Background: an optimization exercise with open tools, aiming at small area. Do not read the settings as production practice.
The RTL was checked by simulation tests, not by an equivalence proof against the original design.
The series may have gaps, and a smaller design here may also do less where the tests do not look.

==> flow/design.v <==
`timescale 1 ns / 1 ps
module matching_cost_pc62 (input wire [61:0] x, output wire [5:0] y);
  wire s1, c2;
  assign s1 = x[0] ^ x[10] ^ x[11];
  assign c2 = (x[0] & x[10]) | (x[0] & x[11]) | (x[10] & x[11]);
  wire s3, c4;
  assign s3 = x[12] ^ x[13] ^ x[14];
  assign c4 = (x[12] & x[13]) | (x[12] & x[14]) | (x[13] & x[14]);
  wire s5, c6;
  assign s5 = x[15] ^ x[16] ^ x[17];
  assign c6 = (x[15] & x[16]) | (x[15] & x[17]) | (x[16] & x[17]);
  wire s7, c8;
  assign s7 = x[18] ^ x[19] ^ x[1];
  assign c8 = (x[18] & x[19]) | (x[18] & x[1]) | (x[19] & x[1]);
  wire s9, c10;
  assign s9 = x[20] ^ x[21] ^ x[22];
  assign c10 = (x[20] & x[21]) | (x[20] & x[22]) | (x[21] & x[22]);
  wire s11, c12;
  assign s11 = x[23] ^ x[24] ^ x[25];
  assign c12 = (x[23] & x[24]) | (x[23] & x[25]) | (x[24] & x[25]);
  wire s13, c14;
  assign s13 = x[26] ^ x[27] ^ x[28];
  assign c14 = (x[26] & x[27]) | (x[26] & x[28]) | (x[27] & x[28]);
  wire s15, c16;
  assign s15 = x[29] ^ x[2] ^ x[30];
  assign c16 = (x[29] & x[2]) | (x[29] & x[30]) | (x[2] & x[30]);
  wire s17, c18;
  assign s17 = x[31] ^ x[32] ^ x[33];
  assign c18 = (x[31] & x[32]) | (x[31] & x[33]) | (x[32] & x[33]);
  wire s19, c20;
  assign s19 = x[34] ^ x[35] ^ x[36];
  assign c20 = (x[34] & x[35]) | (x[34] & x[36]) | (x[35] & x[36]);
  wire s21, c22;
  assign s21 = x[37] ^ x[38] ^ x[39];
  assign c22 = (x[37] & x[38]) | (x[37] & x[39]) | (x[38] & x[39]);
  wire s23, c24;
  assign s23 = x[3] ^ x[40] ^ x[41];
  assign c24 = (x[3] & x[40]) | (x[3] & x[41]) | (x[40] & x[41]);
  wire s25, c26;
  assign s25 = x[42] ^ x[43] ^ x[44];
  assign c26 = (x[42] & x[43]) | (x[42] & x[44]) | (x[43] & x[44]);
  wire s27, c28;
  assign s27 = x[45] ^ x[46] ^ x[47];
  assign c28 = (x[45] & x[46]) | (x[45] & x[47]) | (x[46] & x[47]);
  wire s29, c30;
  assign s29 = x[48] ^ x[49] ^ x[4];
  assign c30 = (x[48] & x[49]) | (x[48] & x[4]) | (x[49] & x[4]);
  wire s31, c32;
  assign s31 = x[50] ^ x[51] ^ x[52];
  assign c32 = (x[50] & x[51]) | (x[50] & x[52]) | (x[51] & x[52]);
  wire s33, c34;
  assign s33 = x[53] ^ x[54] ^ x[55];
  assign c34 = (x[53] & x[54]) | (x[53] & x[55]) | (x[54] & x[55]);
  wire s35, c36;
  assign s35 = x[56] ^ x[57] ^ x[58];
  assign c36 = (x[56] & x[57]) | (x[56] & x[58]) | (x[57] & x[58]);
  wire s37, c38;
  assign s37 = x[59] ^ x[5] ^ x[60];
  assign c38 = (x[59] & x[5]) | (x[59] & x[60]) | (x[5] & x[60]);
  wire s39, c40;
  assign s39 = x[61] ^ x[6] ^ x[7];
  assign c40 = (x[61] & x[6]) | (x[61] & x[7]) | (x[6] & x[7]);
  wire s41, c42;
  assign s41 = x[8] ^ x[9] ^ s1;
  assign c42 = (x[8] & x[9]) | (x[8] & s1) | (x[9] & s1);
  wire s43, c44;
  assign s43 = s11 ^ s13 ^ s15;
  assign c44 = (s11 & s13) | (s11 & s15) | (s13 & s15);
  wire s45, c46;
  assign s45 = s17 ^ s19 ^ s21;
  assign c46 = (s17 & s19) | (s17 & s21) | (s19 & s21);
  wire s47, c48;
  assign s47 = s23 ^ s25 ^ s27;
  assign c48 = (s23 & s25) | (s23 & s27) | (s25 & s27);
  wire s49, c50;
  assign s49 = s29 ^ s3 ^ s31;
  assign c50 = (s29 & s3) | (s29 & s31) | (s3 & s31);
  wire s51, c52;
  assign s51 = s33 ^ s35 ^ s37;
  assign c52 = (s33 & s35) | (s33 & s37) | (s35 & s37);
  wire s53, c54;
  assign s53 = s39 ^ s5 ^ s7;
  assign c54 = (s39 & s5) | (s39 & s7) | (s5 & s7);
  wire s55, c56;
  assign s55 = s9 ^ s41 ^ s43;
  assign c56 = (s9 & s41) | (s9 & s43) | (s41 & s43);
  wire s57, c58;
  assign s57 = s45 ^ s47 ^ s49;
  assign c58 = (s45 & s47) | (s45 & s49) | (s47 & s49);
  wire s59, c60;
  assign s59 = s51 ^ s53 ^ s55;
  assign c60 = (s51 & s53) | (s51 & s55) | (s53 & s55);
  wire s61, c62;
  assign s61 = s57 ^ s59;
  assign c62 = s57 & s59;
  wire s63, c64;
  assign s63 = c10 ^ c12 ^ c14;
  assign c64 = (c10 & c12) | (c10 & c14) | (c12 & c14);
  wire s65, c66;
  assign s65 = c16 ^ c18 ^ c2;
  assign c66 = (c16 & c18) | (c16 & c2) | (c18 & c2);
  wire s67, c68;
  assign s67 = c20 ^ c22 ^ c24;
  assign c68 = (c20 & c22) | (c20 & c24) | (c22 & c24);
  wire s69, c70;
  assign s69 = c26 ^ c28 ^ c30;
  assign c70 = (c26 & c28) | (c26 & c30) | (c28 & c30);
  wire s71, c72;
  assign s71 = c32 ^ c34 ^ c36;
  assign c72 = (c32 & c34) | (c32 & c36) | (c34 & c36);
  wire s73, c74;
  assign s73 = c38 ^ c4 ^ c40;
  assign c74 = (c38 & c4) | (c38 & c40) | (c4 & c40);
  wire s75, c76;
  assign s75 = c6 ^ c8 ^ c42;
  assign c76 = (c6 & c8) | (c6 & c42) | (c8 & c42);
  wire s77, c78;
  assign s77 = c44 ^ c46 ^ c48;
  assign c78 = (c44 & c46) | (c44 & c48) | (c46 & c48);
  wire s79, c80;
  assign s79 = c50 ^ c52 ^ c54;
  assign c80 = (c50 & c52) | (c50 & c54) | (c52 & c54);
  wire s81, c82;
  assign s81 = s63 ^ s65 ^ s67;
  assign c82 = (s63 & s65) | (s63 & s67) | (s65 & s67);
  wire s83, c84;
  assign s83 = s69 ^ s71 ^ s73;
  assign c84 = (s69 & s71) | (s69 & s73) | (s71 & s73);
  wire s85, c86;
  assign s85 = c56 ^ c58 ^ s75;
  assign c86 = (c56 & c58) | (c56 & s75) | (c58 & s75);
  wire s87, c88;
  assign s87 = s77 ^ s79 ^ s81;
  assign c88 = (s77 & s79) | (s77 & s81) | (s79 & s81);
  wire s89, c90;
  assign s89 = s83 ^ c60 ^ s85;
  assign c90 = (s83 & c60) | (s83 & s85) | (c60 & s85);
  wire s91, c92;
  assign s91 = s87 ^ c62 ^ s89;
  assign c92 = (s87 & c62) | (s87 & s89) | (c62 & s89);
  wire s93, c94;
  assign s93 = c64 ^ c66 ^ c68;
  assign c94 = (c64 & c66) | (c64 & c68) | (c66 & c68);
  wire s95, c96;
  assign s95 = c70 ^ c72 ^ c74;
  assign c96 = (c70 & c72) | (c70 & c74) | (c72 & c74);
  wire s97, c98;
  assign s97 = c76 ^ c78 ^ c80;
  assign c98 = (c76 & c78) | (c76 & c80) | (c78 & c80);
  wire s99, c100;
  assign s99 = c82 ^ c84 ^ s93;
  assign c100 = (c82 & c84) | (c82 & s93) | (c84 & s93);
  wire s101, c102;
  assign s101 = s95 ^ c86 ^ c88;
  assign c102 = (s95 & c86) | (s95 & c88) | (c86 & c88);
  wire s103, c104;
  assign s103 = s97 ^ s99 ^ c90;
  assign c104 = (s97 & s99) | (s97 & c90) | (s99 & c90);
  wire s105, c106;
  assign s105 = s101 ^ c92 ^ s103;
  assign c106 = (s101 & c92) | (s101 & s103) | (c92 & s103);
  wire s107, c108;
  assign s107 = c94 ^ c96 ^ c98;
  assign c108 = (c94 & c96) | (c94 & c98) | (c96 & c98);
  wire s109, c110;
  assign s109 = c100 ^ c102 ^ s107;
  assign c110 = (c100 & c102) | (c100 & s107) | (c102 & s107);
  wire s111, c112;
  assign s111 = c104 ^ s109 ^ c106;
  assign c112 = (c104 & s109) | (c104 & c106) | (s109 & c106);
  wire s113, c114;
  assign s113 = c108 ^ c110 ^ c112;
  assign c114 = (c108 & c110) | (c108 & c112) | (c110 & c112);
  assign y = {c114, s113, s111, s105, s91, s61};
endmodule
module matching_cost
#(
	parameter  MAXDISPARITY = 64 ,
	parameter  MATCHINGCOSTBITWID = 6 ,
	parameter  INPUTDATAWID = 63,
	parameter  OUTPUTDATAWID = 385
  )
(
	input wire                      clk ,
	input wire                      en ,
	input wire[INPUTDATAWID-1:0]    leftCTstream ,
	input wire[INPUTDATAWID-1:0]    rightCTstream ,
	output wire[OUTPUTDATAWID-1:0]  MatchingCost ,
	input  wire                     rst_n
);
localparam RD = 70;    
localparam LD = 7;    
reg [61:0] r [0:RD-1];
reg [62:0] l [0:LD-1];
reg [6:0]  cnt;          
integer i;
always @(posedge clk)
if (en) begin
	r[0] <= rightCTstream[61:0];
	for (i = 1; i < RD; i = i + 1)
		r[i] <= r[i-1];
end
always @(posedge clk)
if (!rst_n)
	l[0] <= 63'd0;
else if (en)
	l[0] <= leftCTstream;
always @(posedge clk)
if (en) begin
	for (i = 1; i < LD; i = i + 1)
		l[i] <= l[i-1];
end
always @(posedge clk)
if (!rst_n)
	cnt <= 7'd0;
else if (en && cnt != 7'd70)
	cnt <= cnt + 7'd1;
wire [61:0] lw = l[LD-1][61:0];
wire [5:0]  pcl;
matching_cost_pc62 u_pcl (.x(lw), .y(pcl));
wire [OUTPUTDATAWID-1:0] cost;
genvar k;
generate
for (k = 0; k < MAXDISPARITY; k = k + 1) begin : disp
	wire [5:0] pc;
	matching_cost_pc62 u_pc (.x(lw ^ r[6+k]), .y(pc));
	assign cost[6*k+5:6*k] = (cnt >= 7+k) ? pc : pcl;
end
endgenerate
assign cost[OUTPUTDATAWID-1] = l[LD-1][62];
reg [OUTPUTDATAWID-1:0] out;
always @(posedge clk)
if (en)
	out <= cost;
assign MatchingCost = out;
endmodule
==> flow/run.sh <==
#!/bin/bash
# synth_recipe.tcl (not shown) runs the flow's synth.tcl, then flattens the netlist and writes it again
# the make line also repeats each setting of config.mk as NAME=value (left out here)
make -C /OpenROAD-flow-scripts/flow DESIGN_CONFIG=/design/flow/config.mk WORK_HOME=/design/flow/orfs CLKGATE_MAP_FILE= SYNTH_SCRIPT=/design/flow/synth_recipe.tcl finish
==> flow/config.mk <==
export PLATFORM = sky130hd
export DESIGN_NAME = matching_cost
export DESIGN_NICKNAME = matching_cost
export VERILOG_FILES = /design/flow/design.v
export SDC_FILE = /design/flow/constraint.sdc
export NUM_CORES = 8
export LEC_CHECK = 0
export CAP_MARGIN = 20
export CORE_MARGIN = 2
export CORE_UTILIZATION = 40
export SLEW_MARGIN = 20
==> flow/constraint.sdc <==
create_clock -name core_clock -period 6.67 [get_ports {clk}]
set_input_delay 1.3340 -clock core_clock [delete_from_list [all_inputs] [get_ports {clk}]]
set_output_delay 1.3340 -clock core_clock [all_outputs]
set_load 0.01 [all_outputs]
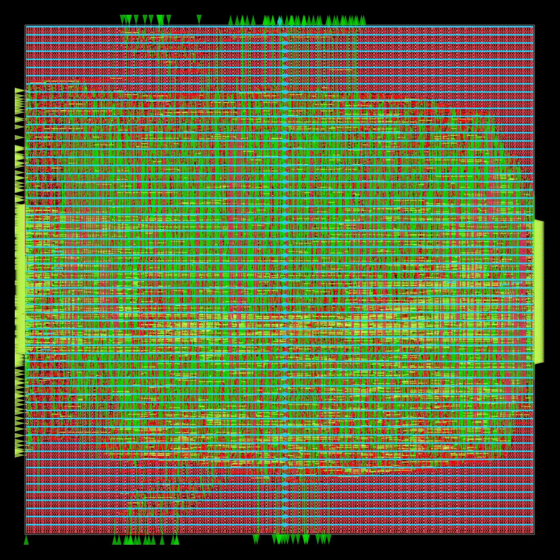
**Above:** run 1 (full-chip view from the flow's report step).
Post-Route WL: 826000 µm
cell area after layout: 0.326 mm²
die extent in y: 849 µm
die area: 0.720 mm²

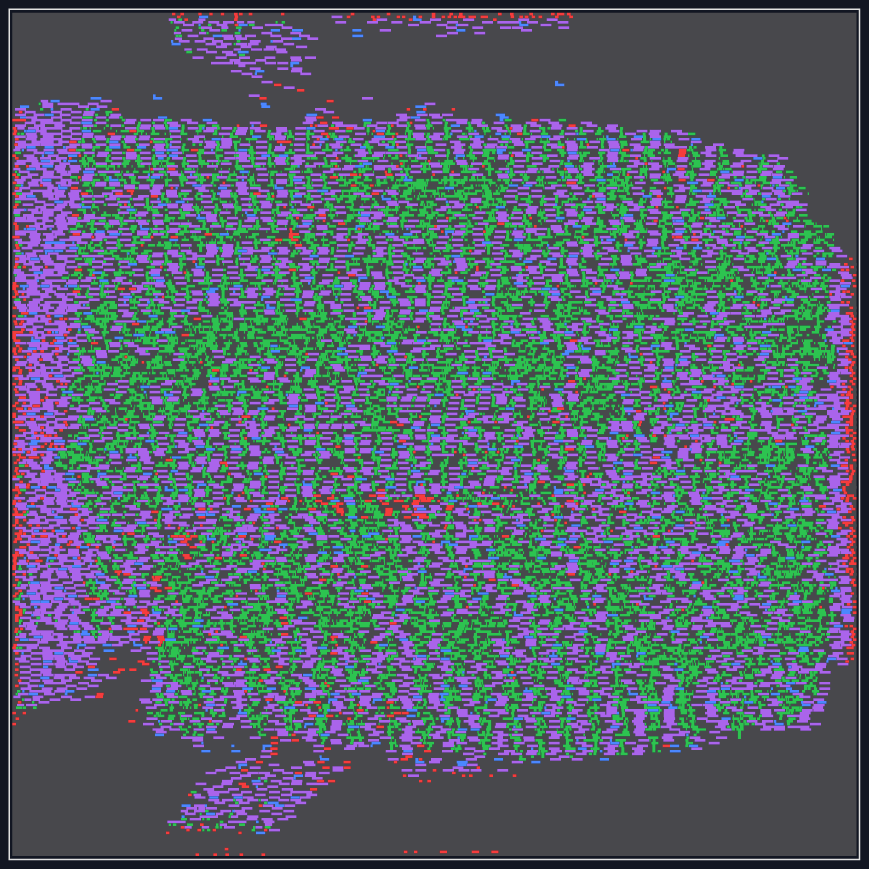
**Above:** run 1 (placed cells, one color a class).
Scale: 1 px per µm. Fill, decap, tap and diode cells in gray.
legend:
  remaining logic cells:
    color: green
    cells: 12030
  remaining buffers and delay cells:
    color: red
    cells: 1068
  clock drivers and dummy loads:
    color: blue
    cells: 1057
  sequential cells:
    color: purple
    cells: 5173
sequential share of cell area: 47.4%
post-layout util: 45.9%
Core Box Area: 0.712 mm²

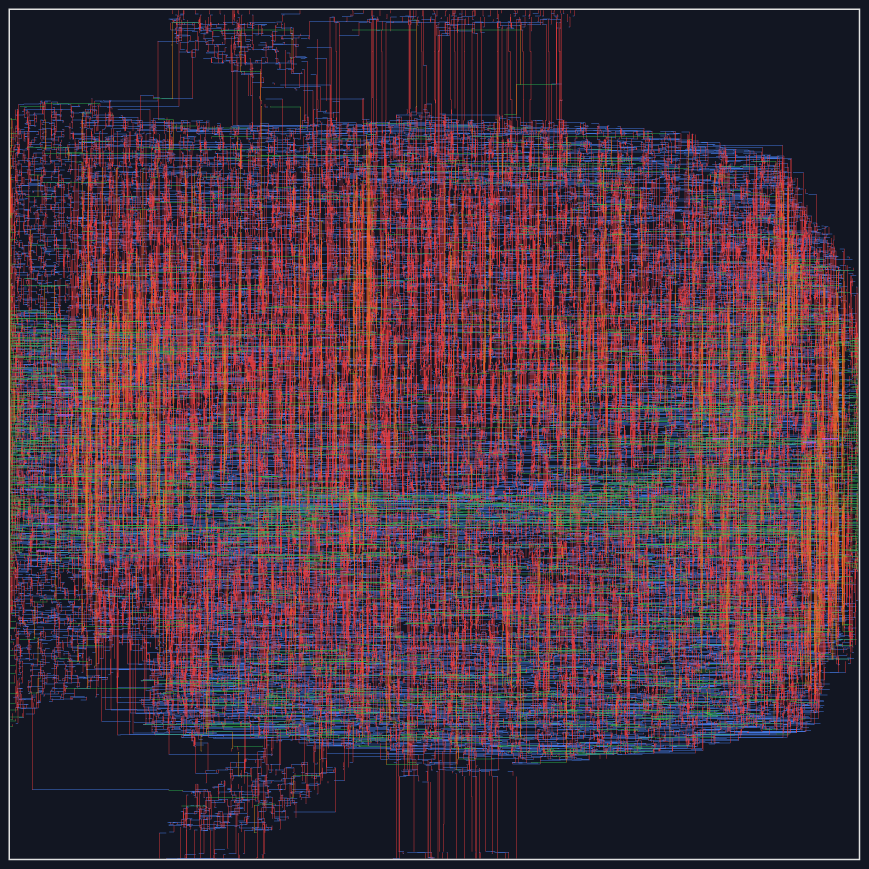
**Above:** run 1 (routed metal, one color a layer).
Scale: 1 px per µm.
legend:
  M2:
    color: red
    wire_length: 402 mm
  M1:
    color: blue
    wire_length: 320 mm
  M4:
    color: orange
    wire_length: 37.1 mm
  M5:
    color: purple
    wire_length: 99.4 µm
  M3:
    color: green
    wire_length: 66.3 mm
wire length per cell: 28.6 µm
via count: 141000
gr usage total: 23.0%

==> summary.txt, run 1 <==
Setup crit start - l[6][0]
Synth unique cells - 57
Status - complete, no violations
Global routing usage on met2 - 38.3%
Hold crit path type - reg2reg
Reg2reg end - out[124]
Worst setup path category - reg2reg
Initial DRT Pass Iterations - 6
# fillers - 62000
Number of flip-flops in the largest register - 4340
Reg2reg start - l[6][0]
Largest net degree at the start of global routing - 197
Synth cell count leaders - edfxtp_1, fa_1, inv_1
Sequential share of the synthesized area - 54.2%
Fin. Hold Viols - 0
EDFF count, synth - 5103
Min Tclk post-route - 6590 ps
Comb_multi_in - 8573
Final worst slack - 77.3 ps
Most used DFF post-synth - edfxtp_1
## Run 2: files that changed since run 1, shown whole
==> flow/design.v <==
`timescale 1 ns / 1 ps
module matching_cost_pc62 (input wire [61:0] x, output wire [5:0] y);
  wire [61:0] xi = ~x;
  wire s1, c2;
  assign s1 = ~(xi[0] ^ xi[10]);
  assign c2 = xi[0] | xi[10];
  wire s3, c4;
  assign {c4, s3} = xi[11] + xi[12] + xi[13];
  wire s5, c6;
  assign {c6, s5} = xi[14] + xi[15] + xi[16];
  wire s7, c8;
  assign {c8, s7} = xi[17] + xi[18] + xi[19];
  wire s9, c10;
  assign {c10, s9} = xi[1] + xi[20] + xi[21];
  wire s11, c12;
  assign {c12, s11} = xi[22] + xi[23] + xi[24];
  wire s13, c14;
  assign {c14, s13} = xi[25] + xi[26] + xi[27];
  wire s15, c16;
  assign {c16, s15} = xi[28] + xi[29] + xi[2];
  wire s17, c18;
  assign {c18, s17} = xi[30] + xi[31] + xi[32];
  wire s19, c20;
  assign {c20, s19} = xi[33] + xi[34] + xi[35];
  wire s21, c22;
  assign {c22, s21} = xi[36] + xi[37] + xi[38];
  wire s23, c24;
  assign {c24, s23} = xi[39] + xi[3] + xi[40];
  wire s25, c26;
  assign {c26, s25} = xi[41] + xi[42] + xi[43];
  wire s27, c28;
  assign {c28, s27} = xi[44] + xi[45] + xi[46];
  wire s29, c30;
  assign {c30, s29} = xi[47] + xi[48] + xi[49];
  wire s31, c32;
  assign {c32, s31} = xi[4] + xi[50] + xi[51];
  wire s33, c34;
  assign {c34, s33} = xi[52] + xi[53] + xi[54];
  wire s35, c36;
  assign {c36, s35} = xi[55] + xi[56] + xi[57];
  wire s37, c38;
  assign {c38, s37} = xi[58] + xi[59] + xi[5];
  wire s39, c40;
  assign {c40, s39} = xi[60] + xi[61] + xi[6];
  wire s41, c42;
  assign {c42, s41} = xi[7] + xi[8] + xi[9];
  wire s43, c44;
  assign {c44, s43} = s1 + s11 + s13;
  wire s45, c46;
  assign {c46, s45} = s15 + s17 + s19;
  wire s47, c48;
  assign {c48, s47} = s21 + s23 + s25;
  wire s49, c50;
  assign {c50, s49} = s27 + s29 + s3;
  wire s51, c52;
  assign {c52, s51} = s31 + s33 + s35;
  wire s53, c54;
  assign {c54, s53} = s37 + s39 + s41;
  wire s55, c56;
  assign {c56, s55} = s5 + s7 + s9;
  wire s57, c58;
  assign {c58, s57} = s43 + s45 + s47;
  wire s59, c60;
  assign {c60, s59} = s49 + s51 + s53;
  wire s61, c62;
  assign {c62, s61} = s55 + s57 + s59;
  wire s63, c64;
  assign {c64, s63} = c2 + c10 + c12;
  wire s65, c66;
  assign {c66, s65} = c14 + c16 + c18;
  wire s67, c68;
  assign {c68, s67} = c20 + c22 + c24;
  wire s69, c70;
  assign {c70, s69} = c26 + c28 + c30;
  wire s71, c72;
  assign {c72, s71} = c32 + c34 + c36;
  wire s73, c74;
  assign {c74, s73} = c38 + c4 + c40;
  wire s75, c76;
  assign {c76, s75} = c42 + c6 + c8;
  wire s77, c78;
  assign {c78, s77} = c44 + c46 + c48;
  wire s79, c80;
  assign {c80, s79} = c50 + c52 + c54;
  wire s81, c82;
  assign {c82, s81} = c56 + s63 + s65;
  wire s83, c84;
  assign {c84, s83} = s67 + s69 + s71;
  wire s85, c86;
  assign {c86, s85} = s73 + s75 + c58;
  wire s87, c88;
  assign {c88, s87} = c60 + s77 + s79;
  wire s89, c90;
  assign {c90, s89} = s81 + s83 + c62;
  wire s91, c92;
  assign {c92, s91} = s85 + s87 + s89;
  wire s93, c94;
  assign {c94, s93} = c64 + c66 + c68;
  wire s95, c96;
  assign {c96, s95} = c70 + c72 + c74;
  wire s97, c98;
  assign {c98, s97} = c76 + c78 + c80;
  wire s99, c100;
  assign {c100, s99} = c82 + c84 + s93;
  wire s101, c102;
  assign {c102, s101} = s95 + c86 + c88;
  wire s103, c104;
  assign {c104, s103} = s97 + s99 + c90;
  wire s105, c106;
  assign {c106, s105} = s101 + c92 + s103;
  wire s107, c108;
  assign {c108, s107} = c94 + c96 + c98;
  wire s109, c110;
  assign {c110, s109} = c100 + c102 + s107;
  wire s111, c112;
  assign {c112, s111} = c104 + s109 + c106;
  wire s113, c114;
  assign {c114, s113} = c108 + c110 + c112;
  assign y = ~{c114, s113, s111, s105, s91, s61};
endmodule
module matching_cost
#(
	parameter  MAXDISPARITY = 64 ,
	parameter  MATCHINGCOSTBITWID = 6 ,
	parameter  INPUTDATAWID = 63,
	parameter  OUTPUTDATAWID = 385
  )
(
	input wire                      clk ,
	input wire                      en ,
	input wire[INPUTDATAWID-1:0]    leftCTstream ,
	input wire[INPUTDATAWID-1:0]    rightCTstream ,
	output wire[OUTPUTDATAWID-1:0]  MatchingCost ,
	input  wire                     rst_n
);
reg [61:0] r [0:62];       
reg [62:0] l [0:6];        
reg [6:0]  cnt;              
integer i;
always @(posedge clk)
if (en) begin
	r[0] <= rightCTstream[61:0];
	for (i = 1; i < 63; i = i + 1)
		r[i] <= r[i-1];
	l[0] <= leftCTstream;
	for (i = 1; i < 7; i = i + 1)
		l[i] <= l[i-1];
end
always @(posedge clk)
if (!rst_n)
	cnt <= 7'd0;
else if (en && cnt != 7'd70)
	cnt <= cnt + 7'd1;
wire        lvalid = (cnt >= 7'd7);      
wire [5:0]  pcl;
matching_cost_pc62 u_pcl (.x(l[6][61:0]), .y(pcl));
wire [5:0]  pcl0 = lvalid ? pcl : 6'd0;      
reg [OUTPUTDATAWID-1:0] out;
assign MatchingCost = out;
always @(posedge clk)
if (en)
	out[OUTPUTDATAWID-1] <= lvalid & l[6][62];
wire [5:0] pc0;
matching_cost_pc62 u_pc0 (.x(l[6][61:0] ^ r[6]), .y(pc0));
always @(posedge clk)
if (en)
	out[5:0] <= (cnt >= 7'd7) ? pc0 : pcl0;
wire [5:0] pc1;
matching_cost_pc62 u_pc1 (.x(l[6][61:0] ^ r[7]), .y(pc1));
always @(posedge clk)
if (en)
	out[11:6] <= (cnt >= 7'd8) ? pc1 : pcl0;
wire [5:0] pc2;
matching_cost_pc62 u_pc2 (.x(l[6][61:0] ^ r[8]), .y(pc2));
always @(posedge clk)
if (en)
	out[17:12] <= (cnt >= 7'd9) ? pc2 : pcl0;
wire [5:0] pc3;
matching_cost_pc62 u_pc3 (.x(l[6][61:0] ^ r[9]), .y(pc3));
always @(posedge clk)
if (en)
	out[23:18] <= (cnt >= 7'd10) ? pc3 : pcl0;
wire [5:0] pc4;
matching_cost_pc62 u_pc4 (.x(l[6][61:0] ^ r[10]), .y(pc4));
always @(posedge clk)
if (en)
	out[29:24] <= (cnt >= 7'd11) ? pc4 : pcl0;
wire [5:0] pc5;
matching_cost_pc62 u_pc5 (.x(l[6][61:0] ^ r[11]), .y(pc5));
always @(posedge clk)
if (en)
	out[35:30] <= (cnt >= 7'd12) ? pc5 : pcl0;
wire [5:0] pc6;
matching_cost_pc62 u_pc6 (.x(l[6][61:0] ^ r[12]), .y(pc6));
always @(posedge clk)
if (en)
	out[41:36] <= (cnt >= 7'd13) ? pc6 : pcl0;
wire [5:0] pc7;
matching_cost_pc62 u_pc7 (.x(l[6][61:0] ^ r[13]), .y(pc7));
always @(posedge clk)
if (en)
	out[47:42] <= (cnt >= 7'd14) ? pc7 : pcl0;
wire [5:0] pc8;
matching_cost_pc62 u_pc8 (.x(l[6][61:0] ^ r[14]), .y(pc8));
always @(posedge clk)
if (en)
	out[53:48] <= (cnt >= 7'd15) ? pc8 : pcl0;
wire [5:0] pc9;
matching_cost_pc62 u_pc9 (.x(l[6][61:0] ^ r[15]), .y(pc9));
always @(posedge clk)
if (en)
	out[59:54] <= (cnt >= 7'd16) ? pc9 : pcl0;
wire [5:0] pc10;
matching_cost_pc62 u_pc10 (.x(l[6][61:0] ^ r[16]), .y(pc10));
always @(posedge clk)
if (en)
	out[65:60] <= (cnt >= 7'd17) ? pc10 : pcl0;
wire [5:0] pc11;
matching_cost_pc62 u_pc11 (.x(l[6][61:0] ^ r[17]), .y(pc11));
always @(posedge clk)
if (en)
	out[71:66] <= (cnt >= 7'd18) ? pc11 : pcl0;
wire [5:0] pc12;
matching_cost_pc62 u_pc12 (.x(l[6][61:0] ^ r[18]), .y(pc12));
always @(posedge clk)
if (en)
	out[77:72] <= (cnt >= 7'd19) ? pc12 : pcl0;
wire [5:0] pc13;
matching_cost_pc62 u_pc13 (.x(l[6][61:0] ^ r[19]), .y(pc13));
always @(posedge clk)
if (en)
	out[83:78] <= (cnt >= 7'd20) ? pc13 : pcl0;
wire [5:0] pc14;
matching_cost_pc62 u_pc14 (.x(l[6][61:0] ^ r[20]), .y(pc14));
always @(posedge clk)
if (en)
	out[89:84] <= (cnt >= 7'd21) ? pc14 : pcl0;
wire [5:0] pc15;
matching_cost_pc62 u_pc15 (.x(l[6][61:0] ^ r[21]), .y(pc15));
always @(posedge clk)
if (en)
	out[95:90] <= (cnt >= 7'd22) ? pc15 : pcl0;
wire [5:0] pc16;
matching_cost_pc62 u_pc16 (.x(l[6][61:0] ^ r[22]), .y(pc16));
always @(posedge clk)
if (en)
	out[101:96] <= (cnt >= 7'd23) ? pc16 : pcl0;
wire [5:0] pc17;
matching_cost_pc62 u_pc17 (.x(l[6][61:0] ^ r[23]), .y(pc17));
always @(posedge clk)
if (en)
	out[107:102] <= (cnt >= 7'd24) ? pc17 : pcl0;
wire [5:0] pc18;
matching_cost_pc62 u_pc18 (.x(l[6][61:0] ^ r[24]), .y(pc18));
always @(posedge clk)
if (en)
	out[113:108] <= (cnt >= 7'd25) ? pc18 : pcl0;
wire [5:0] pc19;
matching_cost_pc62 u_pc19 (.x(l[6][61:0] ^ r[25]), .y(pc19));
always @(posedge clk)
if (en)
	out[119:114] <= (cnt >= 7'd26) ? pc19 : pcl0;
wire [5:0] pc20;
matching_cost_pc62 u_pc20 (.x(l[6][61:0] ^ r[26]), .y(pc20));
always @(posedge clk)
if (en)
	out[125:120] <= (cnt >= 7'd27) ? pc20 : pcl0;
wire [5:0] pc21;
matching_cost_pc62 u_pc21 (.x(l[6][61:0] ^ r[27]), .y(pc21));
always @(posedge clk)
if (en)
	out[131:126] <= (cnt >= 7'd28) ? pc21 : pcl0;
wire [5:0] pc22;
matching_cost_pc62 u_pc22 (.x(l[6][61:0] ^ r[28]), .y(pc22));
always @(posedge clk)
if (en)
	out[137:132] <= (cnt >= 7'd29) ? pc22 : pcl0;
wire [5:0] pc23;
matching_cost_pc62 u_pc23 (.x(l[6][61:0] ^ r[29]), .y(pc23));
always @(posedge clk)
if (en)
	out[143:138] <= (cnt >= 7'd30) ? pc23 : pcl0;
wire [5:0] pc24;
matching_cost_pc62 u_pc24 (.x(l[6][61:0] ^ r[30]), .y(pc24));
always @(posedge clk)
if (en)
	out[149:144] <= (cnt >= 7'd31) ? pc24 : pcl0;
wire [5:0] pc25;
matching_cost_pc62 u_pc25 (.x(l[6][61:0] ^ r[31]), .y(pc25));
always @(posedge clk)
if (en)
	out[155:150] <= (cnt >= 7'd32) ? pc25 : pcl0;
wire [5:0] pc26;
matching_cost_pc62 u_pc26 (.x(l[6][61:0] ^ r[32]), .y(pc26));
always @(posedge clk)
if (en)
	out[161:156] <= (cnt >= 7'd33) ? pc26 : pcl0;
wire [5:0] pc27;
matching_cost_pc62 u_pc27 (.x(l[6][61:0] ^ r[33]), .y(pc27));
always @(posedge clk)
if (en)
	out[167:162] <= (cnt >= 7'd34) ? pc27 : pcl0;
wire [5:0] pc28;
matching_cost_pc62 u_pc28 (.x(l[6][61:0] ^ r[34]), .y(pc28));
always @(posedge clk)
if (en)
	out[173:168] <= (cnt >= 7'd35) ? pc28 : pcl0;
wire [5:0] pc29;
matching_cost_pc62 u_pc29 (.x(l[6][61:0] ^ r[35]), .y(pc29));
always @(posedge clk)
if (en)
	out[179:174] <= (cnt >= 7'd36) ? pc29 : pcl0;
wire [5:0] pc30;
matching_cost_pc62 u_pc30 (.x(l[6][61:0] ^ r[36]), .y(pc30));
always @(posedge clk)
if (en)
	out[185:180] <= (cnt >= 7'd37) ? pc30 : pcl0;
wire [5:0] pc31;
matching_cost_pc62 u_pc31 (.x(l[6][61:0] ^ r[37]), .y(pc31));
always @(posedge clk)
if (en)
	out[191:186] <= (cnt >= 7'd38) ? pc31 : pcl0;
wire [5:0] pc32;
matching_cost_pc62 u_pc32 (.x(l[6][61:0] ^ r[38]), .y(pc32));
always @(posedge clk)
if (en)
	out[197:192] <= (cnt >= 7'd39) ? pc32 : pcl0;
wire [5:0] pc33;
matching_cost_pc62 u_pc33 (.x(l[6][61:0] ^ r[39]), .y(pc33));
always @(posedge clk)
if (en)
	out[203:198] <= (cnt >= 7'd40) ? pc33 : pcl0;
wire [5:0] pc34;
matching_cost_pc62 u_pc34 (.x(l[6][61:0] ^ r[40]), .y(pc34));
always @(posedge clk)
if (en)
	out[209:204] <= (cnt >= 7'd41) ? pc34 : pcl0;
wire [5:0] pc35;
matching_cost_pc62 u_pc35 (.x(l[6][61:0] ^ r[41]), .y(pc35));
always @(posedge clk)
if (en)
	out[215:210] <= (cnt >= 7'd42) ? pc35 : pcl0;
wire [5:0] pc36;
matching_cost_pc62 u_pc36 (.x(l[6][61:0] ^ r[42]), .y(pc36));
always @(posedge clk)
if (en)
	out[221:216] <= (cnt >= 7'd43) ? pc36 : pcl0;
wire [5:0] pc37;
matching_cost_pc62 u_pc37 (.x(l[6][61:0] ^ r[43]), .y(pc37));
always @(posedge clk)
if (en)
	out[227:222] <= (cnt >= 7'd44) ? pc37 : pcl0;
wire [5:0] pc38;
matching_cost_pc62 u_pc38 (.x(l[6][61:0] ^ r[44]), .y(pc38));
always @(posedge clk)
if (en)
	out[233:228] <= (cnt >= 7'd45) ? pc38 : pcl0;
wire [5:0] pc39;
matching_cost_pc62 u_pc39 (.x(l[6][61:0] ^ r[45]), .y(pc39));
always @(posedge clk)
if (en)
	out[239:234] <= (cnt >= 7'd46) ? pc39 : pcl0;
wire [5:0] pc40;
matching_cost_pc62 u_pc40 (.x(l[6][61:0] ^ r[46]), .y(pc40));
always @(posedge clk)
if (en)
	out[245:240] <= (cnt >= 7'd47) ? pc40 : pcl0;
wire [5:0] pc41;
matching_cost_pc62 u_pc41 (.x(l[6][61:0] ^ r[47]), .y(pc41));
always @(posedge clk)
if (en)
	out[251:246] <= (cnt >= 7'd48) ? pc41 : pcl0;
wire [5:0] pc42;
matching_cost_pc62 u_pc42 (.x(l[6][61:0] ^ r[48]), .y(pc42));
always @(posedge clk)
if (en)
	out[257:252] <= (cnt >= 7'd49) ? pc42 : pcl0;
wire [5:0] pc43;
matching_cost_pc62 u_pc43 (.x(l[6][61:0] ^ r[49]), .y(pc43));
always @(posedge clk)
if (en)
	out[263:258] <= (cnt >= 7'd50) ? pc43 : pcl0;
wire [5:0] pc44;
matching_cost_pc62 u_pc44 (.x(l[6][61:0] ^ r[50]), .y(pc44));
always @(posedge clk)
if (en)
	out[269:264] <= (cnt >= 7'd51) ? pc44 : pcl0;
wire [5:0] pc45;
matching_cost_pc62 u_pc45 (.x(l[6][61:0] ^ r[51]), .y(pc45));
always @(posedge clk)
if (en)
	out[275:270] <= (cnt >= 7'd52) ? pc45 : pcl0;
wire [5:0] pc46;
matching_cost_pc62 u_pc46 (.x(l[6][61:0] ^ r[52]), .y(pc46));
always @(posedge clk)
if (en)
	out[281:276] <= (cnt >= 7'd53) ? pc46 : pcl0;
wire [5:0] pc47;
matching_cost_pc62 u_pc47 (.x(l[6][61:0] ^ r[53]), .y(pc47));
always @(posedge clk)
if (en)
	out[287:282] <= (cnt >= 7'd54) ? pc47 : pcl0;
wire [5:0] pc48;
matching_cost_pc62 u_pc48 (.x(l[6][61:0] ^ r[54]), .y(pc48));
always @(posedge clk)
if (en)
	out[293:288] <= (cnt >= 7'd55) ? pc48 : pcl0;
wire [5:0] pc49;
matching_cost_pc62 u_pc49 (.x(l[6][61:0] ^ r[55]), .y(pc49));
always @(posedge clk)
if (en)
	out[299:294] <= (cnt >= 7'd56) ? pc49 : pcl0;
wire [5:0] pc50;
matching_cost_pc62 u_pc50 (.x(l[6][61:0] ^ r[56]), .y(pc50));
always @(posedge clk)
if (en)
	out[305:300] <= (cnt >= 7'd57) ? pc50 : pcl0;
wire [5:0] pc51;
matching_cost_pc62 u_pc51 (.x(l[6][61:0] ^ r[57]), .y(pc51));
always @(posedge clk)
if (en)
	out[311:306] <= (cnt >= 7'd58) ? pc51 : pcl0;
wire [5:0] pc52;
matching_cost_pc62 u_pc52 (.x(l[6][61:0] ^ r[58]), .y(pc52));
always @(posedge clk)
if (en)
	out[317:312] <= (cnt >= 7'd59) ? pc52 : pcl0;
wire [5:0] pc53;
matching_cost_pc62 u_pc53 (.x(l[6][61:0] ^ r[59]), .y(pc53));
always @(posedge clk)
if (en)
	out[323:318] <= (cnt >= 7'd60) ? pc53 : pcl0;
wire [5:0] pc54;
matching_cost_pc62 u_pc54 (.x(l[6][61:0] ^ r[60]), .y(pc54));
always @(posedge clk)
if (en)
	out[329:324] <= (cnt >= 7'd61) ? pc54 : pcl0;
wire [5:0] pc55;
matching_cost_pc62 u_pc55 (.x(l[6][61:0] ^ r[61]), .y(pc55));
always @(posedge clk)
if (en)
	out[335:330] <= (cnt >= 7'd62) ? pc55 : pcl0;
wire [5:0] pc56;
matching_cost_pc62 u_pc56 (.x(l[6][61:0] ^ r[62]), .y(pc56));
always @(posedge clk)
if (en)
	out[341:336] <= (cnt >= 7'd63) ? pc56 : pcl0;
wire [5:0] pc57;
matching_cost_pc62 u_pc57 (.x(l[5][61:0] ^ r[62]), .y(pc57));
reg [5:0] res57 [0:0];
always @(posedge clk)
if (en) begin
	res57[0] <= pc57;
end
always @(posedge clk)
if (en)
	out[347:342] <= (cnt >= 7'd64) ? res57[0] : pcl0;
wire [5:0] pc58;
matching_cost_pc62 u_pc58 (.x(l[4][61:0] ^ r[62]), .y(pc58));
reg [5:0] res58 [0:1];
always @(posedge clk)
if (en) begin
	res58[0] <= pc58;
	res58[1] <= res58[0];
end
always @(posedge clk)
if (en)
	out[353:348] <= (cnt >= 7'd65) ? res58[1] : pcl0;
wire [5:0] pc59;
matching_cost_pc62 u_pc59 (.x(l[3][61:0] ^ r[62]), .y(pc59));
reg [5:0] res59 [0:2];
always @(posedge clk)
if (en) begin
	res59[0] <= pc59;
	res59[1] <= res59[0];
	res59[2] <= res59[1];
end
always @(posedge clk)
if (en)
	out[359:354] <= (cnt >= 7'd66) ? res59[2] : pcl0;
wire [5:0] pc60;
matching_cost_pc62 u_pc60 (.x(l[2][61:0] ^ r[62]), .y(pc60));
reg [5:0] res60 [0:3];
always @(posedge clk)
if (en) begin
	res60[0] <= pc60;
	res60[1] <= res60[0];
	res60[2] <= res60[1];
	res60[3] <= res60[2];
end
always @(posedge clk)
if (en)
	out[365:360] <= (cnt >= 7'd67) ? res60[3] : pcl0;
wire [5:0] pc61;
matching_cost_pc62 u_pc61 (.x(l[1][61:0] ^ r[62]), .y(pc61));
reg [5:0] res61 [0:4];
always @(posedge clk)
if (en) begin
	res61[0] <= pc61;
	res61[1] <= res61[0];
	res61[2] <= res61[1];
	res61[3] <= res61[2];
	res61[4] <= res61[3];
end
always @(posedge clk)
if (en)
	out[371:366] <= (cnt >= 7'd68) ? res61[4] : pcl0;
wire [5:0] pc62;
matching_cost_pc62 u_pc62 (.x(l[0][61:0] ^ r[62]), .y(pc62));
reg [5:0] res62 [0:5];
always @(posedge clk)
if (en) begin
	res62[0] <= pc62;
	res62[1] <= res62[0];
	res62[2] <= res62[1];
	res62[3] <= res62[2];
	res62[4] <= res62[3];
	res62[5] <= res62[4];
end
always @(posedge clk)
if (en)
	out[377:372] <= (cnt >= 7'd69) ? res62[5] : pcl0;
wire [5:0] pc63;
matching_cost_pc62 u_pc63 (.x(leftCTstream[61:0] ^ r[62]), .y(pc63));
reg [5:0] res63 [0:6];
always @(posedge clk)
if (en) begin
	res63[0] <= pc63;
	res63[1] <= res63[0];
	res63[2] <= res63[1];
	res63[3] <= res63[2];
	res63[4] <= res63[3];
	res63[5] <= res63[4];
	res63[6] <= res63[5];
end
always @(posedge clk)
if (en)
	out[383:378] <= (cnt >= 7'd70) ? res63[6] : pcl0;
endmodule
==> flow/config.mk <==
export PLATFORM = sky130hd
export DESIGN_NAME = matching_cost
export DESIGN_NICKNAME = matching_cost
export VERILOG_FILES = /design/flow/design.v
export SDC_FILE = /design/flow/constraint.sdc
export NUM_CORES = 8
export LEC_CHECK = 0
export CAP_MARGIN = 20
export CORE_MARGIN = 2
export CORE_UTILIZATION = 65
export PLACE_DENSITY = 0.75
export SLEW_MARGIN = 20
==> run 2 against run 1 <==
Net effect: now fails the layout checks on setup timing; final area is 8.2% lower; via count is 2.7% higher; flip-flop and latch count decreased by 266; synthesized area is 7.4% lower; fmax decreased by 1.9%; register-to-register slack worse by 130 ps; clock skew is 9.8 ps higher; die area down 43%; sequential share of layout area increased by 1.8 points; largest cell class unchanged.
==> summary.txt, run 2 <==
Status - failed layout checks
SO Viols - setup timing
Share of cells above drive strength 1 - 10.1%
CP Max Fanout - 22
FFs w/ async S/R, synth - 0%
Final setup fails - 1
Hold crit path type - reg2reg
Die area - 0.412 mm² (-43%)
Sequential share of cell area - 49.1% (+1.8 points)
Global routing usage on met2 - 68.0% (+30 points)
Final worst slack - -51.9 ps (-129 ps)
Most used DFF post-synth - edfxtp_1
Largest register by flop count - r
Synth cell count leaders - edfxtp_1, xor2_1, fa_1
DP HPWL - 747000 µm
Worst setup path category - reg2reg
EDFF count, synth - 4900 (-4.0%)
Gr ovfl total - 0
Reg2reg end - out[219]
Number of flip-flops in the largest register - 3906 (-10%)
Ys Warns - 19
Reg2reg start - l[6][57]
Sequential share of the synthesized area - 55.7% (+1.5 points)
Setup crit start - l[6][57]
Min Tclk post-route - 6720 ps (+129 ps)
Fin. Hold Viols - 0 (unchanged)
Synth unique cells - 61 (+7.0%)
Initial Util - 65.2%
Comb_multi_in - 8545 (-0.33%)
WHS Endpoint - r[6][12]
Max transition margin - 11.8%
Largest net degree at the start of global routing - 186 (-5.6%)
# fillers - 23300 (-62%)
Initial DRT Pass Iterations - 8 (+2)
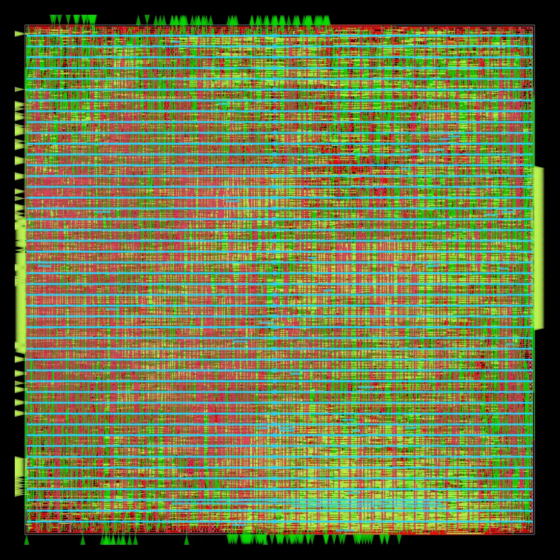
**Above:** run 2 (full-chip view from the flow's report step).
IO Pins: 514
Rows: 234
die extent in y: 642 µm

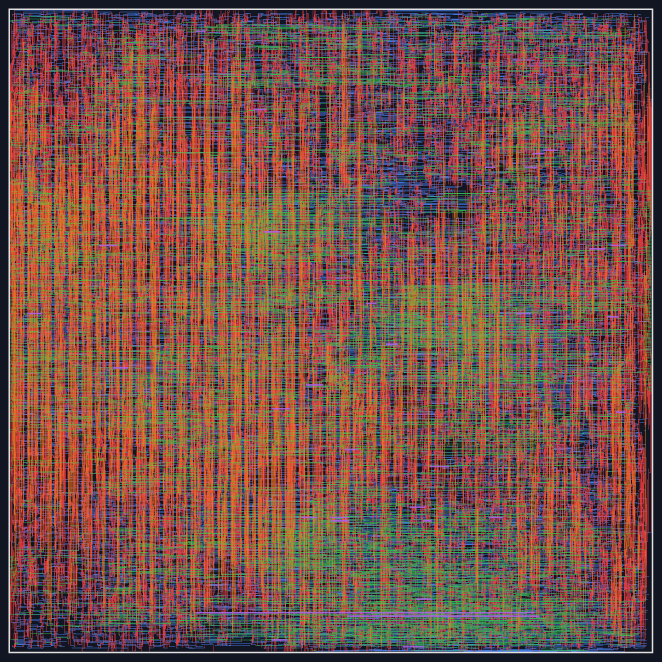
**Above:** run 2 (routed metal, one color a layer).
Scale: 1 px per µm.
legend:
  M3:
    color: green
    wire_length: 143 mm
  M5:
    color: purple
    wire_length: 930 µm
  M4:
    color: orange
    wire_length: 112 mm
  M1:
    color: blue
    wire_length: 308 mm
  M2:
    color: red
    wire_length: 424 mm
gr usage total: 48.2%
via count: 144000
wire length per cell: 45.8 µm
Post-Route WL: 988000 µm

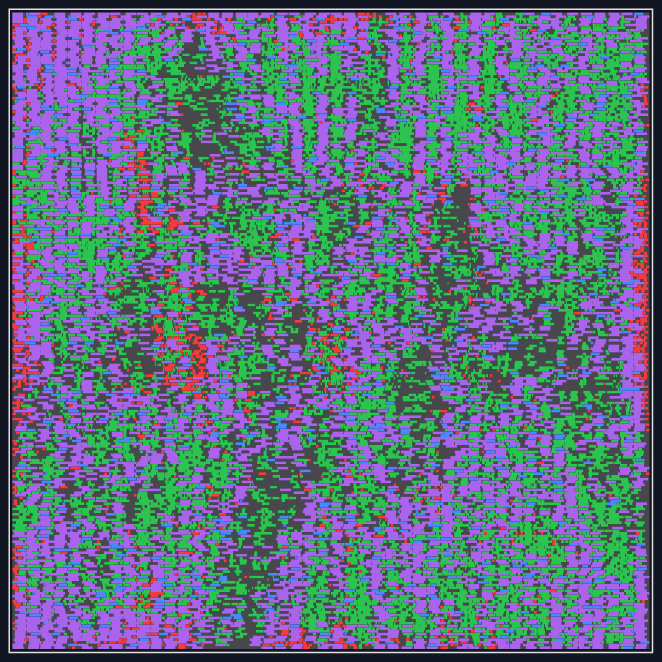
**Above:** run 2 (placed cells, one color a class).
Scale: 1 px per µm. Fill, decap, tap and diode cells in gray.
legend:
  remaining logic cells:
    color: green
    cells: 8855
  remaining buffers and delay cells:
    color: red
    cells: 1199
  sequential cells:
    color: purple
    cells: 4907
  clock drivers and dummy loads:
    color: blue
    cells: 938
cell area after layout: 0.300 mm²
Core Box Area: 0.406 mm²
post-layout util: 73.9%

**Run 2: signal wires on met1**

Scale: 1 px per µm. Supply wires on this layer in gray.
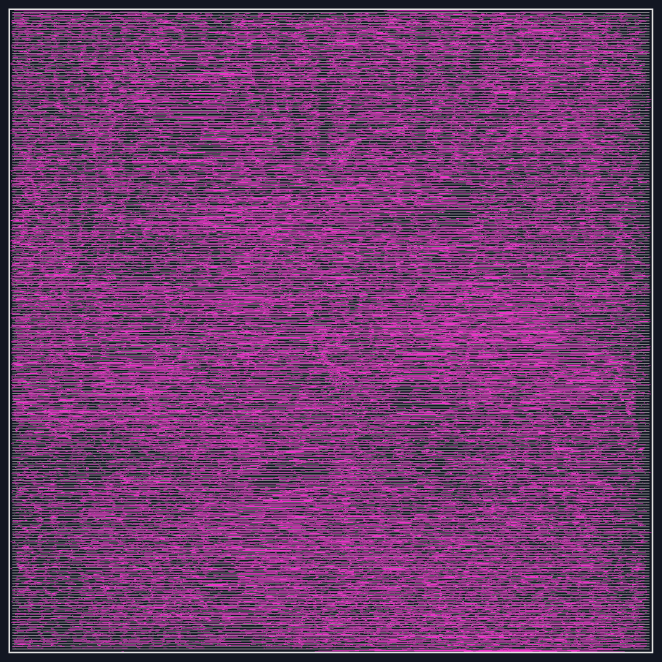

==> run 3: a larger rewrite; changed files in full <==
==> flow/design.v <==
`timescale 1 ns / 1 ps
module matching_cost_pc62 (input wire [61:0] x, output wire [5:0] y);
  wire [61:0] xi = ~x;
  wire s1, c2;
  assign s1 = ~(xi[0] ^ xi[10]);
  assign c2 = xi[0] | xi[10];
  wire s3, c4;
  assign {c4, s3} = xi[11] + xi[12] + xi[13];
  wire s5, c6;
  assign {c6, s5} = xi[14] + xi[15] + xi[16];
  wire s7, c8;
  assign {c8, s7} = xi[17] + xi[18] + xi[19];
  wire s9, c10;
  assign {c10, s9} = xi[1] + xi[20] + xi[21];
  wire s11, c12;
  assign {c12, s11} = xi[22] + xi[23] + xi[24];
  wire s13, c14;
  assign {c14, s13} = xi[25] + xi[26] + xi[27];
  wire s15, c16;
  assign {c16, s15} = xi[28] + xi[29] + xi[2];
  wire s17, c18;
  assign {c18, s17} = xi[30] + xi[31] + xi[32];
  wire s19, c20;
  assign {c20, s19} = xi[33] + xi[34] + xi[35];
  wire s21, c22;
  assign {c22, s21} = xi[36] + xi[37] + xi[38];
  wire s23, c24;
  assign {c24, s23} = xi[39] + xi[3] + xi[40];
  wire s25, c26;
  assign {c26, s25} = xi[41] + xi[42] + xi[43];
  wire s27, c28;
  assign {c28, s27} = xi[44] + xi[45] + xi[46];
  wire s29, c30;
  assign {c30, s29} = xi[47] + xi[48] + xi[49];
  wire s31, c32;
  assign {c32, s31} = xi[4] + xi[50] + xi[51];
  wire s33, c34;
  assign {c34, s33} = xi[52] + xi[53] + xi[54];
  wire s35, c36;
  assign {c36, s35} = xi[55] + xi[56] + xi[57];
  wire s37, c38;
  assign {c38, s37} = xi[58] + xi[59] + xi[5];
  wire s39, c40;
  assign {c40, s39} = xi[60] + xi[61] + xi[6];
  wire s41, c42;
  assign {c42, s41} = xi[7] + xi[8] + xi[9];
  wire s43, c44;
  assign {c44, s43} = s1 + s11 + s13;
  wire s45, c46;
  assign {c46, s45} = s15 + s17 + s19;
  wire s47, c48;
  assign {c48, s47} = s21 + s23 + s25;
  wire s49, c50;
  assign {c50, s49} = s27 + s29 + s3;
  wire s51, c52;
  assign {c52, s51} = s31 + s33 + s35;
  wire s53, c54;
  assign {c54, s53} = s37 + s39 + s41;
  wire s55, c56;
  assign {c56, s55} = s5 + s7 + s9;
  wire s57, c58;
  assign {c58, s57} = s43 + s45 + s47;
  wire s59, c60;
  assign {c60, s59} = s49 + s51 + s53;
  wire s61, c62;
  assign {c62, s61} = s55 + s57 + s59;
  wire s63, c64;
  assign {c64, s63} = c2 + c10 + c12;
  wire s65, c66;
  assign {c66, s65} = c14 + c16 + c18;
  wire s67, c68;
  assign {c68, s67} = c20 + c22 + c24;
  wire s69, c70;
  assign {c70, s69} = c26 + c28 + c30;
  wire s71, c72;
  assign {c72, s71} = c32 + c34 + c36;
  wire s73, c74;
  assign {c74, s73} = c38 + c4 + c40;
  wire s75, c76;
  assign {c76, s75} = c42 + c6 + c8;
  wire s77, c78;
  assign {c78, s77} = c44 + c46 + c48;
  wire s79, c80;
  assign {c80, s79} = c50 + c52 + c54;
  wire s81, c82;
  assign {c82, s81} = c56 + s63 + s65;
  wire s83, c84;
  assign {c84, s83} = s67 + s69 + s71;
  wire s85, c86;
  assign {c86, s85} = s73 + s75 + c58;
  wire s87, c88;
  assign {c88, s87} = c60 + s77 + s79;
  wire s89, c90;
  assign {c90, s89} = s81 + s83 + c62;
  wire s91, c92;
  assign {c92, s91} = s85 + s87 + s89;
  wire s93, c94;
  assign {c94, s93} = c64 + c66 + c68;
  wire s95, c96;
  assign {c96, s95} = c70 + c72 + c74;
  wire s97, c98;
  assign {c98, s97} = c76 + c78 + c80;
  wire s99, c100;
  assign {c100, s99} = c82 + c84 + s93;
  wire s101, c102;
  assign {c102, s101} = s95 + c86 + c88;
  wire s103, c104;
  assign {c104, s103} = s97 + s99 + c90;
  wire s105, c106;
  assign {c106, s105} = s101 + c92 + s103;
  wire s107, c108;
  assign {c108, s107} = c94 + c96 + c98;
  wire s109, c110;
  assign {c110, s109} = c100 + c102 + s107;
  wire s111, c112;
  assign {c112, s111} = c104 + s109 + c106;
  wire s113, c114;
  assign {c114, s113} = c108 + c110 + c112;
  assign y = ~{c114, s113, s111, s105, s91, s61};
endmodule
module matching_cost_pc62p (input wire [61:0] x, output wire [5:0] y);
  wire s1, c2;
  assign {c2, s1} = x[0] + x[10];
  wire s3, c4;
  assign {c4, s3} = x[11] + x[12] + x[13];
  wire s5, c6;
  assign {c6, s5} = x[14] + x[15] + x[16];
  wire s7, c8;
  assign {c8, s7} = x[17] + x[18] + x[19];
  wire s9, c10;
  assign {c10, s9} = x[1] + x[20] + x[21];
  wire s11, c12;
  assign {c12, s11} = x[22] + x[23] + x[24];
  wire s13, c14;
  assign {c14, s13} = x[25] + x[26] + x[27];
  wire s15, c16;
  assign {c16, s15} = x[28] + x[29] + x[2];
  wire s17, c18;
  assign {c18, s17} = x[30] + x[31] + x[32];
  wire s19, c20;
  assign {c20, s19} = x[33] + x[34] + x[35];
  wire s21, c22;
  assign {c22, s21} = x[36] + x[37] + x[38];
  wire s23, c24;
  assign {c24, s23} = x[39] + x[3] + x[40];
  wire s25, c26;
  assign {c26, s25} = x[41] + x[42] + x[43];
  wire s27, c28;
  assign {c28, s27} = x[44] + x[45] + x[46];
  wire s29, c30;
  assign {c30, s29} = x[47] + x[48] + x[49];
  wire s31, c32;
  assign {c32, s31} = x[4] + x[50] + x[51];
  wire s33, c34;
  assign {c34, s33} = x[52] + x[53] + x[54];
  wire s35, c36;
  assign {c36, s35} = x[55] + x[56] + x[57];
  wire s37, c38;
  assign {c38, s37} = x[58] + x[59] + x[5];
  wire s39, c40;
  assign {c40, s39} = x[60] + x[61] + x[6];
  wire s41, c42;
  assign {c42, s41} = x[7] + x[8] + x[9];
  wire s43, c44;
  assign {c44, s43} = s1 + s11 + s13;
  wire s45, c46;
  assign {c46, s45} = s15 + s17 + s19;
  wire s47, c48;
  assign {c48, s47} = s21 + s23 + s25;
  wire s49, c50;
  assign {c50, s49} = s27 + s29 + s3;
  wire s51, c52;
  assign {c52, s51} = s31 + s33 + s35;
  wire s53, c54;
  assign {c54, s53} = s37 + s39 + s41;
  wire s55, c56;
  assign {c56, s55} = s5 + s7 + s9;
  wire s57, c58;
  assign {c58, s57} = s43 + s45 + s47;
  wire s59, c60;
  assign {c60, s59} = s49 + s51 + s53;
  wire s61, c62;
  assign {c62, s61} = s55 + s57 + s59;
  wire s63, c64;
  assign {c64, s63} = c2 + c10 + c12;
  wire s65, c66;
  assign {c66, s65} = c14 + c16 + c18;
  wire s67, c68;
  assign {c68, s67} = c20 + c22 + c24;
  wire s69, c70;
  assign {c70, s69} = c26 + c28 + c30;
  wire s71, c72;
  assign {c72, s71} = c32 + c34 + c36;
  wire s73, c74;
  assign {c74, s73} = c38 + c4 + c40;
  wire s75, c76;
  assign {c76, s75} = c42 + c6 + c8;
  wire s77, c78;
  assign {c78, s77} = c44 + c46 + c48;
  wire s79, c80;
  assign {c80, s79} = c50 + c52 + c54;
  wire s81, c82;
  assign {c82, s81} = c56 + s63 + s65;
  wire s83, c84;
  assign {c84, s83} = s67 + s69 + s71;
  wire s85, c86;
  assign {c86, s85} = s73 + s75 + c58;
  wire s87, c88;
  assign {c88, s87} = c60 + s77 + s79;
  wire s89, c90;
  assign {c90, s89} = s81 + s83 + c62;
  wire s91, c92;
  assign {c92, s91} = s85 + s87 + s89;
  wire s93, c94;
  assign {c94, s93} = c64 + c66 + c68;
  wire s95, c96;
  assign {c96, s95} = c70 + c72 + c74;
  wire s97, c98;
  assign {c98, s97} = c76 + c78 + c80;
  wire s99, c100;
  assign {c100, s99} = c82 + c84 + s93;
  wire s101, c102;
  assign {c102, s101} = s95 + c86 + c88;
  wire s103, c104;
  assign {c104, s103} = s97 + s99 + c90;
  wire s105, c106;
  assign {c106, s105} = s101 + c92 + s103;
  wire s107, c108;
  assign {c108, s107} = c94 + c96 + c98;
  wire s109, c110;
  assign {c110, s109} = c100 + c102 + s107;
  wire s111, c112;
  assign {c112, s111} = c104 + s109 + c106;
  wire s113, c114;
  assign {c114, s113} = c108 + c110 + c112;
  assign y = {c114, s113, s111, s105, s91, s61};
endmodule
module matching_cost
#(
	parameter  MAXDISPARITY = 64 ,
	parameter  MATCHINGCOSTBITWID = 6 ,
	parameter  INPUTDATAWID = 63,
	parameter  OUTPUTDATAWID = 385
  )
(
	input wire                      clk ,
	input wire                      en ,
	input wire[INPUTDATAWID-1:0]    leftCTstream ,
	input wire[INPUTDATAWID-1:0]    rightCTstream ,
	output wire[OUTPUTDATAWID-1:0]  MatchingCost ,
	input  wire                     rst_n
);
reg [61:0] r [0:62];       
reg [62:0] l [0:6];        
reg [6:0]  cnt;              
integer i;
always @(posedge clk)
if (en) begin
	r[0] <= rightCTstream[61:0];
	for (i = 1; i < 63; i = i + 1)
		r[i] <= r[i-1];
	l[0] <= leftCTstream;
	for (i = 1; i < 7; i = i + 1)
		l[i] <= l[i-1];
end
always @(posedge clk)
if (!rst_n)
	cnt <= 7'd0;
else if (en && cnt != 7'd71)
	cnt <= cnt + 7'd1;
wire        lvalid = (cnt >= 7'd7);      
wire [5:0]  pcl;
matching_cost_pc62p u_pcl (.x(l[6][61:0]), .y(pcl));
reg [OUTPUTDATAWID-1:0] out;     
reg [5:0]  pcl0;                 
always @(posedge clk)
if (en) begin
	out[OUTPUTDATAWID-1] <= lvalid & l[6][62];
	pcl0 <= lvalid ? pcl : 6'd0;
end
assign MatchingCost[OUTPUTDATAWID-1] = out[OUTPUTDATAWID-1];
genvar g;
generate
for (g = 0; g < MAXDISPARITY; g = g + 1) begin : sel
	assign MatchingCost[6*g+5:6*g] = (cnt >= 8+g) ? out[6*g+5:6*g] : pcl0;
end
endgenerate
wire [5:0] pc0;
matching_cost_pc62 u_pc0 (.x(l[6][61:0] ^ r[6]), .y(pc0));
always @(posedge clk)
if (en)
	out[5:0] <= pc0;
wire [5:0] pc1;
matching_cost_pc62 u_pc1 (.x(l[6][61:0] ^ r[7]), .y(pc1));
always @(posedge clk)
if (en)
	out[11:6] <= pc1;
wire [5:0] pc2;
matching_cost_pc62 u_pc2 (.x(l[6][61:0] ^ r[8]), .y(pc2));
always @(posedge clk)
if (en)
	out[17:12] <= pc2;
wire [5:0] pc3;
matching_cost_pc62 u_pc3 (.x(l[6][61:0] ^ r[9]), .y(pc3));
always @(posedge clk)
if (en)
	out[23:18] <= pc3;
wire [5:0] pc4;
matching_cost_pc62 u_pc4 (.x(l[6][61:0] ^ r[10]), .y(pc4));
always @(posedge clk)
if (en)
	out[29:24] <= pc4;
wire [5:0] pc5;
matching_cost_pc62 u_pc5 (.x(l[6][61:0] ^ r[11]), .y(pc5));
always @(posedge clk)
if (en)
	out[35:30] <= pc5;
wire [5:0] pc6;
matching_cost_pc62 u_pc6 (.x(l[6][61:0] ^ r[12]), .y(pc6));
always @(posedge clk)
if (en)
	out[41:36] <= pc6;
wire [5:0] pc7;
matching_cost_pc62 u_pc7 (.x(l[6][61:0] ^ r[13]), .y(pc7));
always @(posedge clk)
if (en)
	out[47:42] <= pc7;
wire [5:0] pc8;
matching_cost_pc62 u_pc8 (.x(l[6][61:0] ^ r[14]), .y(pc8));
always @(posedge clk)
if (en)
	out[53:48] <= pc8;
wire [5:0] pc9;
matching_cost_pc62 u_pc9 (.x(l[6][61:0] ^ r[15]), .y(pc9));
always @(posedge clk)
if (en)
	out[59:54] <= pc9;
wire [5:0] pc10;
matching_cost_pc62 u_pc10 (.x(l[6][61:0] ^ r[16]), .y(pc10));
always @(posedge clk)
if (en)
	out[65:60] <= pc10;
wire [5:0] pc11;
matching_cost_pc62 u_pc11 (.x(l[6][61:0] ^ r[17]), .y(pc11));
always @(posedge clk)
if (en)
	out[71:66] <= pc11;
wire [5:0] pc12;
matching_cost_pc62 u_pc12 (.x(l[6][61:0] ^ r[18]), .y(pc12));
always @(posedge clk)
if (en)
	out[77:72] <= pc12;
wire [5:0] pc13;
matching_cost_pc62 u_pc13 (.x(l[6][61:0] ^ r[19]), .y(pc13));
always @(posedge clk)
if (en)
	out[83:78] <= pc13;
wire [5:0] pc14;
matching_cost_pc62 u_pc14 (.x(l[6][61:0] ^ r[20]), .y(pc14));
always @(posedge clk)
if (en)
	out[89:84] <= pc14;
wire [5:0] pc15;
matching_cost_pc62 u_pc15 (.x(l[6][61:0] ^ r[21]), .y(pc15));
always @(posedge clk)
if (en)
	out[95:90] <= pc15;
wire [5:0] pc16;
matching_cost_pc62 u_pc16 (.x(l[6][61:0] ^ r[22]), .y(pc16));
always @(posedge clk)
if (en)
	out[101:96] <= pc16;
wire [5:0] pc17;
matching_cost_pc62 u_pc17 (.x(l[6][61:0] ^ r[23]), .y(pc17));
always @(posedge clk)
if (en)
	out[107:102] <= pc17;
wire [5:0] pc18;
matching_cost_pc62 u_pc18 (.x(l[6][61:0] ^ r[24]), .y(pc18));
always @(posedge clk)
if (en)
	out[113:108] <= pc18;
wire [5:0] pc19;
matching_cost_pc62 u_pc19 (.x(l[6][61:0] ^ r[25]), .y(pc19));
always @(posedge clk)
if (en)
	out[119:114] <= pc19;
wire [5:0] pc20;
matching_cost_pc62 u_pc20 (.x(l[6][61:0] ^ r[26]), .y(pc20));
always @(posedge clk)
if (en)
	out[125:120] <= pc20;
wire [5:0] pc21;
matching_cost_pc62 u_pc21 (.x(l[6][61:0] ^ r[27]), .y(pc21));
always @(posedge clk)
if (en)
	out[131:126] <= pc21;
wire [5:0] pc22;
matching_cost_pc62 u_pc22 (.x(l[6][61:0] ^ r[28]), .y(pc22));
always @(posedge clk)
if (en)
	out[137:132] <= pc22;
wire [5:0] pc23;
matching_cost_pc62 u_pc23 (.x(l[6][61:0] ^ r[29]), .y(pc23));
always @(posedge clk)
if (en)
	out[143:138] <= pc23;
wire [5:0] pc24;
matching_cost_pc62 u_pc24 (.x(l[6][61:0] ^ r[30]), .y(pc24));
always @(posedge clk)
if (en)
	out[149:144] <= pc24;
wire [5:0] pc25;
matching_cost_pc62 u_pc25 (.x(l[6][61:0] ^ r[31]), .y(pc25));
always @(posedge clk)
if (en)
	out[155:150] <= pc25;
wire [5:0] pc26;
matching_cost_pc62 u_pc26 (.x(l[6][61:0] ^ r[32]), .y(pc26));
always @(posedge clk)
if (en)
	out[161:156] <= pc26;
wire [5:0] pc27;
matching_cost_pc62 u_pc27 (.x(l[6][61:0] ^ r[33]), .y(pc27));
always @(posedge clk)
if (en)
	out[167:162] <= pc27;
wire [5:0] pc28;
matching_cost_pc62 u_pc28 (.x(l[6][61:0] ^ r[34]), .y(pc28));
always @(posedge clk)
if (en)
	out[173:168] <= pc28;
wire [5:0] pc29;
matching_cost_pc62 u_pc29 (.x(l[6][61:0] ^ r[35]), .y(pc29));
always @(posedge clk)
if (en)
	out[179:174] <= pc29;
wire [5:0] pc30;
matching_cost_pc62 u_pc30 (.x(l[6][61:0] ^ r[36]), .y(pc30));
always @(posedge clk)
if (en)
	out[185:180] <= pc30;
wire [5:0] pc31;
matching_cost_pc62 u_pc31 (.x(l[6][61:0] ^ r[37]), .y(pc31));
always @(posedge clk)
if (en)
	out[191:186] <= pc31;
wire [5:0] pc32;
matching_cost_pc62 u_pc32 (.x(l[6][61:0] ^ r[38]), .y(pc32));
always @(posedge clk)
if (en)
	out[197:192] <= pc32;
wire [5:0] pc33;
matching_cost_pc62 u_pc33 (.x(l[6][61:0] ^ r[39]), .y(pc33));
always @(posedge clk)
if (en)
	out[203:198] <= pc33;
wire [5:0] pc34;
matching_cost_pc62 u_pc34 (.x(l[6][61:0] ^ r[40]), .y(pc34));
always @(posedge clk)
if (en)
	out[209:204] <= pc34;
wire [5:0] pc35;
matching_cost_pc62 u_pc35 (.x(l[6][61:0] ^ r[41]), .y(pc35));
always @(posedge clk)
if (en)
	out[215:210] <= pc35;
wire [5:0] pc36;
matching_cost_pc62 u_pc36 (.x(l[6][61:0] ^ r[42]), .y(pc36));
always @(posedge clk)
if (en)
	out[221:216] <= pc36;
wire [5:0] pc37;
matching_cost_pc62 u_pc37 (.x(l[6][61:0] ^ r[43]), .y(pc37));
always @(posedge clk)
if (en)
	out[227:222] <= pc37;
wire [5:0] pc38;
matching_cost_pc62 u_pc38 (.x(l[6][61:0] ^ r[44]), .y(pc38));
always @(posedge clk)
if (en)
	out[233:228] <= pc38;
wire [5:0] pc39;
matching_cost_pc62 u_pc39 (.x(l[6][61:0] ^ r[45]), .y(pc39));
always @(posedge clk)
if (en)
	out[239:234] <= pc39;
wire [5:0] pc40;
matching_cost_pc62 u_pc40 (.x(l[6][61:0] ^ r[46]), .y(pc40));
always @(posedge clk)
if (en)
	out[245:240] <= pc40;
wire [5:0] pc41;
matching_cost_pc62 u_pc41 (.x(l[6][61:0] ^ r[47]), .y(pc41));
always @(posedge clk)
if (en)
	out[251:246] <= pc41;
wire [5:0] pc42;
matching_cost_pc62 u_pc42 (.x(l[6][61:0] ^ r[48]), .y(pc42));
always @(posedge clk)
if (en)
	out[257:252] <= pc42;
wire [5:0] pc43;
matching_cost_pc62 u_pc43 (.x(l[6][61:0] ^ r[49]), .y(pc43));
always @(posedge clk)
if (en)
	out[263:258] <= pc43;
wire [5:0] pc44;
matching_cost_pc62 u_pc44 (.x(l[6][61:0] ^ r[50]), .y(pc44));
always @(posedge clk)
if (en)
	out[269:264] <= pc44;
wire [5:0] pc45;
matching_cost_pc62 u_pc45 (.x(l[6][61:0] ^ r[51]), .y(pc45));
always @(posedge clk)
if (en)
	out[275:270] <= pc45;
wire [5:0] pc46;
matching_cost_pc62 u_pc46 (.x(l[6][61:0] ^ r[52]), .y(pc46));
always @(posedge clk)
if (en)
	out[281:276] <= pc46;
wire [5:0] pc47;
matching_cost_pc62 u_pc47 (.x(l[6][61:0] ^ r[53]), .y(pc47));
always @(posedge clk)
if (en)
	out[287:282] <= pc47;
wire [5:0] pc48;
matching_cost_pc62 u_pc48 (.x(l[6][61:0] ^ r[54]), .y(pc48));
always @(posedge clk)
if (en)
	out[293:288] <= pc48;
wire [5:0] pc49;
matching_cost_pc62 u_pc49 (.x(l[6][61:0] ^ r[55]), .y(pc49));
always @(posedge clk)
if (en)
	out[299:294] <= pc49;
wire [5:0] pc50;
matching_cost_pc62 u_pc50 (.x(l[6][61:0] ^ r[56]), .y(pc50));
always @(posedge clk)
if (en)
	out[305:300] <= pc50;
wire [5:0] pc51;
matching_cost_pc62 u_pc51 (.x(l[6][61:0] ^ r[57]), .y(pc51));
always @(posedge clk)
if (en)
	out[311:306] <= pc51;
wire [5:0] pc52;
matching_cost_pc62 u_pc52 (.x(l[6][61:0] ^ r[58]), .y(pc52));
always @(posedge clk)
if (en)
	out[317:312] <= pc52;
wire [5:0] pc53;
matching_cost_pc62 u_pc53 (.x(l[6][61:0] ^ r[59]), .y(pc53));
always @(posedge clk)
if (en)
	out[323:318] <= pc53;
wire [5:0] pc54;
matching_cost_pc62 u_pc54 (.x(l[6][61:0] ^ r[60]), .y(pc54));
always @(posedge clk)
if (en)
	out[329:324] <= pc54;
wire [5:0] pc55;
matching_cost_pc62 u_pc55 (.x(l[6][61:0] ^ r[61]), .y(pc55));
always @(posedge clk)
if (en)
	out[335:330] <= pc55;
wire [5:0] pc56;
matching_cost_pc62 u_pc56 (.x(l[6][61:0] ^ r[62]), .y(pc56));
always @(posedge clk)
if (en)
	out[341:336] <= pc56;
wire [5:0] pc57;
matching_cost_pc62 u_pc57 (.x(l[5][61:0] ^ r[62]), .y(pc57));
reg [5:0] res57 [0:0];
always @(posedge clk)
if (en) begin
	res57[0] <= pc57;
end
always @(posedge clk)
if (en)
	out[347:342] <= res57[0];
wire [5:0] pc58;
matching_cost_pc62 u_pc58 (.x(l[4][61:0] ^ r[62]), .y(pc58));
reg [5:0] res58 [0:1];
always @(posedge clk)
if (en) begin
	res58[0] <= pc58;
	res58[1] <= res58[0];
end
always @(posedge clk)
if (en)
	out[353:348] <= res58[1];
wire [5:0] pc59;
matching_cost_pc62 u_pc59 (.x(l[3][61:0] ^ r[62]), .y(pc59));
reg [5:0] res59 [0:2];
always @(posedge clk)
if (en) begin
	res59[0] <= pc59;
	res59[1] <= res59[0];
	res59[2] <= res59[1];
end
always @(posedge clk)
if (en)
	out[359:354] <= res59[2];
wire [5:0] pc60;
matching_cost_pc62 u_pc60 (.x(l[2][61:0] ^ r[62]), .y(pc60));
reg [5:0] res60 [0:3];
always @(posedge clk)
if (en) begin
	res60[0] <= pc60;
	res60[1] <= res60[0];
	res60[2] <= res60[1];
	res60[3] <= res60[2];
end
always @(posedge clk)
if (en)
	out[365:360] <= res60[3];
wire [5:0] pc61;
matching_cost_pc62 u_pc61 (.x(l[1][61:0] ^ r[62]), .y(pc61));
reg [5:0] res61 [0:4];
always @(posedge clk)
if (en) begin
	res61[0] <= pc61;
	res61[1] <= res61[0];
	res61[2] <= res61[1];
	res61[3] <= res61[2];
	res61[4] <= res61[3];
end
always @(posedge clk)
if (en)
	out[371:366] <= res61[4];
wire [5:0] pc62;
matching_cost_pc62 u_pc62 (.x(l[0][61:0] ^ r[62]), .y(pc62));
reg [5:0] res62 [0:5];
always @(posedge clk)
if (en) begin
	res62[0] <= pc62;
	res62[1] <= res62[0];
	res62[2] <= res62[1];
	res62[3] <= res62[2];
	res62[4] <= res62[3];
	res62[5] <= res62[4];
end
always @(posedge clk)
if (en)
	out[377:372] <= res62[5];
wire [5:0] pc63;
matching_cost_pc62 u_pc63 (.x(leftCTstream[61:0] ^ r[62]), .y(pc63));
reg [5:0] res63 [0:6];
always @(posedge clk)
if (en) begin
	res63[0] <= pc63;
	res63[1] <= res63[0];
	res63[2] <= res63[1];
	res63[3] <= res63[2];
	res63[4] <= res63[3];
	res63[5] <= res63[4];
	res63[6] <= res63[5];
end
always @(posedge clk)
if (en)
	out[383:378] <= res63[6];
endmodule
==> flow/config.mk <==
export PLATFORM = sky130hd
export DESIGN_NAME = matching_cost
export DESIGN_NICKNAME = matching_cost
export VERILOG_FILES = /design/flow/design.v
export SDC_FILE = /design/flow/constraint.sdc
export NUM_CORES = 8
export LEC_CHECK = 0
export CAP_MARGIN = 20
export CORE_MARGIN = 2
export CORE_UTILIZATION = 40
export SLEW_MARGIN = 20
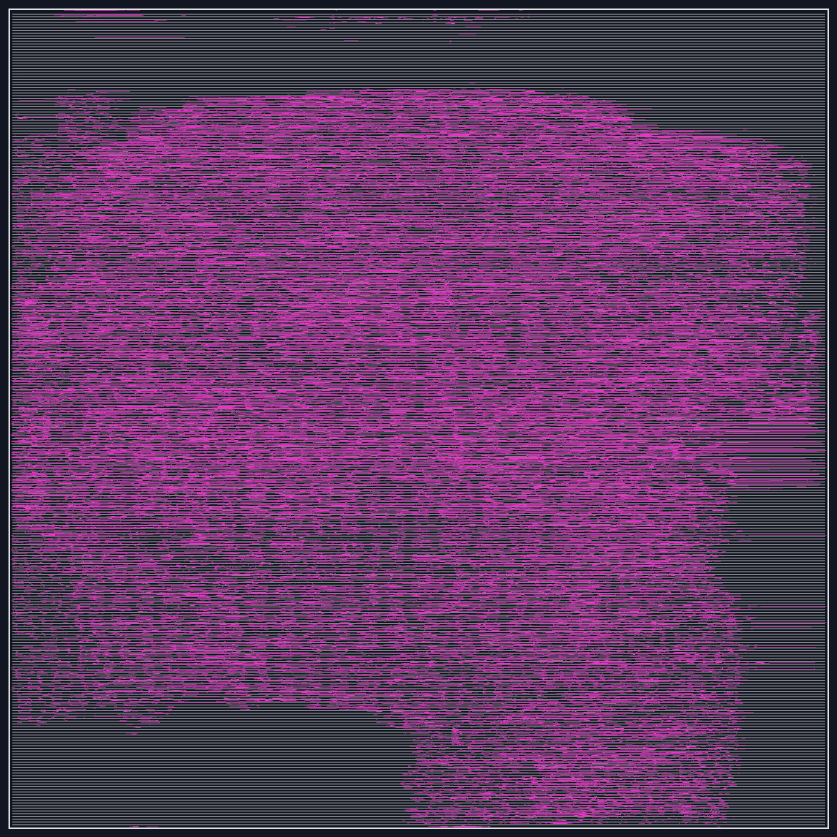
**Above:** run 3 (signal wires on met1).
Scale: 1 px per µm. Supply wires on this layer in gray.
wire length on this layer: 358 mm
share of all routed wire: 42%
nets with wire on the layer: 16807
longest straight run: 173 µm
met1 usage: 36.8%
Post-Route WL: 852000 µm
via count: 128000

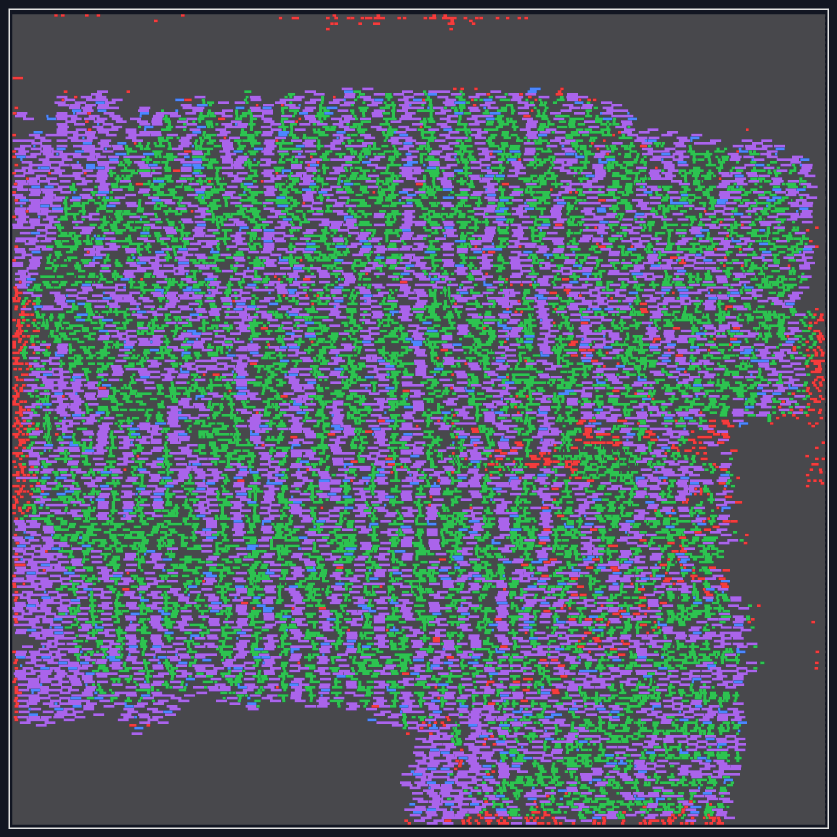
**Above:** run 3 (placed cells, one color a class).
Scale: 1 px per µm. Fill, decap, tap and diode cells in gray.
legend:
  sequential cells:
    color: purple
    cells: 4913
  clock drivers and dummy loads:
    color: blue
    cells: 986
  remaining logic cells:
    color: green
    cells: 8477
  remaining buffers and delay cells:
    color: red
    cells: 968
sequential share of cell area: 48.7%
cell area after layout: 0.303 mm²

==> run 3 against run 2 <==
Net effect: the run now finishes clean; critical path depth is 14 lower; synthesized cell count is 2.9% lower; highest routed layer unchanged; final area is 0.98% higher; critical endpoint is now MatchingCost[323]; setup slack better by 120 ps.
==> summary.txt, run 3 <==
Setup crit start - cnt[1]
Status - complete, no violations
Min Tclk post-route - 6600 ps (-124 ps)
Share of cells above drive strength 1 - 10.8% (+0.73 points)
Rows - 298 (+27%)
Hold crit path type - reg2reg
EDFF count, synth - 4906 (+0.12%)
Multi-input logic area - 0.114 mm²
Worst setup path category - reg2out
IO Pins - 514 (unchanged)
Largest net degree at the start of global routing - 196 (+5.4%)
WHS Endpoint - out[342]
Final worst slack - 71.9 ps (+124 ps)
Synth cell count leaders - edfxtp_1, xor2_1, fa_1
FFs w/ async S/R, synth - 0% (unchanged)
Tightest Pin Transition - 1240 ps
Gr usage total - 25.5% (-23 points)
Placed cell areas - 0.284 mm²
Largest family of logic cells by synthesized area - adder cells
Largest register by flop count - r
Clock Tree Buf Depth - 4
Reg2reg end - out[76]
Gr ovfl total - 0 (unchanged)
Sequential share of the synthesized area - 55.7% (about the same)
Initial DRT Pass Iterations - 5 (-3)
Reg2reg start - l[6][41]
Final setup fails - 0 (-1)
Wire length per cell - 35.3 µm (-23%)
Max stage delay on crit path - 760 ps
Post-synthesis mux area share - 1.51%
Comb_multi_in - 8264 (-3.3%)
Fin. Hold Viols - 0 (unchanged)
Core Box Area - 0.659 mm² (+62%)
Number of flip-flops in the largest register - 3906 (unchanged)
# fillers - 55800 (+140%)
Most used DFF post-synth - edfxtp_1
Max transition margin - 17.5% (+5.7 points)
CP Max Fanout - 19 (-14%)
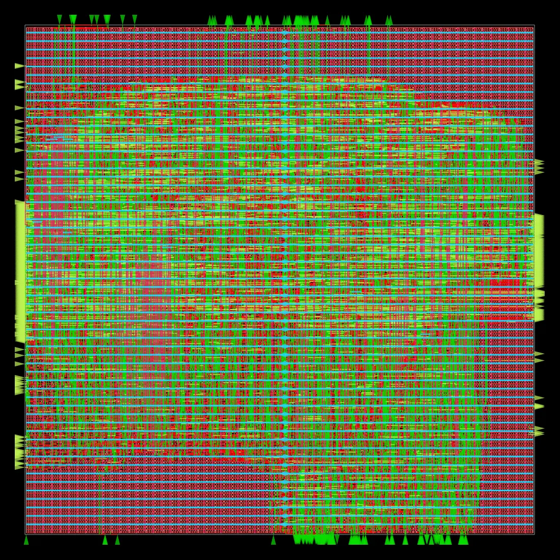
**Above:** run 3 (full-chip view from the flow's report step).
die area: 0.668 mm²
Cell Count, Final, Fillers Out: 24100
post-layout util: 45.9%
Die Wd: 817 µm

==> inputs of run 4 (changes only) <==
--- a/flow/design.v
+++ b/flow/design.v
@@ -279,10 +279,20 @@
 	pcl0 <= lvalid ? pcl : 6'd0;
 end
 assign MatchingCost[OUTPUTDATAWID-1] = out[OUTPUTDATAWID-1];
+wire [8:0] hi_gt, hi_eq;
+wire [7:0] lo_ge;
 genvar g;
 generate
+for (g = 0; g < 9; g = g + 1) begin : pre_hi
+	assign hi_gt[g] = (cnt[6:3] > g);
+	assign hi_eq[g] = (cnt[6:3] == g);
+end
+for (g = 0; g < 8; g = g + 1) begin : pre_lo
+	assign lo_ge[g] = (cnt[2:0] >= g);
+end
 for (g = 0; g < MAXDISPARITY; g = g + 1) begin : sel
-	assign MatchingCost[6*g+5:6*g] = (cnt >= 8+g) ? out[6*g+5:6*g] : pcl0;
+	wire valid = hi_gt[(8+g)/8] | (hi_eq[(8+g)/8] & lo_ge[(8+g)%8]);
+	assign MatchingCost[6*g+5:6*g] = valid ? out[6*g+5:6*g] : pcl0;
 end
 endgenerate
 wire [5:0] pc0;
==> flow/flow/run.sh (new file) <==
#!/bin/bash
# Own layout flow: the standard flow (standard.sh: synthesis, floorplan,
# placement, CTS, routing, finish) with two changes:
#  - the ports are buffered with sky130_fd_sc_hd__buf_1 (one buffer per port, as
#    in the standard flow) instead of the cell buffer_ports picks by default;
#  - CTS runs with the arguments below (sink clustering settings).
# Every tool's output goes to its own log under orfs/logs/ (ORFS's per-step logs);
# make's own output goes to make.log in the work folder.
set -euo pipefail
export BUFFER_PORTS_ARGS="-buffer_cell sky130_fd_sc_hd__buf_1"
bash standard.sh > make.log 2>&1
==> flow/standard.sh (new file) <==
#!/bin/bash
# synth_recipe.tcl (not shown) runs the flow's synth.tcl, then flattens the netlist and writes it again
# the make line also repeats each setting of config.mk as NAME=value (left out here)
make -C /OpenROAD-flow-scripts/flow DESIGN_CONFIG=/design/flow/config.mk WORK_HOME=/design/flow/orfs CLKGATE_MAP_FILE= SYNTH_SCRIPT=/design/flow/synth_recipe.tcl "${@:-finish}"
--- a/flow/config.mk
+++ b/flow/config.mk
@@ -8,4 +8,6 @@
 export CAP_MARGIN = 20
 export CORE_MARGIN = 2
 export CORE_UTILIZATION = 40
+export CTS_CLUSTER_DIAMETER = 80
+export CTS_CLUSTER_SIZE = 25
 export SLEW_MARGIN = 20
removed: flow/run.sh
==> run 4 against run 3 <==
Net effect: synthesized area about the same; final area decreased by 3.6%; non-clock buffer count down 65.
==> summary.txt, run 4 <==
Wire length per cell - 34.3 µm (-3.0%)
Most used DFF post-synth - edfxtp_1
# fillers - 57000 (+2.2%)
Gr usage total - 24.2% (-1.4 points)
Max stage delay on crit path - 920 ps (+160 ps)
Status - complete, no violations
Min Tclk post-route - 6310 ps (-289 ps)
Setup crit start - l[6][37]
Gr ovfl total - 0 (unchanged)
Number of flip-flops in the largest register - 3906 (unchanged)
Die Wd - 818 µm (about the same)
Fin. Hold Viols - 0 (unchanged)
CP Max Fanout - 12 (-7)
Reg2reg start - l[6][37]
Final setup fails - 0 (unchanged)
Hold crit path type - reg2reg
Reg2reg end - out[268]
Largest family of logic cells by synthesized area - adder cells
Share of cells above drive strength 1 - 9.28% (-1.5 points)
EDFF count, synth - 4906 (unchanged)
Multi-input logic area - 0.114 mm² (about the same)
Initial DRT Pass Iterations - 6 (+1)
FFs w/ async S/R, synth - 0% (unchanged)
Largest register by flop count - r
Cell Count, Final, Fillers Out - 23500 (-2.3%)
Tightest Pin Transition - 1190 ps (-47.8 ps)
Worst setup path category - reg2reg
Comb_multi_in - 8203 (-0.74%)
Die area - 0.669 mm² (about the same)
Rows - 298 (unchanged)
Max transition margin - 20.7% (+3.2 points)
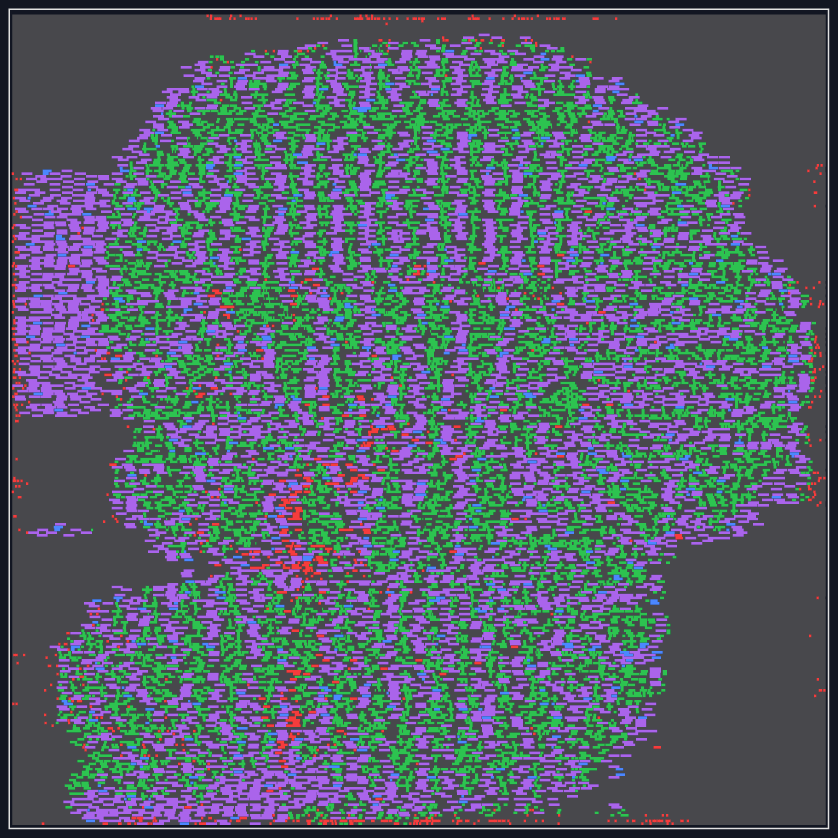
**Above:** run 4 (placed cells, one color a class).
Scale: 1 px per µm. Fill, decap, tap and diode cells in gray.
legend:
  clock drivers and dummy loads:
    color: blue
    cells: 559
  remaining logic cells:
    color: green
    cells: 8448
  sequential cells:
    color: purple
    cells: 4913
  remaining buffers and delay cells:
    color: red
    cells: 903
Core Box Area: 0.659 mm²
sequential share of cell area: 50.6%

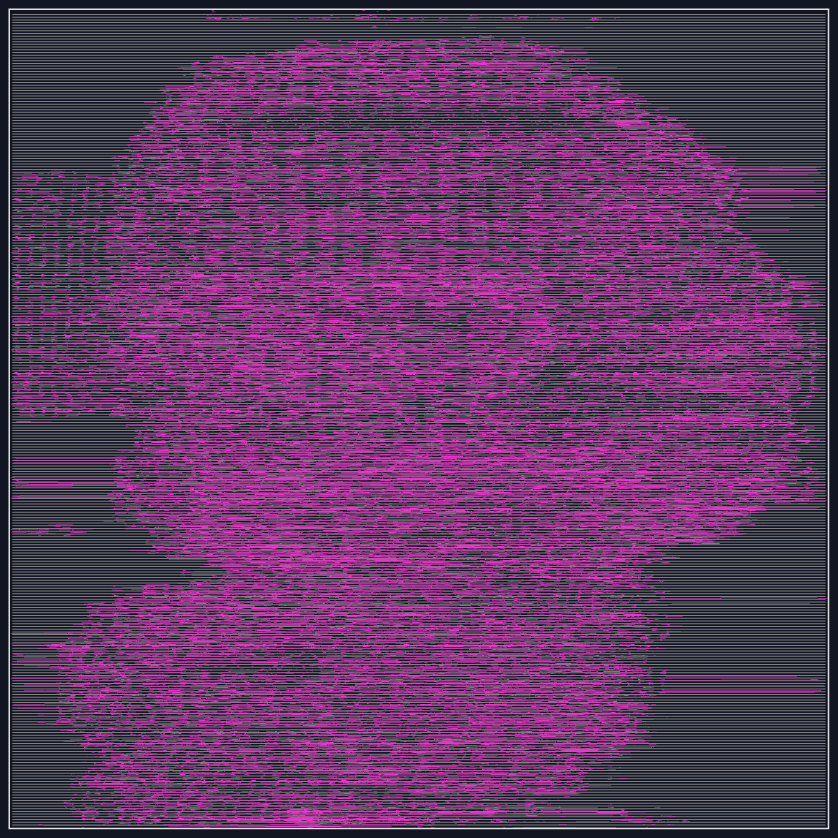
**Above:** run 4 (signal wires on met1).
Scale: 1 px per µm. Supply wires on this layer in gray.
via count: 123000
Post-Route WL: 807000 µm
met1 usage: 34.7%

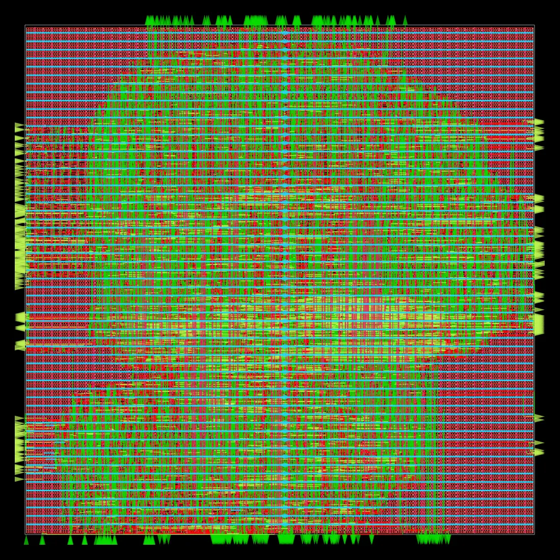
**Above:** run 4 (full-chip view from the flow's report step).
post-layout util: 44.2%
die extent in y: 818 µm
cell area after layout: 0.292 mm²

==> inputs of run 5 (changes only) <==
--- a/flow/flow/run.sh
+++ b/flow/flow/run.sh
@@ -8,4 +8,5 @@
 # make's own output goes to make.log in the work folder.
 set -euo pipefail
 export BUFFER_PORTS_ARGS="-buffer_cell sky130_fd_sc_hd__buf_1"
+export CTS_ARGS="-sink_clustering_enable -repair_clock_nets -sink_clustering_size 25 -sink_clustering_max_diameter 80 -dont_use_dummy_load"
 bash standard.sh > make.log 2>&1
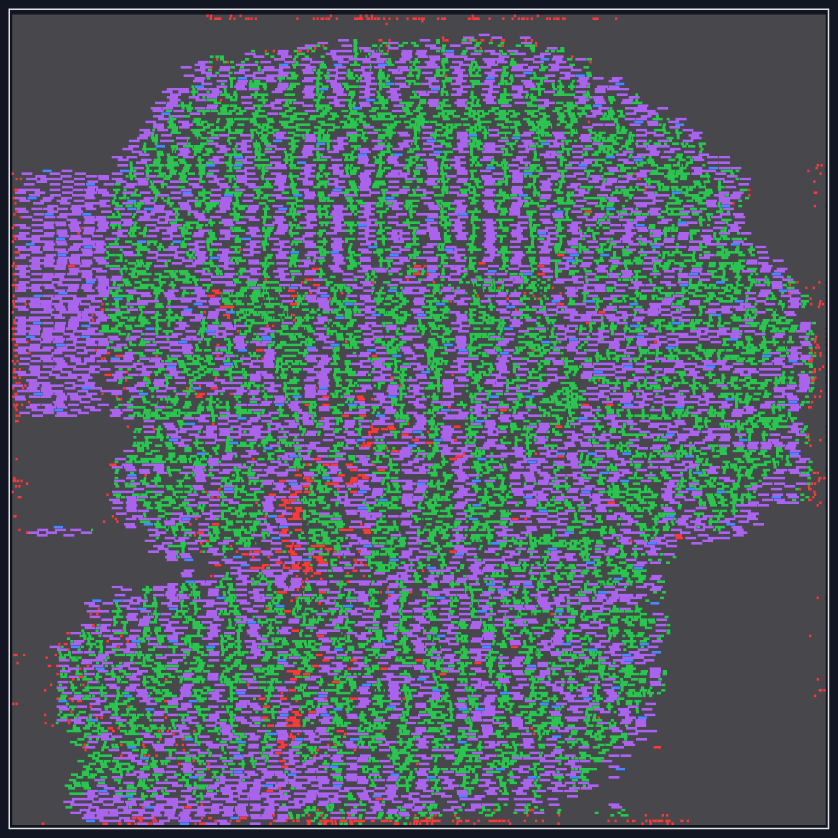
**Above:** run 5 (placed cells, one color a class).
Scale: 1 px per µm. Fill, decap, tap and diode cells in gray.
cell area after layout: 0.288 mm²
post-layout util: 43.8%
Rows: 298

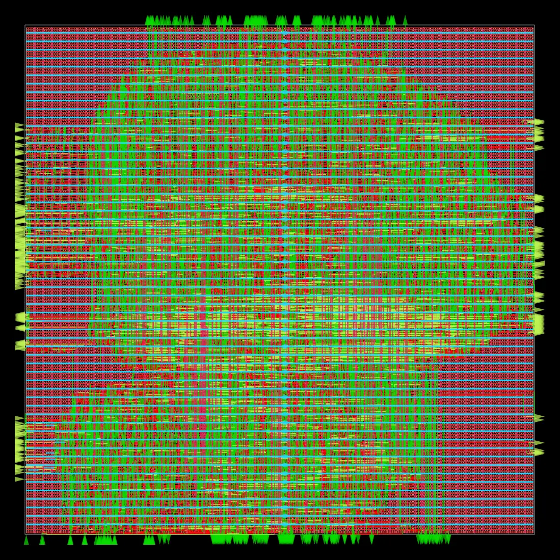
**Above:** run 5 (full-chip view from the flow's report step).
Die Wd: 818 µm
die area: 0.669 mm²
Post-Route WL: 806000 µm
Cell Count, Final, Fillers Out: 23300

==> run 5 against run 4 <==
Net effect: the layout now fails its checks (antenna rules); core utilization fell by 0.48 points; clock-buffer cell count decreased by 12; sequential share of layout area grew 0.56 points; register-to-register slack improved by 40 ps; final area is 1.1% lower; worst hold slack lost 47 ps; flip-flop and latch count is the same; via count decreased by 0.60%; largest cell class unchanged; highest routed layer unchanged.
==> summary.txt, run 5 <==
Status - failed layout checks
SO Viols - antenna rules
Final setup fails - 0 (unchanged)
Fin. Hold Viols - 0 (unchanged)
Hold crit path type - reg2reg
Max stage delay on crit path - 920 ps (about the same)
Setup crit start - l[6][37]
Reg2reg end - out[268]
Share of cells above drive strength 1 - 7.93% (-1.3 points)
# fillers - 57300 (+0.44%)
Most used DFF post-synth - edfxtp_1
Routed Antenna Nets - 1
Wire length per cell - 34.6 µm (+0.84%)
Tightest Pin Transition - 1140 ps (-49.3 ps)
CP Max Fanout - 12 (unchanged)
Initial DRT Pass Iterations - 5 (-1)
Worst setup path category - reg2reg
Reg2reg start - l[6][37]
Max transition margin - 23.9% (+3.3 points)
Comb_multi_in - 8203 (unchanged)
FFs w/ async S/R, synth - 0% (unchanged)
Largest family of logic cells by synthesized area - adder cells
Multi-input logic area - 0.114 mm² (unchanged)
Number of flip-flops in the largest register - 3906 (unchanged)
Core Box Area - 0.659 mm² (unchanged)
Sequential share of cell area - 51.1% (+0.56 points)
Gr usage total - 24.1% (-0.030 points)
Min Tclk post-route - 6270 ps (-40.5 ps)
EDFF count, synth - 4906 (unchanged)
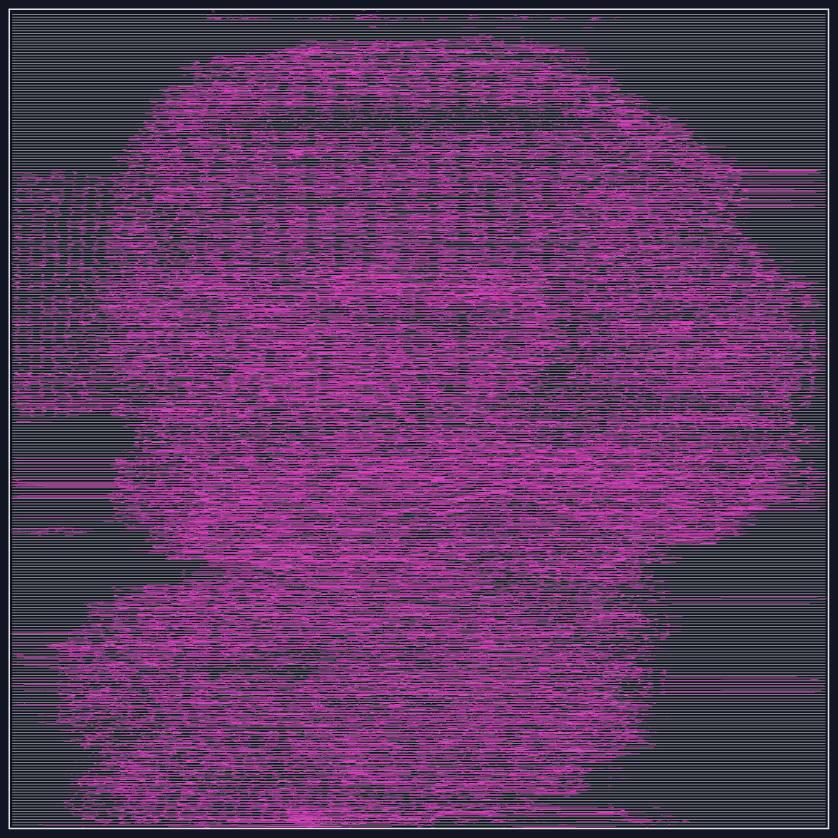
**Above:** run 5 (signal wires on met1).
Scale: 1 px per µm. Supply wires on this layer in gray.
main direction: horizontal
share of all routed wire: 42%
via count: 123000
met1 usage: 34.8%

==> inputs of run 6 (changes only) <==
--- a/flow/flow/run.sh
+++ b/flow/flow/run.sh
@@ -9,4 +9,5 @@
 set -euo pipefail
 export BUFFER_PORTS_ARGS="-buffer_cell sky130_fd_sc_hd__buf_1"
 export CTS_ARGS="-sink_clustering_enable -repair_clock_nets -sink_clustering_size 25 -sink_clustering_max_diameter 80 -dont_use_dummy_load"
+export MAX_REPAIR_ANTENNAS_ITER_DRT=12
 bash standard.sh > make.log 2>&1
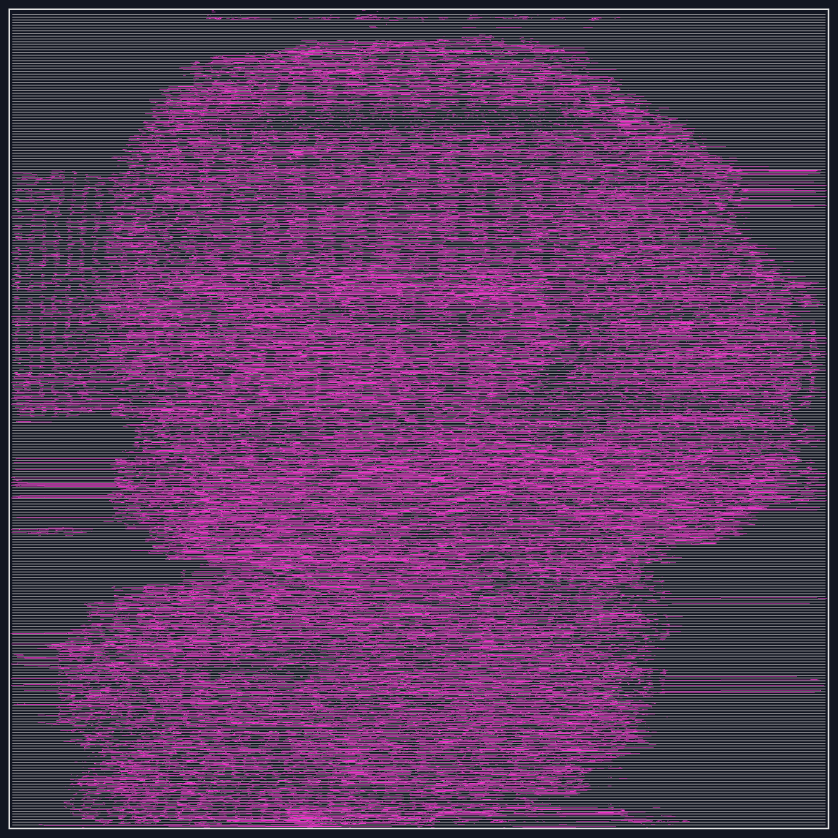
**Above:** run 6 (signal wires on met1).
Scale: 1 px per µm. Supply wires on this layer in gray.
nets with wire on the layer: 16443
main direction: horizontal
wire length on this layer: 340 mm
via count: 123000
Post-Route WL: 806000 µm

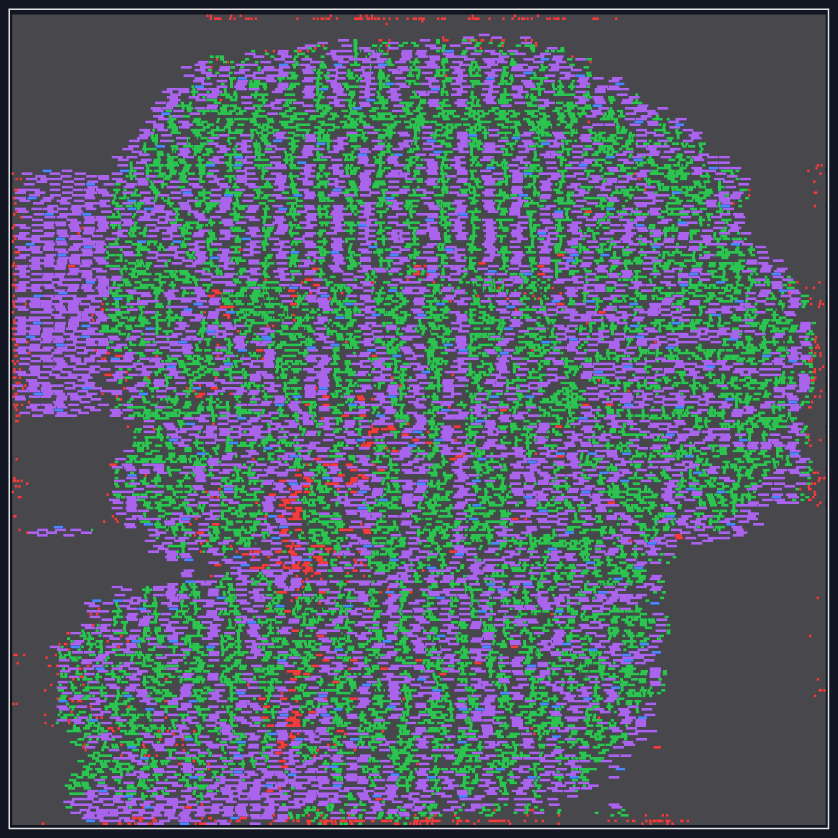
**Above:** run 6 (placed cells, one color a class).
Scale: 1 px per µm. Fill, decap, tap and diode cells in gray.
legend:
  clock-net drivers:
    color: blue
    cells: 318
  sequential cells:
    color: purple
    cells: 4913
  remaining buffers and delay cells:
    color: red
    cells: 903
  remaining logic cells:
    color: green
    cells: 8448
cell area after layout: 0.288 mm²
sequential share of cell area: 51.1%
post-layout util: 43.8%

==> run 6 against run 5 <==
Net effect: the run now finishes clean; die area is the same; via count hardly changed.
==> summary.txt, run 6 <==
Final setup fails - 0 (unchanged)
# fillers - 57300 (unchanged)
FF+latch area - 0.147 mm²
Nets - 18400
Routed Antenna Nets - 0 (-1)
Largest family of logic cells by synthesized area - adder cells
Leading area contributor after synthesis - edfxtp_1
Reg2reg end - out[268]
EDFF count, synth - 4906 (unchanged)
Worst setup path category - reg2reg
Clock Tree Buf Depth - 4
Gr usage total - 24.1% (unchanged)
Hold_ws - 364 ps
Reg2reg start - l[6][37]
Inverters - 245
Worst hold path startpoint - res60[1][1]
Tightest Pin Transition - 1140 ps (unchanged)
Rows - 298 (unchanged)
Max transition margin - 23.9% (unchanged)
Initial DRT Pass Iterations - 5 (unchanged)
Starting DRT DRC Count - 13900
Max stage delay on crit path - 920 ps (about the same)
WHS Endpoint - res60[2][1]
Setup crit start - l[6][37]
CP Max Fanout - 12 (unchanged)
Commonest non-fill, non-tap cell in the layout - edfxtp_1
Comb_multi_in - 8203 (unchanged)
Flops & latches, synth - 4913
Cell family with most CP delay - adder cells
FFs w/ async S/R, synth - 0% (unchanged)
Hold crit path type - reg2reg
Synth unique cells - 58
Met1 usage - 34.8% (unchanged)
Bufs w/o clock - 903
Multi-input logic area - 0.114 mm² (unchanged)
Number of flip-flops in the largest register - 3906 (unchanged)
Max Cap Viol - 0
DRC violations left - 0
Die area - 0.669 mm² (unchanged)
Setup slack, reg-to-reg - 400 ps
Wire length per cell - 34.6 µm (about the same)
Share of cells above drive strength 1 - 7.93% (unchanged)
Core Box Area - 0.659 mm² (unchanged)
Post-CTS Resized - 0
Fin. Hold Viols - 0 (unchanged)
Min Tclk post-route - 6270 ps (-0.00400 ps)
DP Cell Count - 23000
Sequential share of the synthesized area - 55.7%
Status - complete, no violations
Biggest regs - r (3906), l (441), out (385)
Most used DFF post-synth - edfxtp_1
Synth Area in Compound Gates - 0.270%
Die Wd - 818 µm (unchanged)
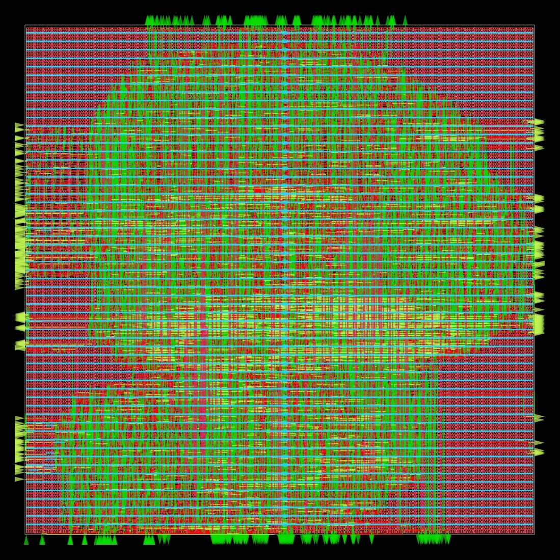
**Above:** run 6 (full-chip view from the flow's report step).
Cell Count, Final, Fillers Out: 23300

==> inputs of run 7 (changes only) <==
--- a/flow/config.mk
+++ b/flow/config.mk
@@ -7,7 +7,6 @@
 export LEC_CHECK = 0
 export CAP_MARGIN = 20
 export CORE_MARGIN = 2
-export CORE_UTILIZATION = 40
-export CTS_CLUSTER_DIAMETER = 80
-export CTS_CLUSTER_SIZE = 25
+export CORE_UTILIZATION = 70
+export PLACE_DENSITY = 0.8
 export SLEW_MARGIN = 20
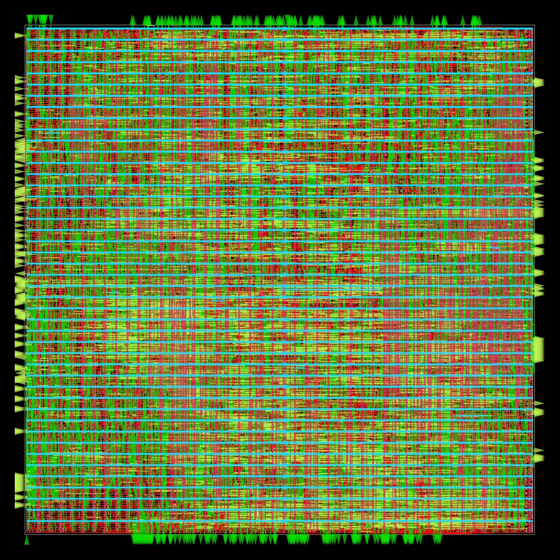
**Above:** run 7 (full-chip view from the flow's report step).
Cell Count, Final, Fillers Out: 19400
Post-Route WL: 751000 µm

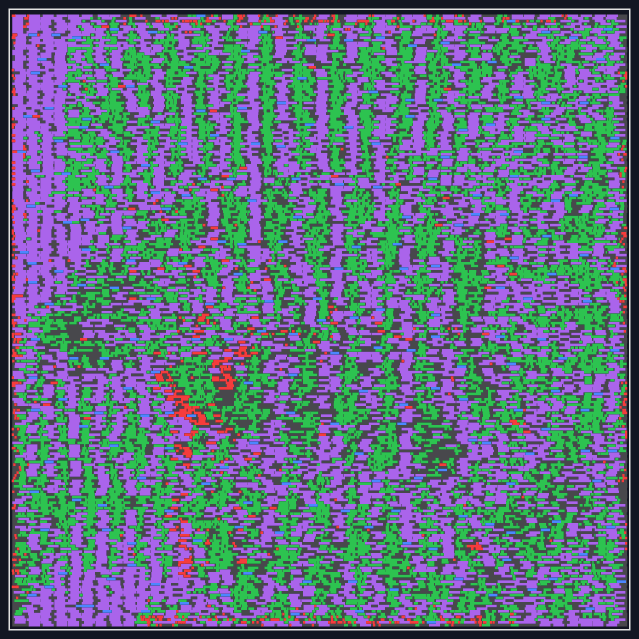
**Above:** run 7 (placed cells, one color a class).
Scale: 1 px per µm. Fill, decap, tap and diode cells in gray.
legend:
  remaining logic cells:
    color: green
    cells: 8448
  remaining buffers and delay cells:
    color: red
    cells: 839
  clock-net drivers:
    color: blue
    cells: 234
  sequential cells:
    color: purple
    cells: 4913
Rows: 225
sequential share of cell area: 52.5%
post-layout util: 74.7%
cell area after layout: 0.281 mm²

==> run 7 against run 6 <==
Net effect: still clean on timing, DRC and antenna; worst hold slack gained 28 ps; sequential share of layout area rose by 1.4 points; via count is 4.6% higher; fmax shrank 3.7%; register-to-register slack worse by 240 ps; final area is 2.6% lower; global-route usage is 16 points higher; routed wire length decreased by 6.8%; setup slack worse by 240 ps.
==> summary.txt, run 7 <==
Status - complete, no violations
Gr usage total - 40.5% (+16 points)
Leading area contributor after synthesis - edfxtp_1
CTS tree - built
Setup crit start - l[6][8]
Clock Tree Buf Depth - 4 (unchanged)
Fin. Hold Viols - 0 (unchanged)
Comb_multi_in - 8203 (unchanged)
Core Box Area - 0.376 mm² (-43%)
Final setup fails - 0 (unchanged)
Worst setup path category - reg2reg
Max stage delay on crit path - 1140 ps (+220 ps)
Nets - 18300 (-0.80%)
Inverters - 245 (unchanged)
Biggest regs - r (3906), l (441), out (385)
Reg2reg end - out[100]
Flops & latches, synth - 4913 (unchanged)
Largest family of logic cells by synthesized area - adder cells
Commonest non-fill, non-tap cell in the layout - edfxtp_1
Worst hold path startpoint - r[3][11]
Bufs w/o clock - 839 (-7.1%)
EDFF count, synth - 4906 (unchanged)
# fillers - 21300 (-63%)
Setup slack, reg-to-reg - 160 ps (-240 ps)
Die area - 0.383 mm² (-43%)
FFs w/ async S/R, synth - 0% (unchanged)
Cell family with most CP delay - adder cells
Hold_ws - 392 ps (+27.7 ps)
Routed Antenna Nets - 0 (unchanged)
Synth unique cells - 58 (unchanged)
Max Cap Viol - 0 (unchanged)
Multi-input logic area - 0.114 mm² (about the same)
Post-synthesis mux area share - 1.66%
Wire length per cell - 38.6 µm (+12%)
Hold crit path type - reg2reg
Synth Area in Compound Gates - 0.270% (unchanged)
Tightest Pin Transition - 1250 ps (+113 ps)
Share of cells above drive strength 1 - 6.96% (-0.97 points)
Post-CTS Resized - 0 (unchanged)
Number of flip-flops in the largest register - 3906 (unchanged)
DRC violations left - 0 (unchanged)
Starting DRT DRC Count - 19100 (+38%)
Die Wd - 619 µm (-24%)
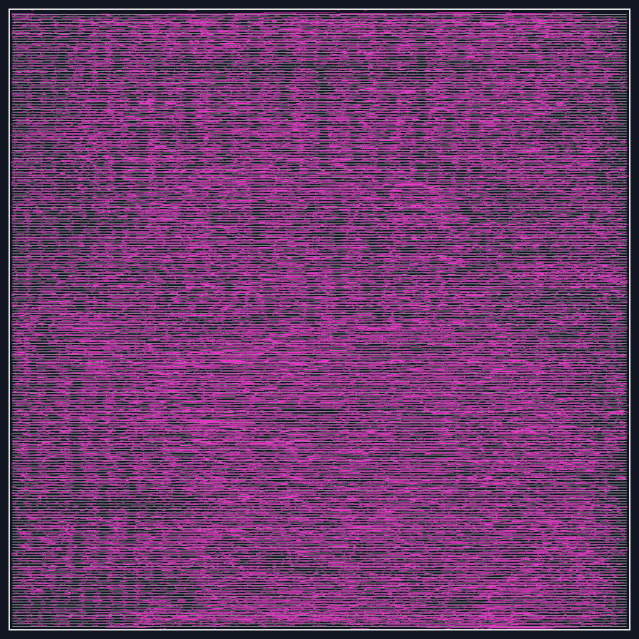
**Above:** run 7 (signal wires on met1).
Scale: 1 px per µm. Supply wires on this layer in gray.
nets with wire on the layer: 16577
main direction: horizontal
met1 usage: 57.9%
via count: 128000

==> inputs of run 8 (changes only) <==
--- a/flow/flow/run.sh
+++ b/flow/flow/run.sh
@@ -10,4 +10,5 @@
 export BUFFER_PORTS_ARGS="-buffer_cell sky130_fd_sc_hd__buf_1"
 export CTS_ARGS="-sink_clustering_enable -repair_clock_nets -sink_clustering_size 25 -sink_clustering_max_diameter 80 -dont_use_dummy_load"
 export MAX_REPAIR_ANTENNAS_ITER_DRT=12
+export RECOVER_POWER=100
 bash standard.sh > make.log 2>&1
==> run 8 against run 7 <==
Net effect: now fails the layout checks on capacitance limit, slew limit; clock-buffer cell count is the same; final area is 0.31% lower; core utilization decreased by 0.23 points; critical path type is now reg2out.
==> summary.txt, run 8 <==
Status - failed layout checks
Synth Area in Compound Gates - 0.270% (unchanged)
EDFF count, synth - 4906 (unchanged)
Rows - 225 (unchanged)
Largest class - registers
Fin. Hold Viols - 0 (unchanged)
Commonest non-fill, non-tap cell in the layout - edfxtp_1
Max stage delay on crit path - 1110 ps (-30 ps)
Post-synthesis mux area share - 1.66% (unchanged)
Largest family of logic cells by synthesized area - adder cells
Final setup fails - 6 (+6)
Inverters - 245 (unchanged)
CTS tree - built
Leading area contributor after synthesis - edfxtp_1
Number of flip-flops in the largest register - 3906 (unchanged)
Nets - 18300 (unchanged)
Post-CTS Resized - 0 (unchanged)
Max-slew violation count - 2538
Biggest regs - r (3906), l (441), out (385)
Gr usage total - 40.5% (unchanged)
Starting DRT DRC Count - 18800 (-1.4%)
Cell family with most CP delay - compound AO/OA/AOI/OAI gates
Routed Antenna Nets - 0 (unchanged)
SO Viols - capacitance limit, slew limit
Comb_multi_in - 8203 (unchanged)
Setup crit start - cnt[1]
Met1 usage - 57.9% (unchanged)
Flops & latches, synth - 4913 (unchanged)
Setup slack, reg-to-reg - 150 ps (about the same)
FFs w/ async S/R, synth - 0% (unchanged)
Tightest Pin Transition - 5080 ps (+3820 ps)
Bufs w/o clock - 839 (unchanged)
Max Cap Viol - 43 (+43)
Wire length per cell - 38.6 µm (about the same)
Worst setup path category - reg2out
Share of cells above drive strength 1 - 5.65% (-1.3 points)
# fillers - 21500 (+0.86%)
Multi-input logic area - 0.114 mm² (-0.26%)
Hold_ws - 390 ps (-1.79 ps)
DRC violations left - 0 (unchanged)
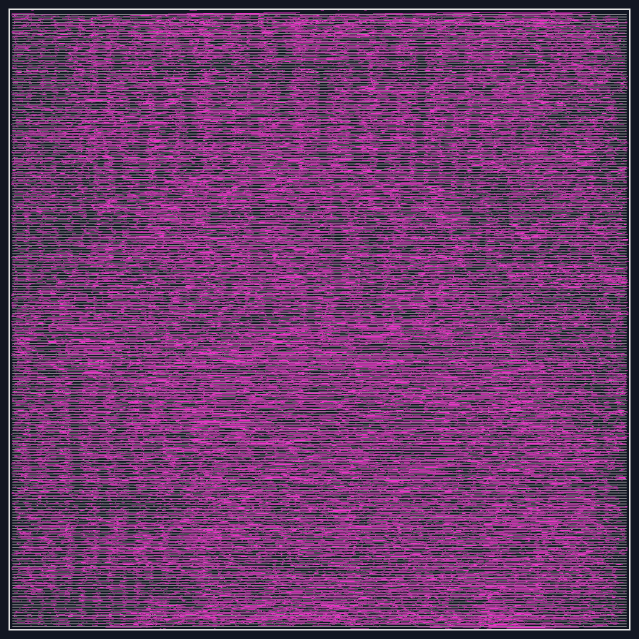
**Above:** run 8 (signal wires on met1).
Scale: 1 px per µm. Supply wires on this layer in gray.
share of all routed wire: 36%
nets with wire on the layer: 16596
main direction: horizontal
via count: 128000
Post-Route WL: 751000 µm

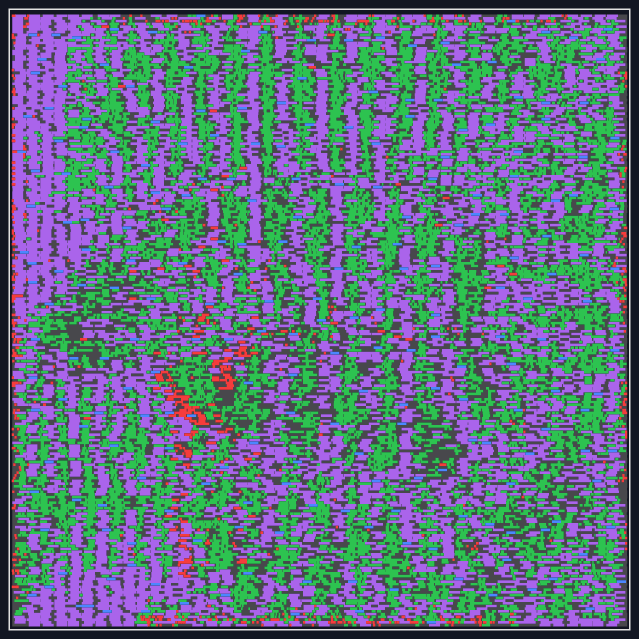
**Above:** run 8 (placed cells, one color a class).
Scale: 1 px per µm. Fill, decap, tap and diode cells in gray.
cell area after layout: 0.280 mm²
post-layout util: 74.5%
sequential share of cell area: 52.6%
Core Box Area: 0.376 mm²

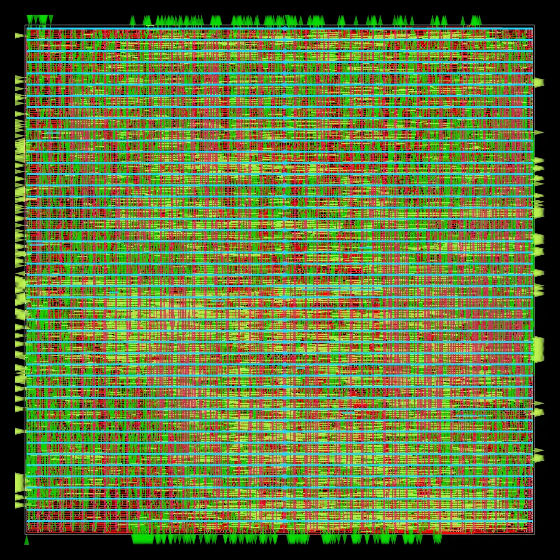
**Above:** run 8 (full-chip view from the flow's report step).
die extent in y: 619 µm
Cell Count, Final, Fillers Out: 19400
die area: 0.383 mm²
Die Wd: 619 µm

==> inputs of run 9 (changes only) <==
--- a/flow/flow/run.sh
+++ b/flow/flow/run.sh
@@ -10,5 +10,4 @@
 export BUFFER_PORTS_ARGS="-buffer_cell sky130_fd_sc_hd__buf_1"
 export CTS_ARGS="-sink_clustering_enable -repair_clock_nets -sink_clustering_size 25 -sink_clustering_max_diameter 80 -dont_use_dummy_load"
 export MAX_REPAIR_ANTENNAS_ITER_DRT=12
-export RECOVER_POWER=100
 bash standard.sh > make.log 2>&1
--- a/flow/config.mk
+++ b/flow/config.mk
@@ -5,8 +5,8 @@
 export SDC_FILE = /design/flow/constraint.sdc
 export NUM_CORES = 8
 export LEC_CHECK = 0
-export CAP_MARGIN = 20
+export CAP_MARGIN = 5
 export CORE_MARGIN = 2
 export CORE_UTILIZATION = 70
 export PLACE_DENSITY = 0.8
-export SLEW_MARGIN = 20
+export SLEW_MARGIN = 5
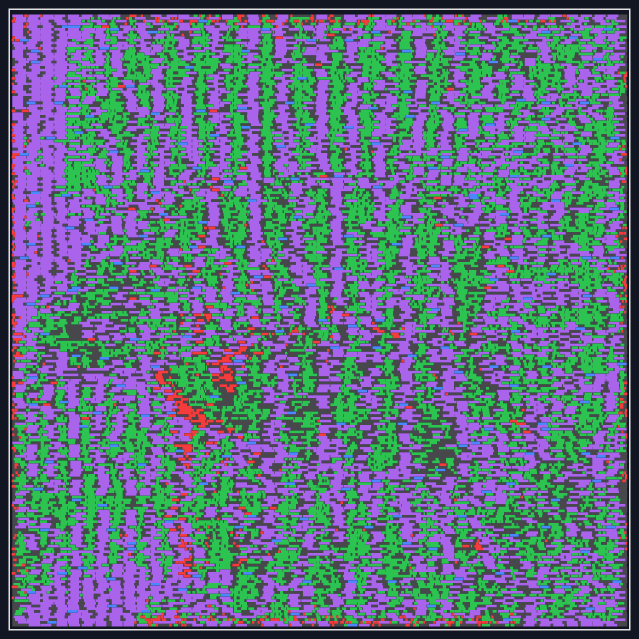
**Above:** run 9 (placed cells, one color a class).
Scale: 1 px per µm. Fill, decap, tap and diode cells in gray.
legend:
  clock-net drivers:
    color: blue
    cells: 233
  sequential cells:
    color: purple
    cells: 4913
  remaining buffers and delay cells:
    color: red
    cells: 838
  remaining logic cells:
    color: green
    cells: 8448
post-layout util: 74.7%
sequential share of cell area: 52.5%
cell area after layout: 0.281 mm²

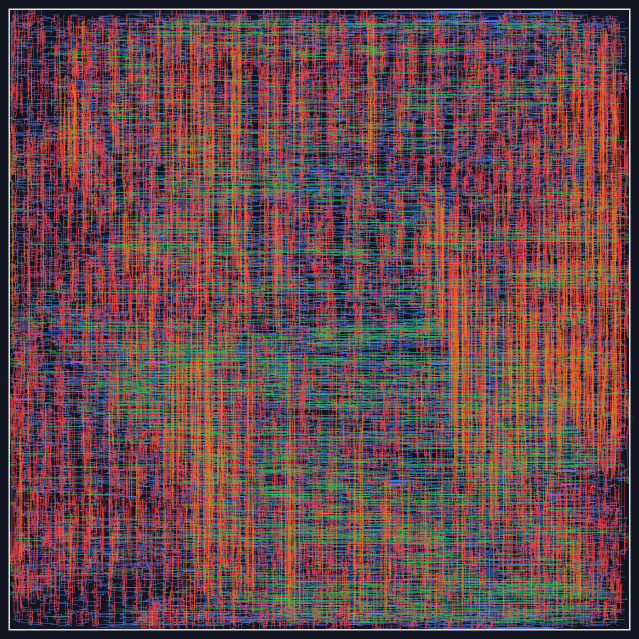
**Above:** run 9 (routed metal, one color a layer).
Scale: 1 px per µm.
legend:
  M3:
    color: green
    wire_length: 99.2 mm
  M2:
    color: red
    wire_length: 330 mm
  M4:
    color: orange
    wire_length: 49.6 mm
  M5:
    color: purple
    wire_length: 99.4 µm
  M1:
    color: blue
    wire_length: 273 mm
via count: 128000
Post-Route WL: 751000 µm
gr usage total: 40.6%
wire length per cell: 38.6 µm

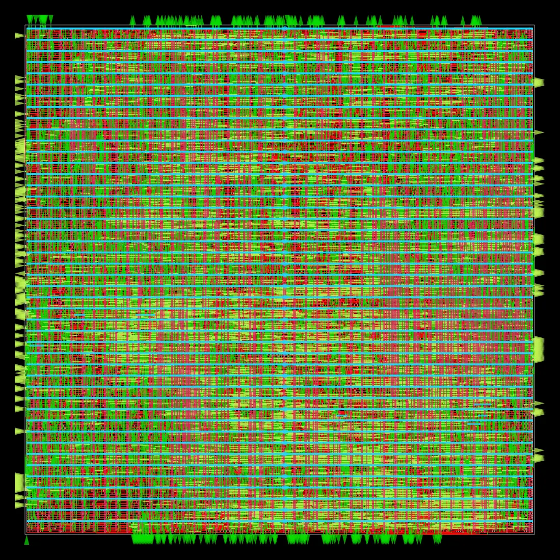
**Above:** run 9 (full-chip view from the flow's report step).
Cell Count, Final, Fillers Out: 19400

==> run 9 against run 8 <==
Net effect: flip-flop and latch count stayed put; global-route usage hardly changed; now clean on timing, DRC and antenna; synthesized area stayed put; register-to-register slack hardly changed; via count is 0.20% lower; largest cell class unchanged; clock skew is 54 ps lower.
==> summary.txt, run 9 <==
CP Depth - 11
Comb_multi_in - 8203 (unchanged)
Number of flip-flops in the largest register - 3906 (unchanged)
Crit. End Element - register
Max-slew violation count - 0 (-100%)
Reg2reg start - l[6][7]
Placed cell areas - 0.275 mm²
Worst setup path category - reg2reg
Share of cells above drive strength 1 - 6.94% (+1.3 points)
Starting DRT DRC Count - 18700 (-0.53%)
Max stage delay on crit path - 1100 ps (about the same)
Largest family of logic cells by synthesized area - adder cells
Die area - 0.383 mm² (unchanged)
Tightest Pin Transition - 1370 ps (-3710 ps)
Largest class - registers
DRC violations left - 0 (unchanged)
Synth Area in Compound Gates - 0.270% (unchanged)
Setup crit start - l[6][7]
GRT Max-Usage Layer - met1
Clock Tree Buf Depth - 4
DP HPWL - 572000 µm
Die extent in y - 619 µm (unchanged)
Post-CTS Resized - 0 (unchanged)
Inverters - 245 (unchanged)
Core Box Area - 0.376 mm² (unchanged)
Met1 usage - 58.3% (+0.45 points)
FFs w/ async S/R, synth - 0% (unchanged)
CTS tree - built
Fin. Hold Viols - 0 (unchanged)
# fillers - 21400 (-0.71%)
Commonest non-fill, non-tap cell in the layout - edfxtp_1
Nets - 18300 (-0.011%)
Final setup fails - 0 (-6)
Max Cap Viol - 0 (-100%)
Status - complete, no violations
Rows - 225 (unchanged)
Die Wd - 619 µm (unchanged)
Cell family with most CP delay - adder cells
EDFF count, synth - 4906 (unchanged)
Setup slack, reg-to-reg - 140 ps (about the same)

==> gallery <==
Routed metal, one color a layer.
Scale: 1 px per µm.
picture 1
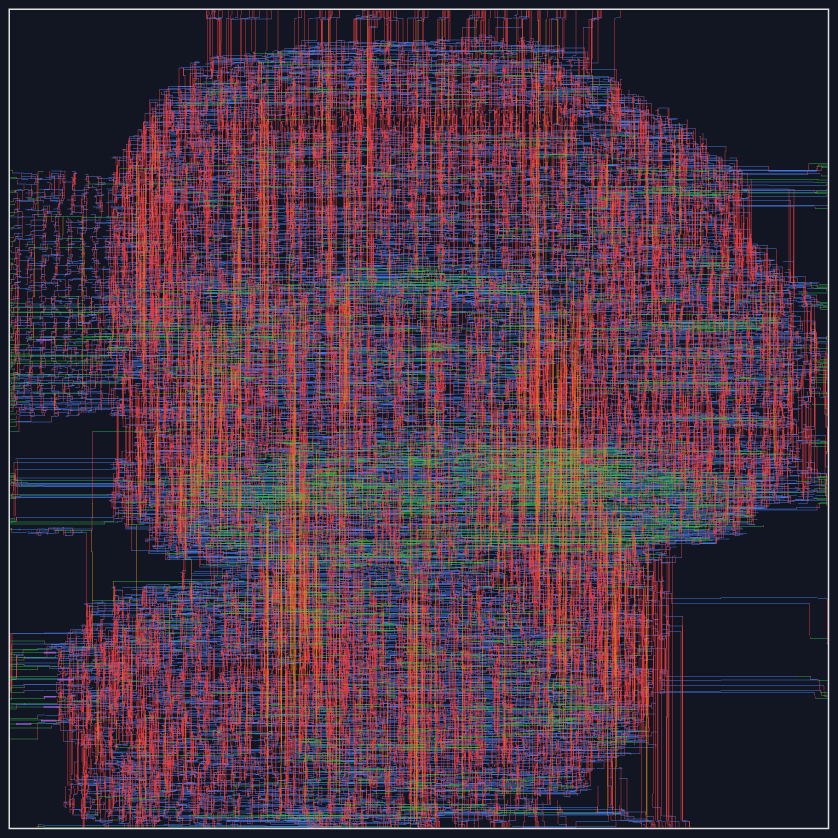
picture 2
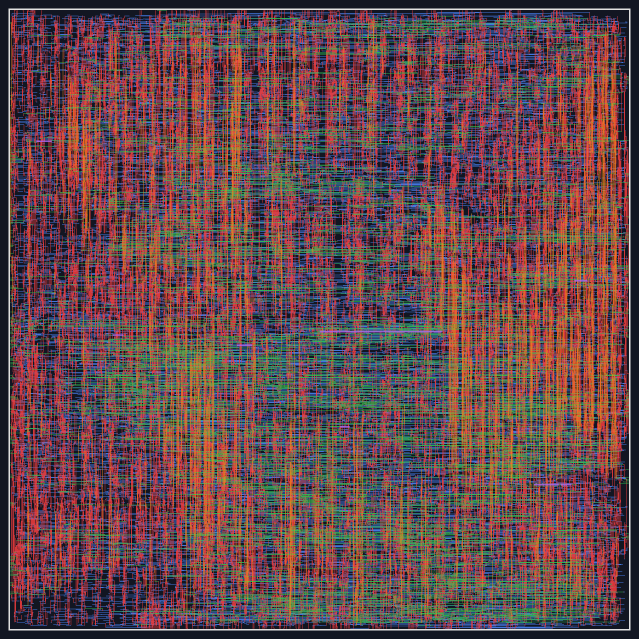
picture 3
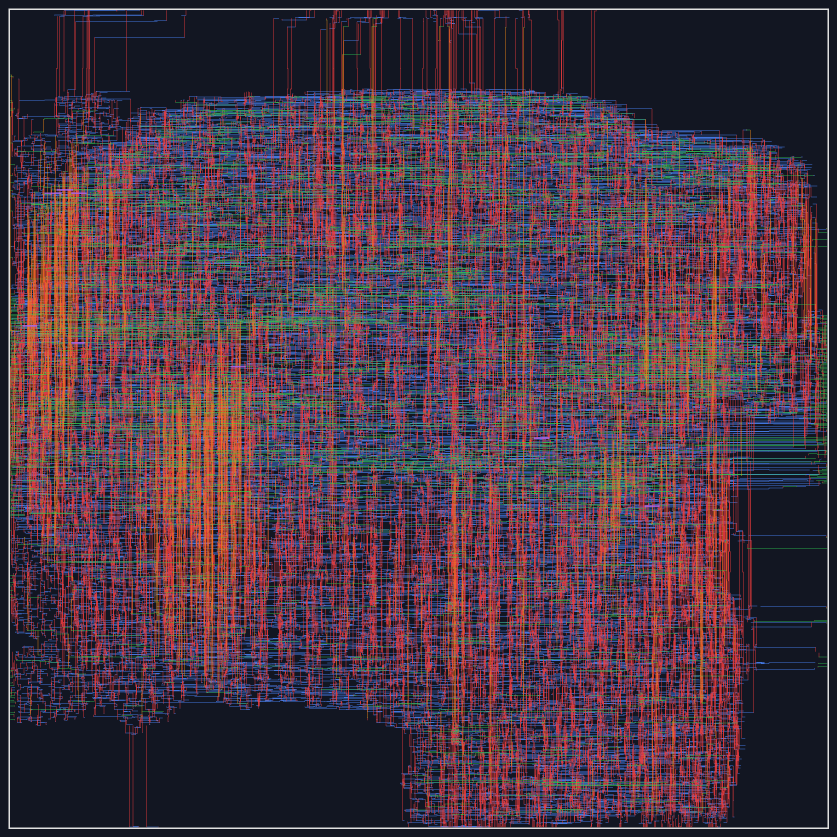
picture 2: run 7
picture 1: run 6
picture 3: run 3
Of these, smallest die: picture 2


==> gallery <==
Routed metal, one color a layer.
Scale: 1 px per µm.
shot_01.png
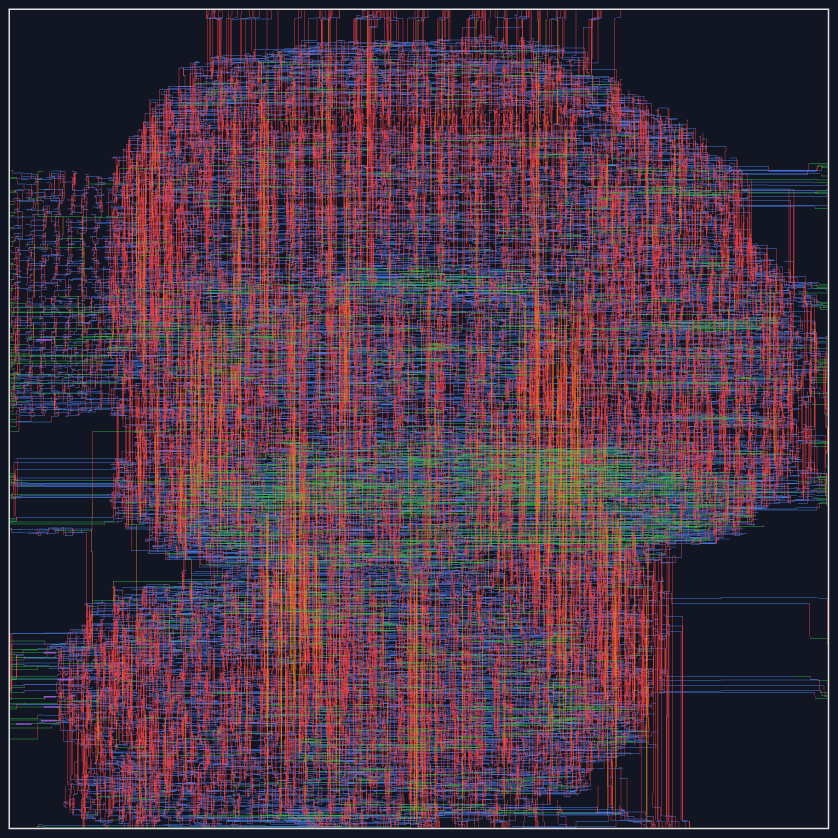
shot_02.png
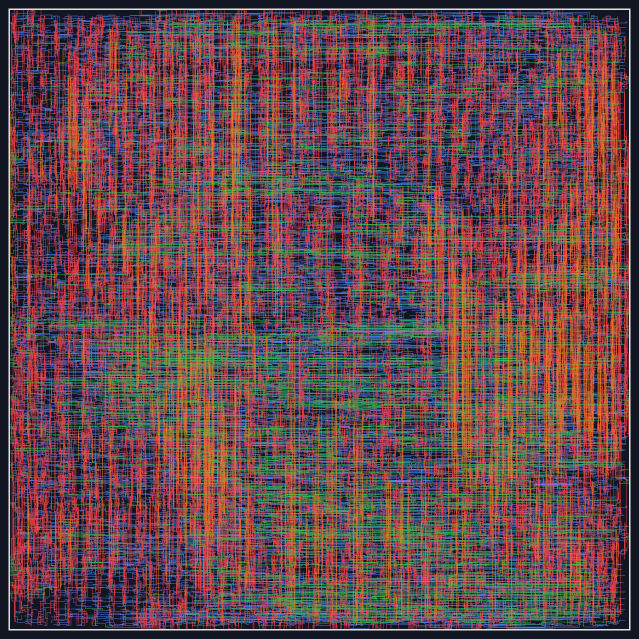
The one with the largest die is shot_01.png.
| picture | from |
|---|---|
| shot_02.png | run 8 |
| shot_01.png | run 5 |

Key to shot_02.png:
legend:
  M4:
    color: orange
    wire_length: 50.9 mm
  M1:
    color: blue
    wire_length: 270 mm
  M3:
    color: green
    wire_length: 101 mm
  M5:
    color: purple
    wire_length: 213 µm
  M2:
    color: red
    wire_length: 329 mm

-- static timing again, ports no longer ideal --
The flow's constraints put no driver on any port. The routed layouts listed below were extracted and timed again, unchanged, in two steps. Step 1, drivers: a clkbuf_16 drives clk and a buf_2 each remaining input, both assumed. Step 2 moves the port delays by t, midway between the first and last clock arrival at a register: inputs arrive t later, outputs are due t later. That takes back most of the time a late clock gives input paths. Three values: no drivers, after step 1, after step 2; two values: the first two.
run	t, ns	setup slack, ns	worst setup path at the end	slew at the worst register clock pin (ns)	worst data-port slew with drivers (ns)
run 1	1.240	0.077 / 0.077 / 0.077	register to register	0.08 / 0.08	0.08
run 2	1.224	-0.052 / -0.052 / -0.537	input to register	0.08 / 0.08	0.26
run 3	1.223	0.072 / -0.078 / -0.118	input to register	0.07 / 0.07	0.35
run 4	1.151	0.361 / 0.361 / 0.219	input to register	0.11 / 0.11	0.34
run 5	1.115	0.402 / 0.402 / 0.252	input to register	0.11 / 0.11	0.33
run 6	1.115	0.402 / 0.402 / 0.252	input to register	0.11 / 0.11	0.33
run 7	1.071	0.162 / 0.162 / 0.162	register to register	0.11 / 0.11	0.25
run 8	1.080	-0.154 / -0.277 / -0.856	input to register	0.11 / 0.11	0.23
run 9	1.087	0.144 / 0.144 / 0.144	register to register	0.11 / 0.11	0.25
With both steps, setup timing fails in run 3, where it was met with ideal ports. For run 8, which loses most, drivers alone change the setup slack by -0.123 ns; drivers and shift together by -0.702 ns.
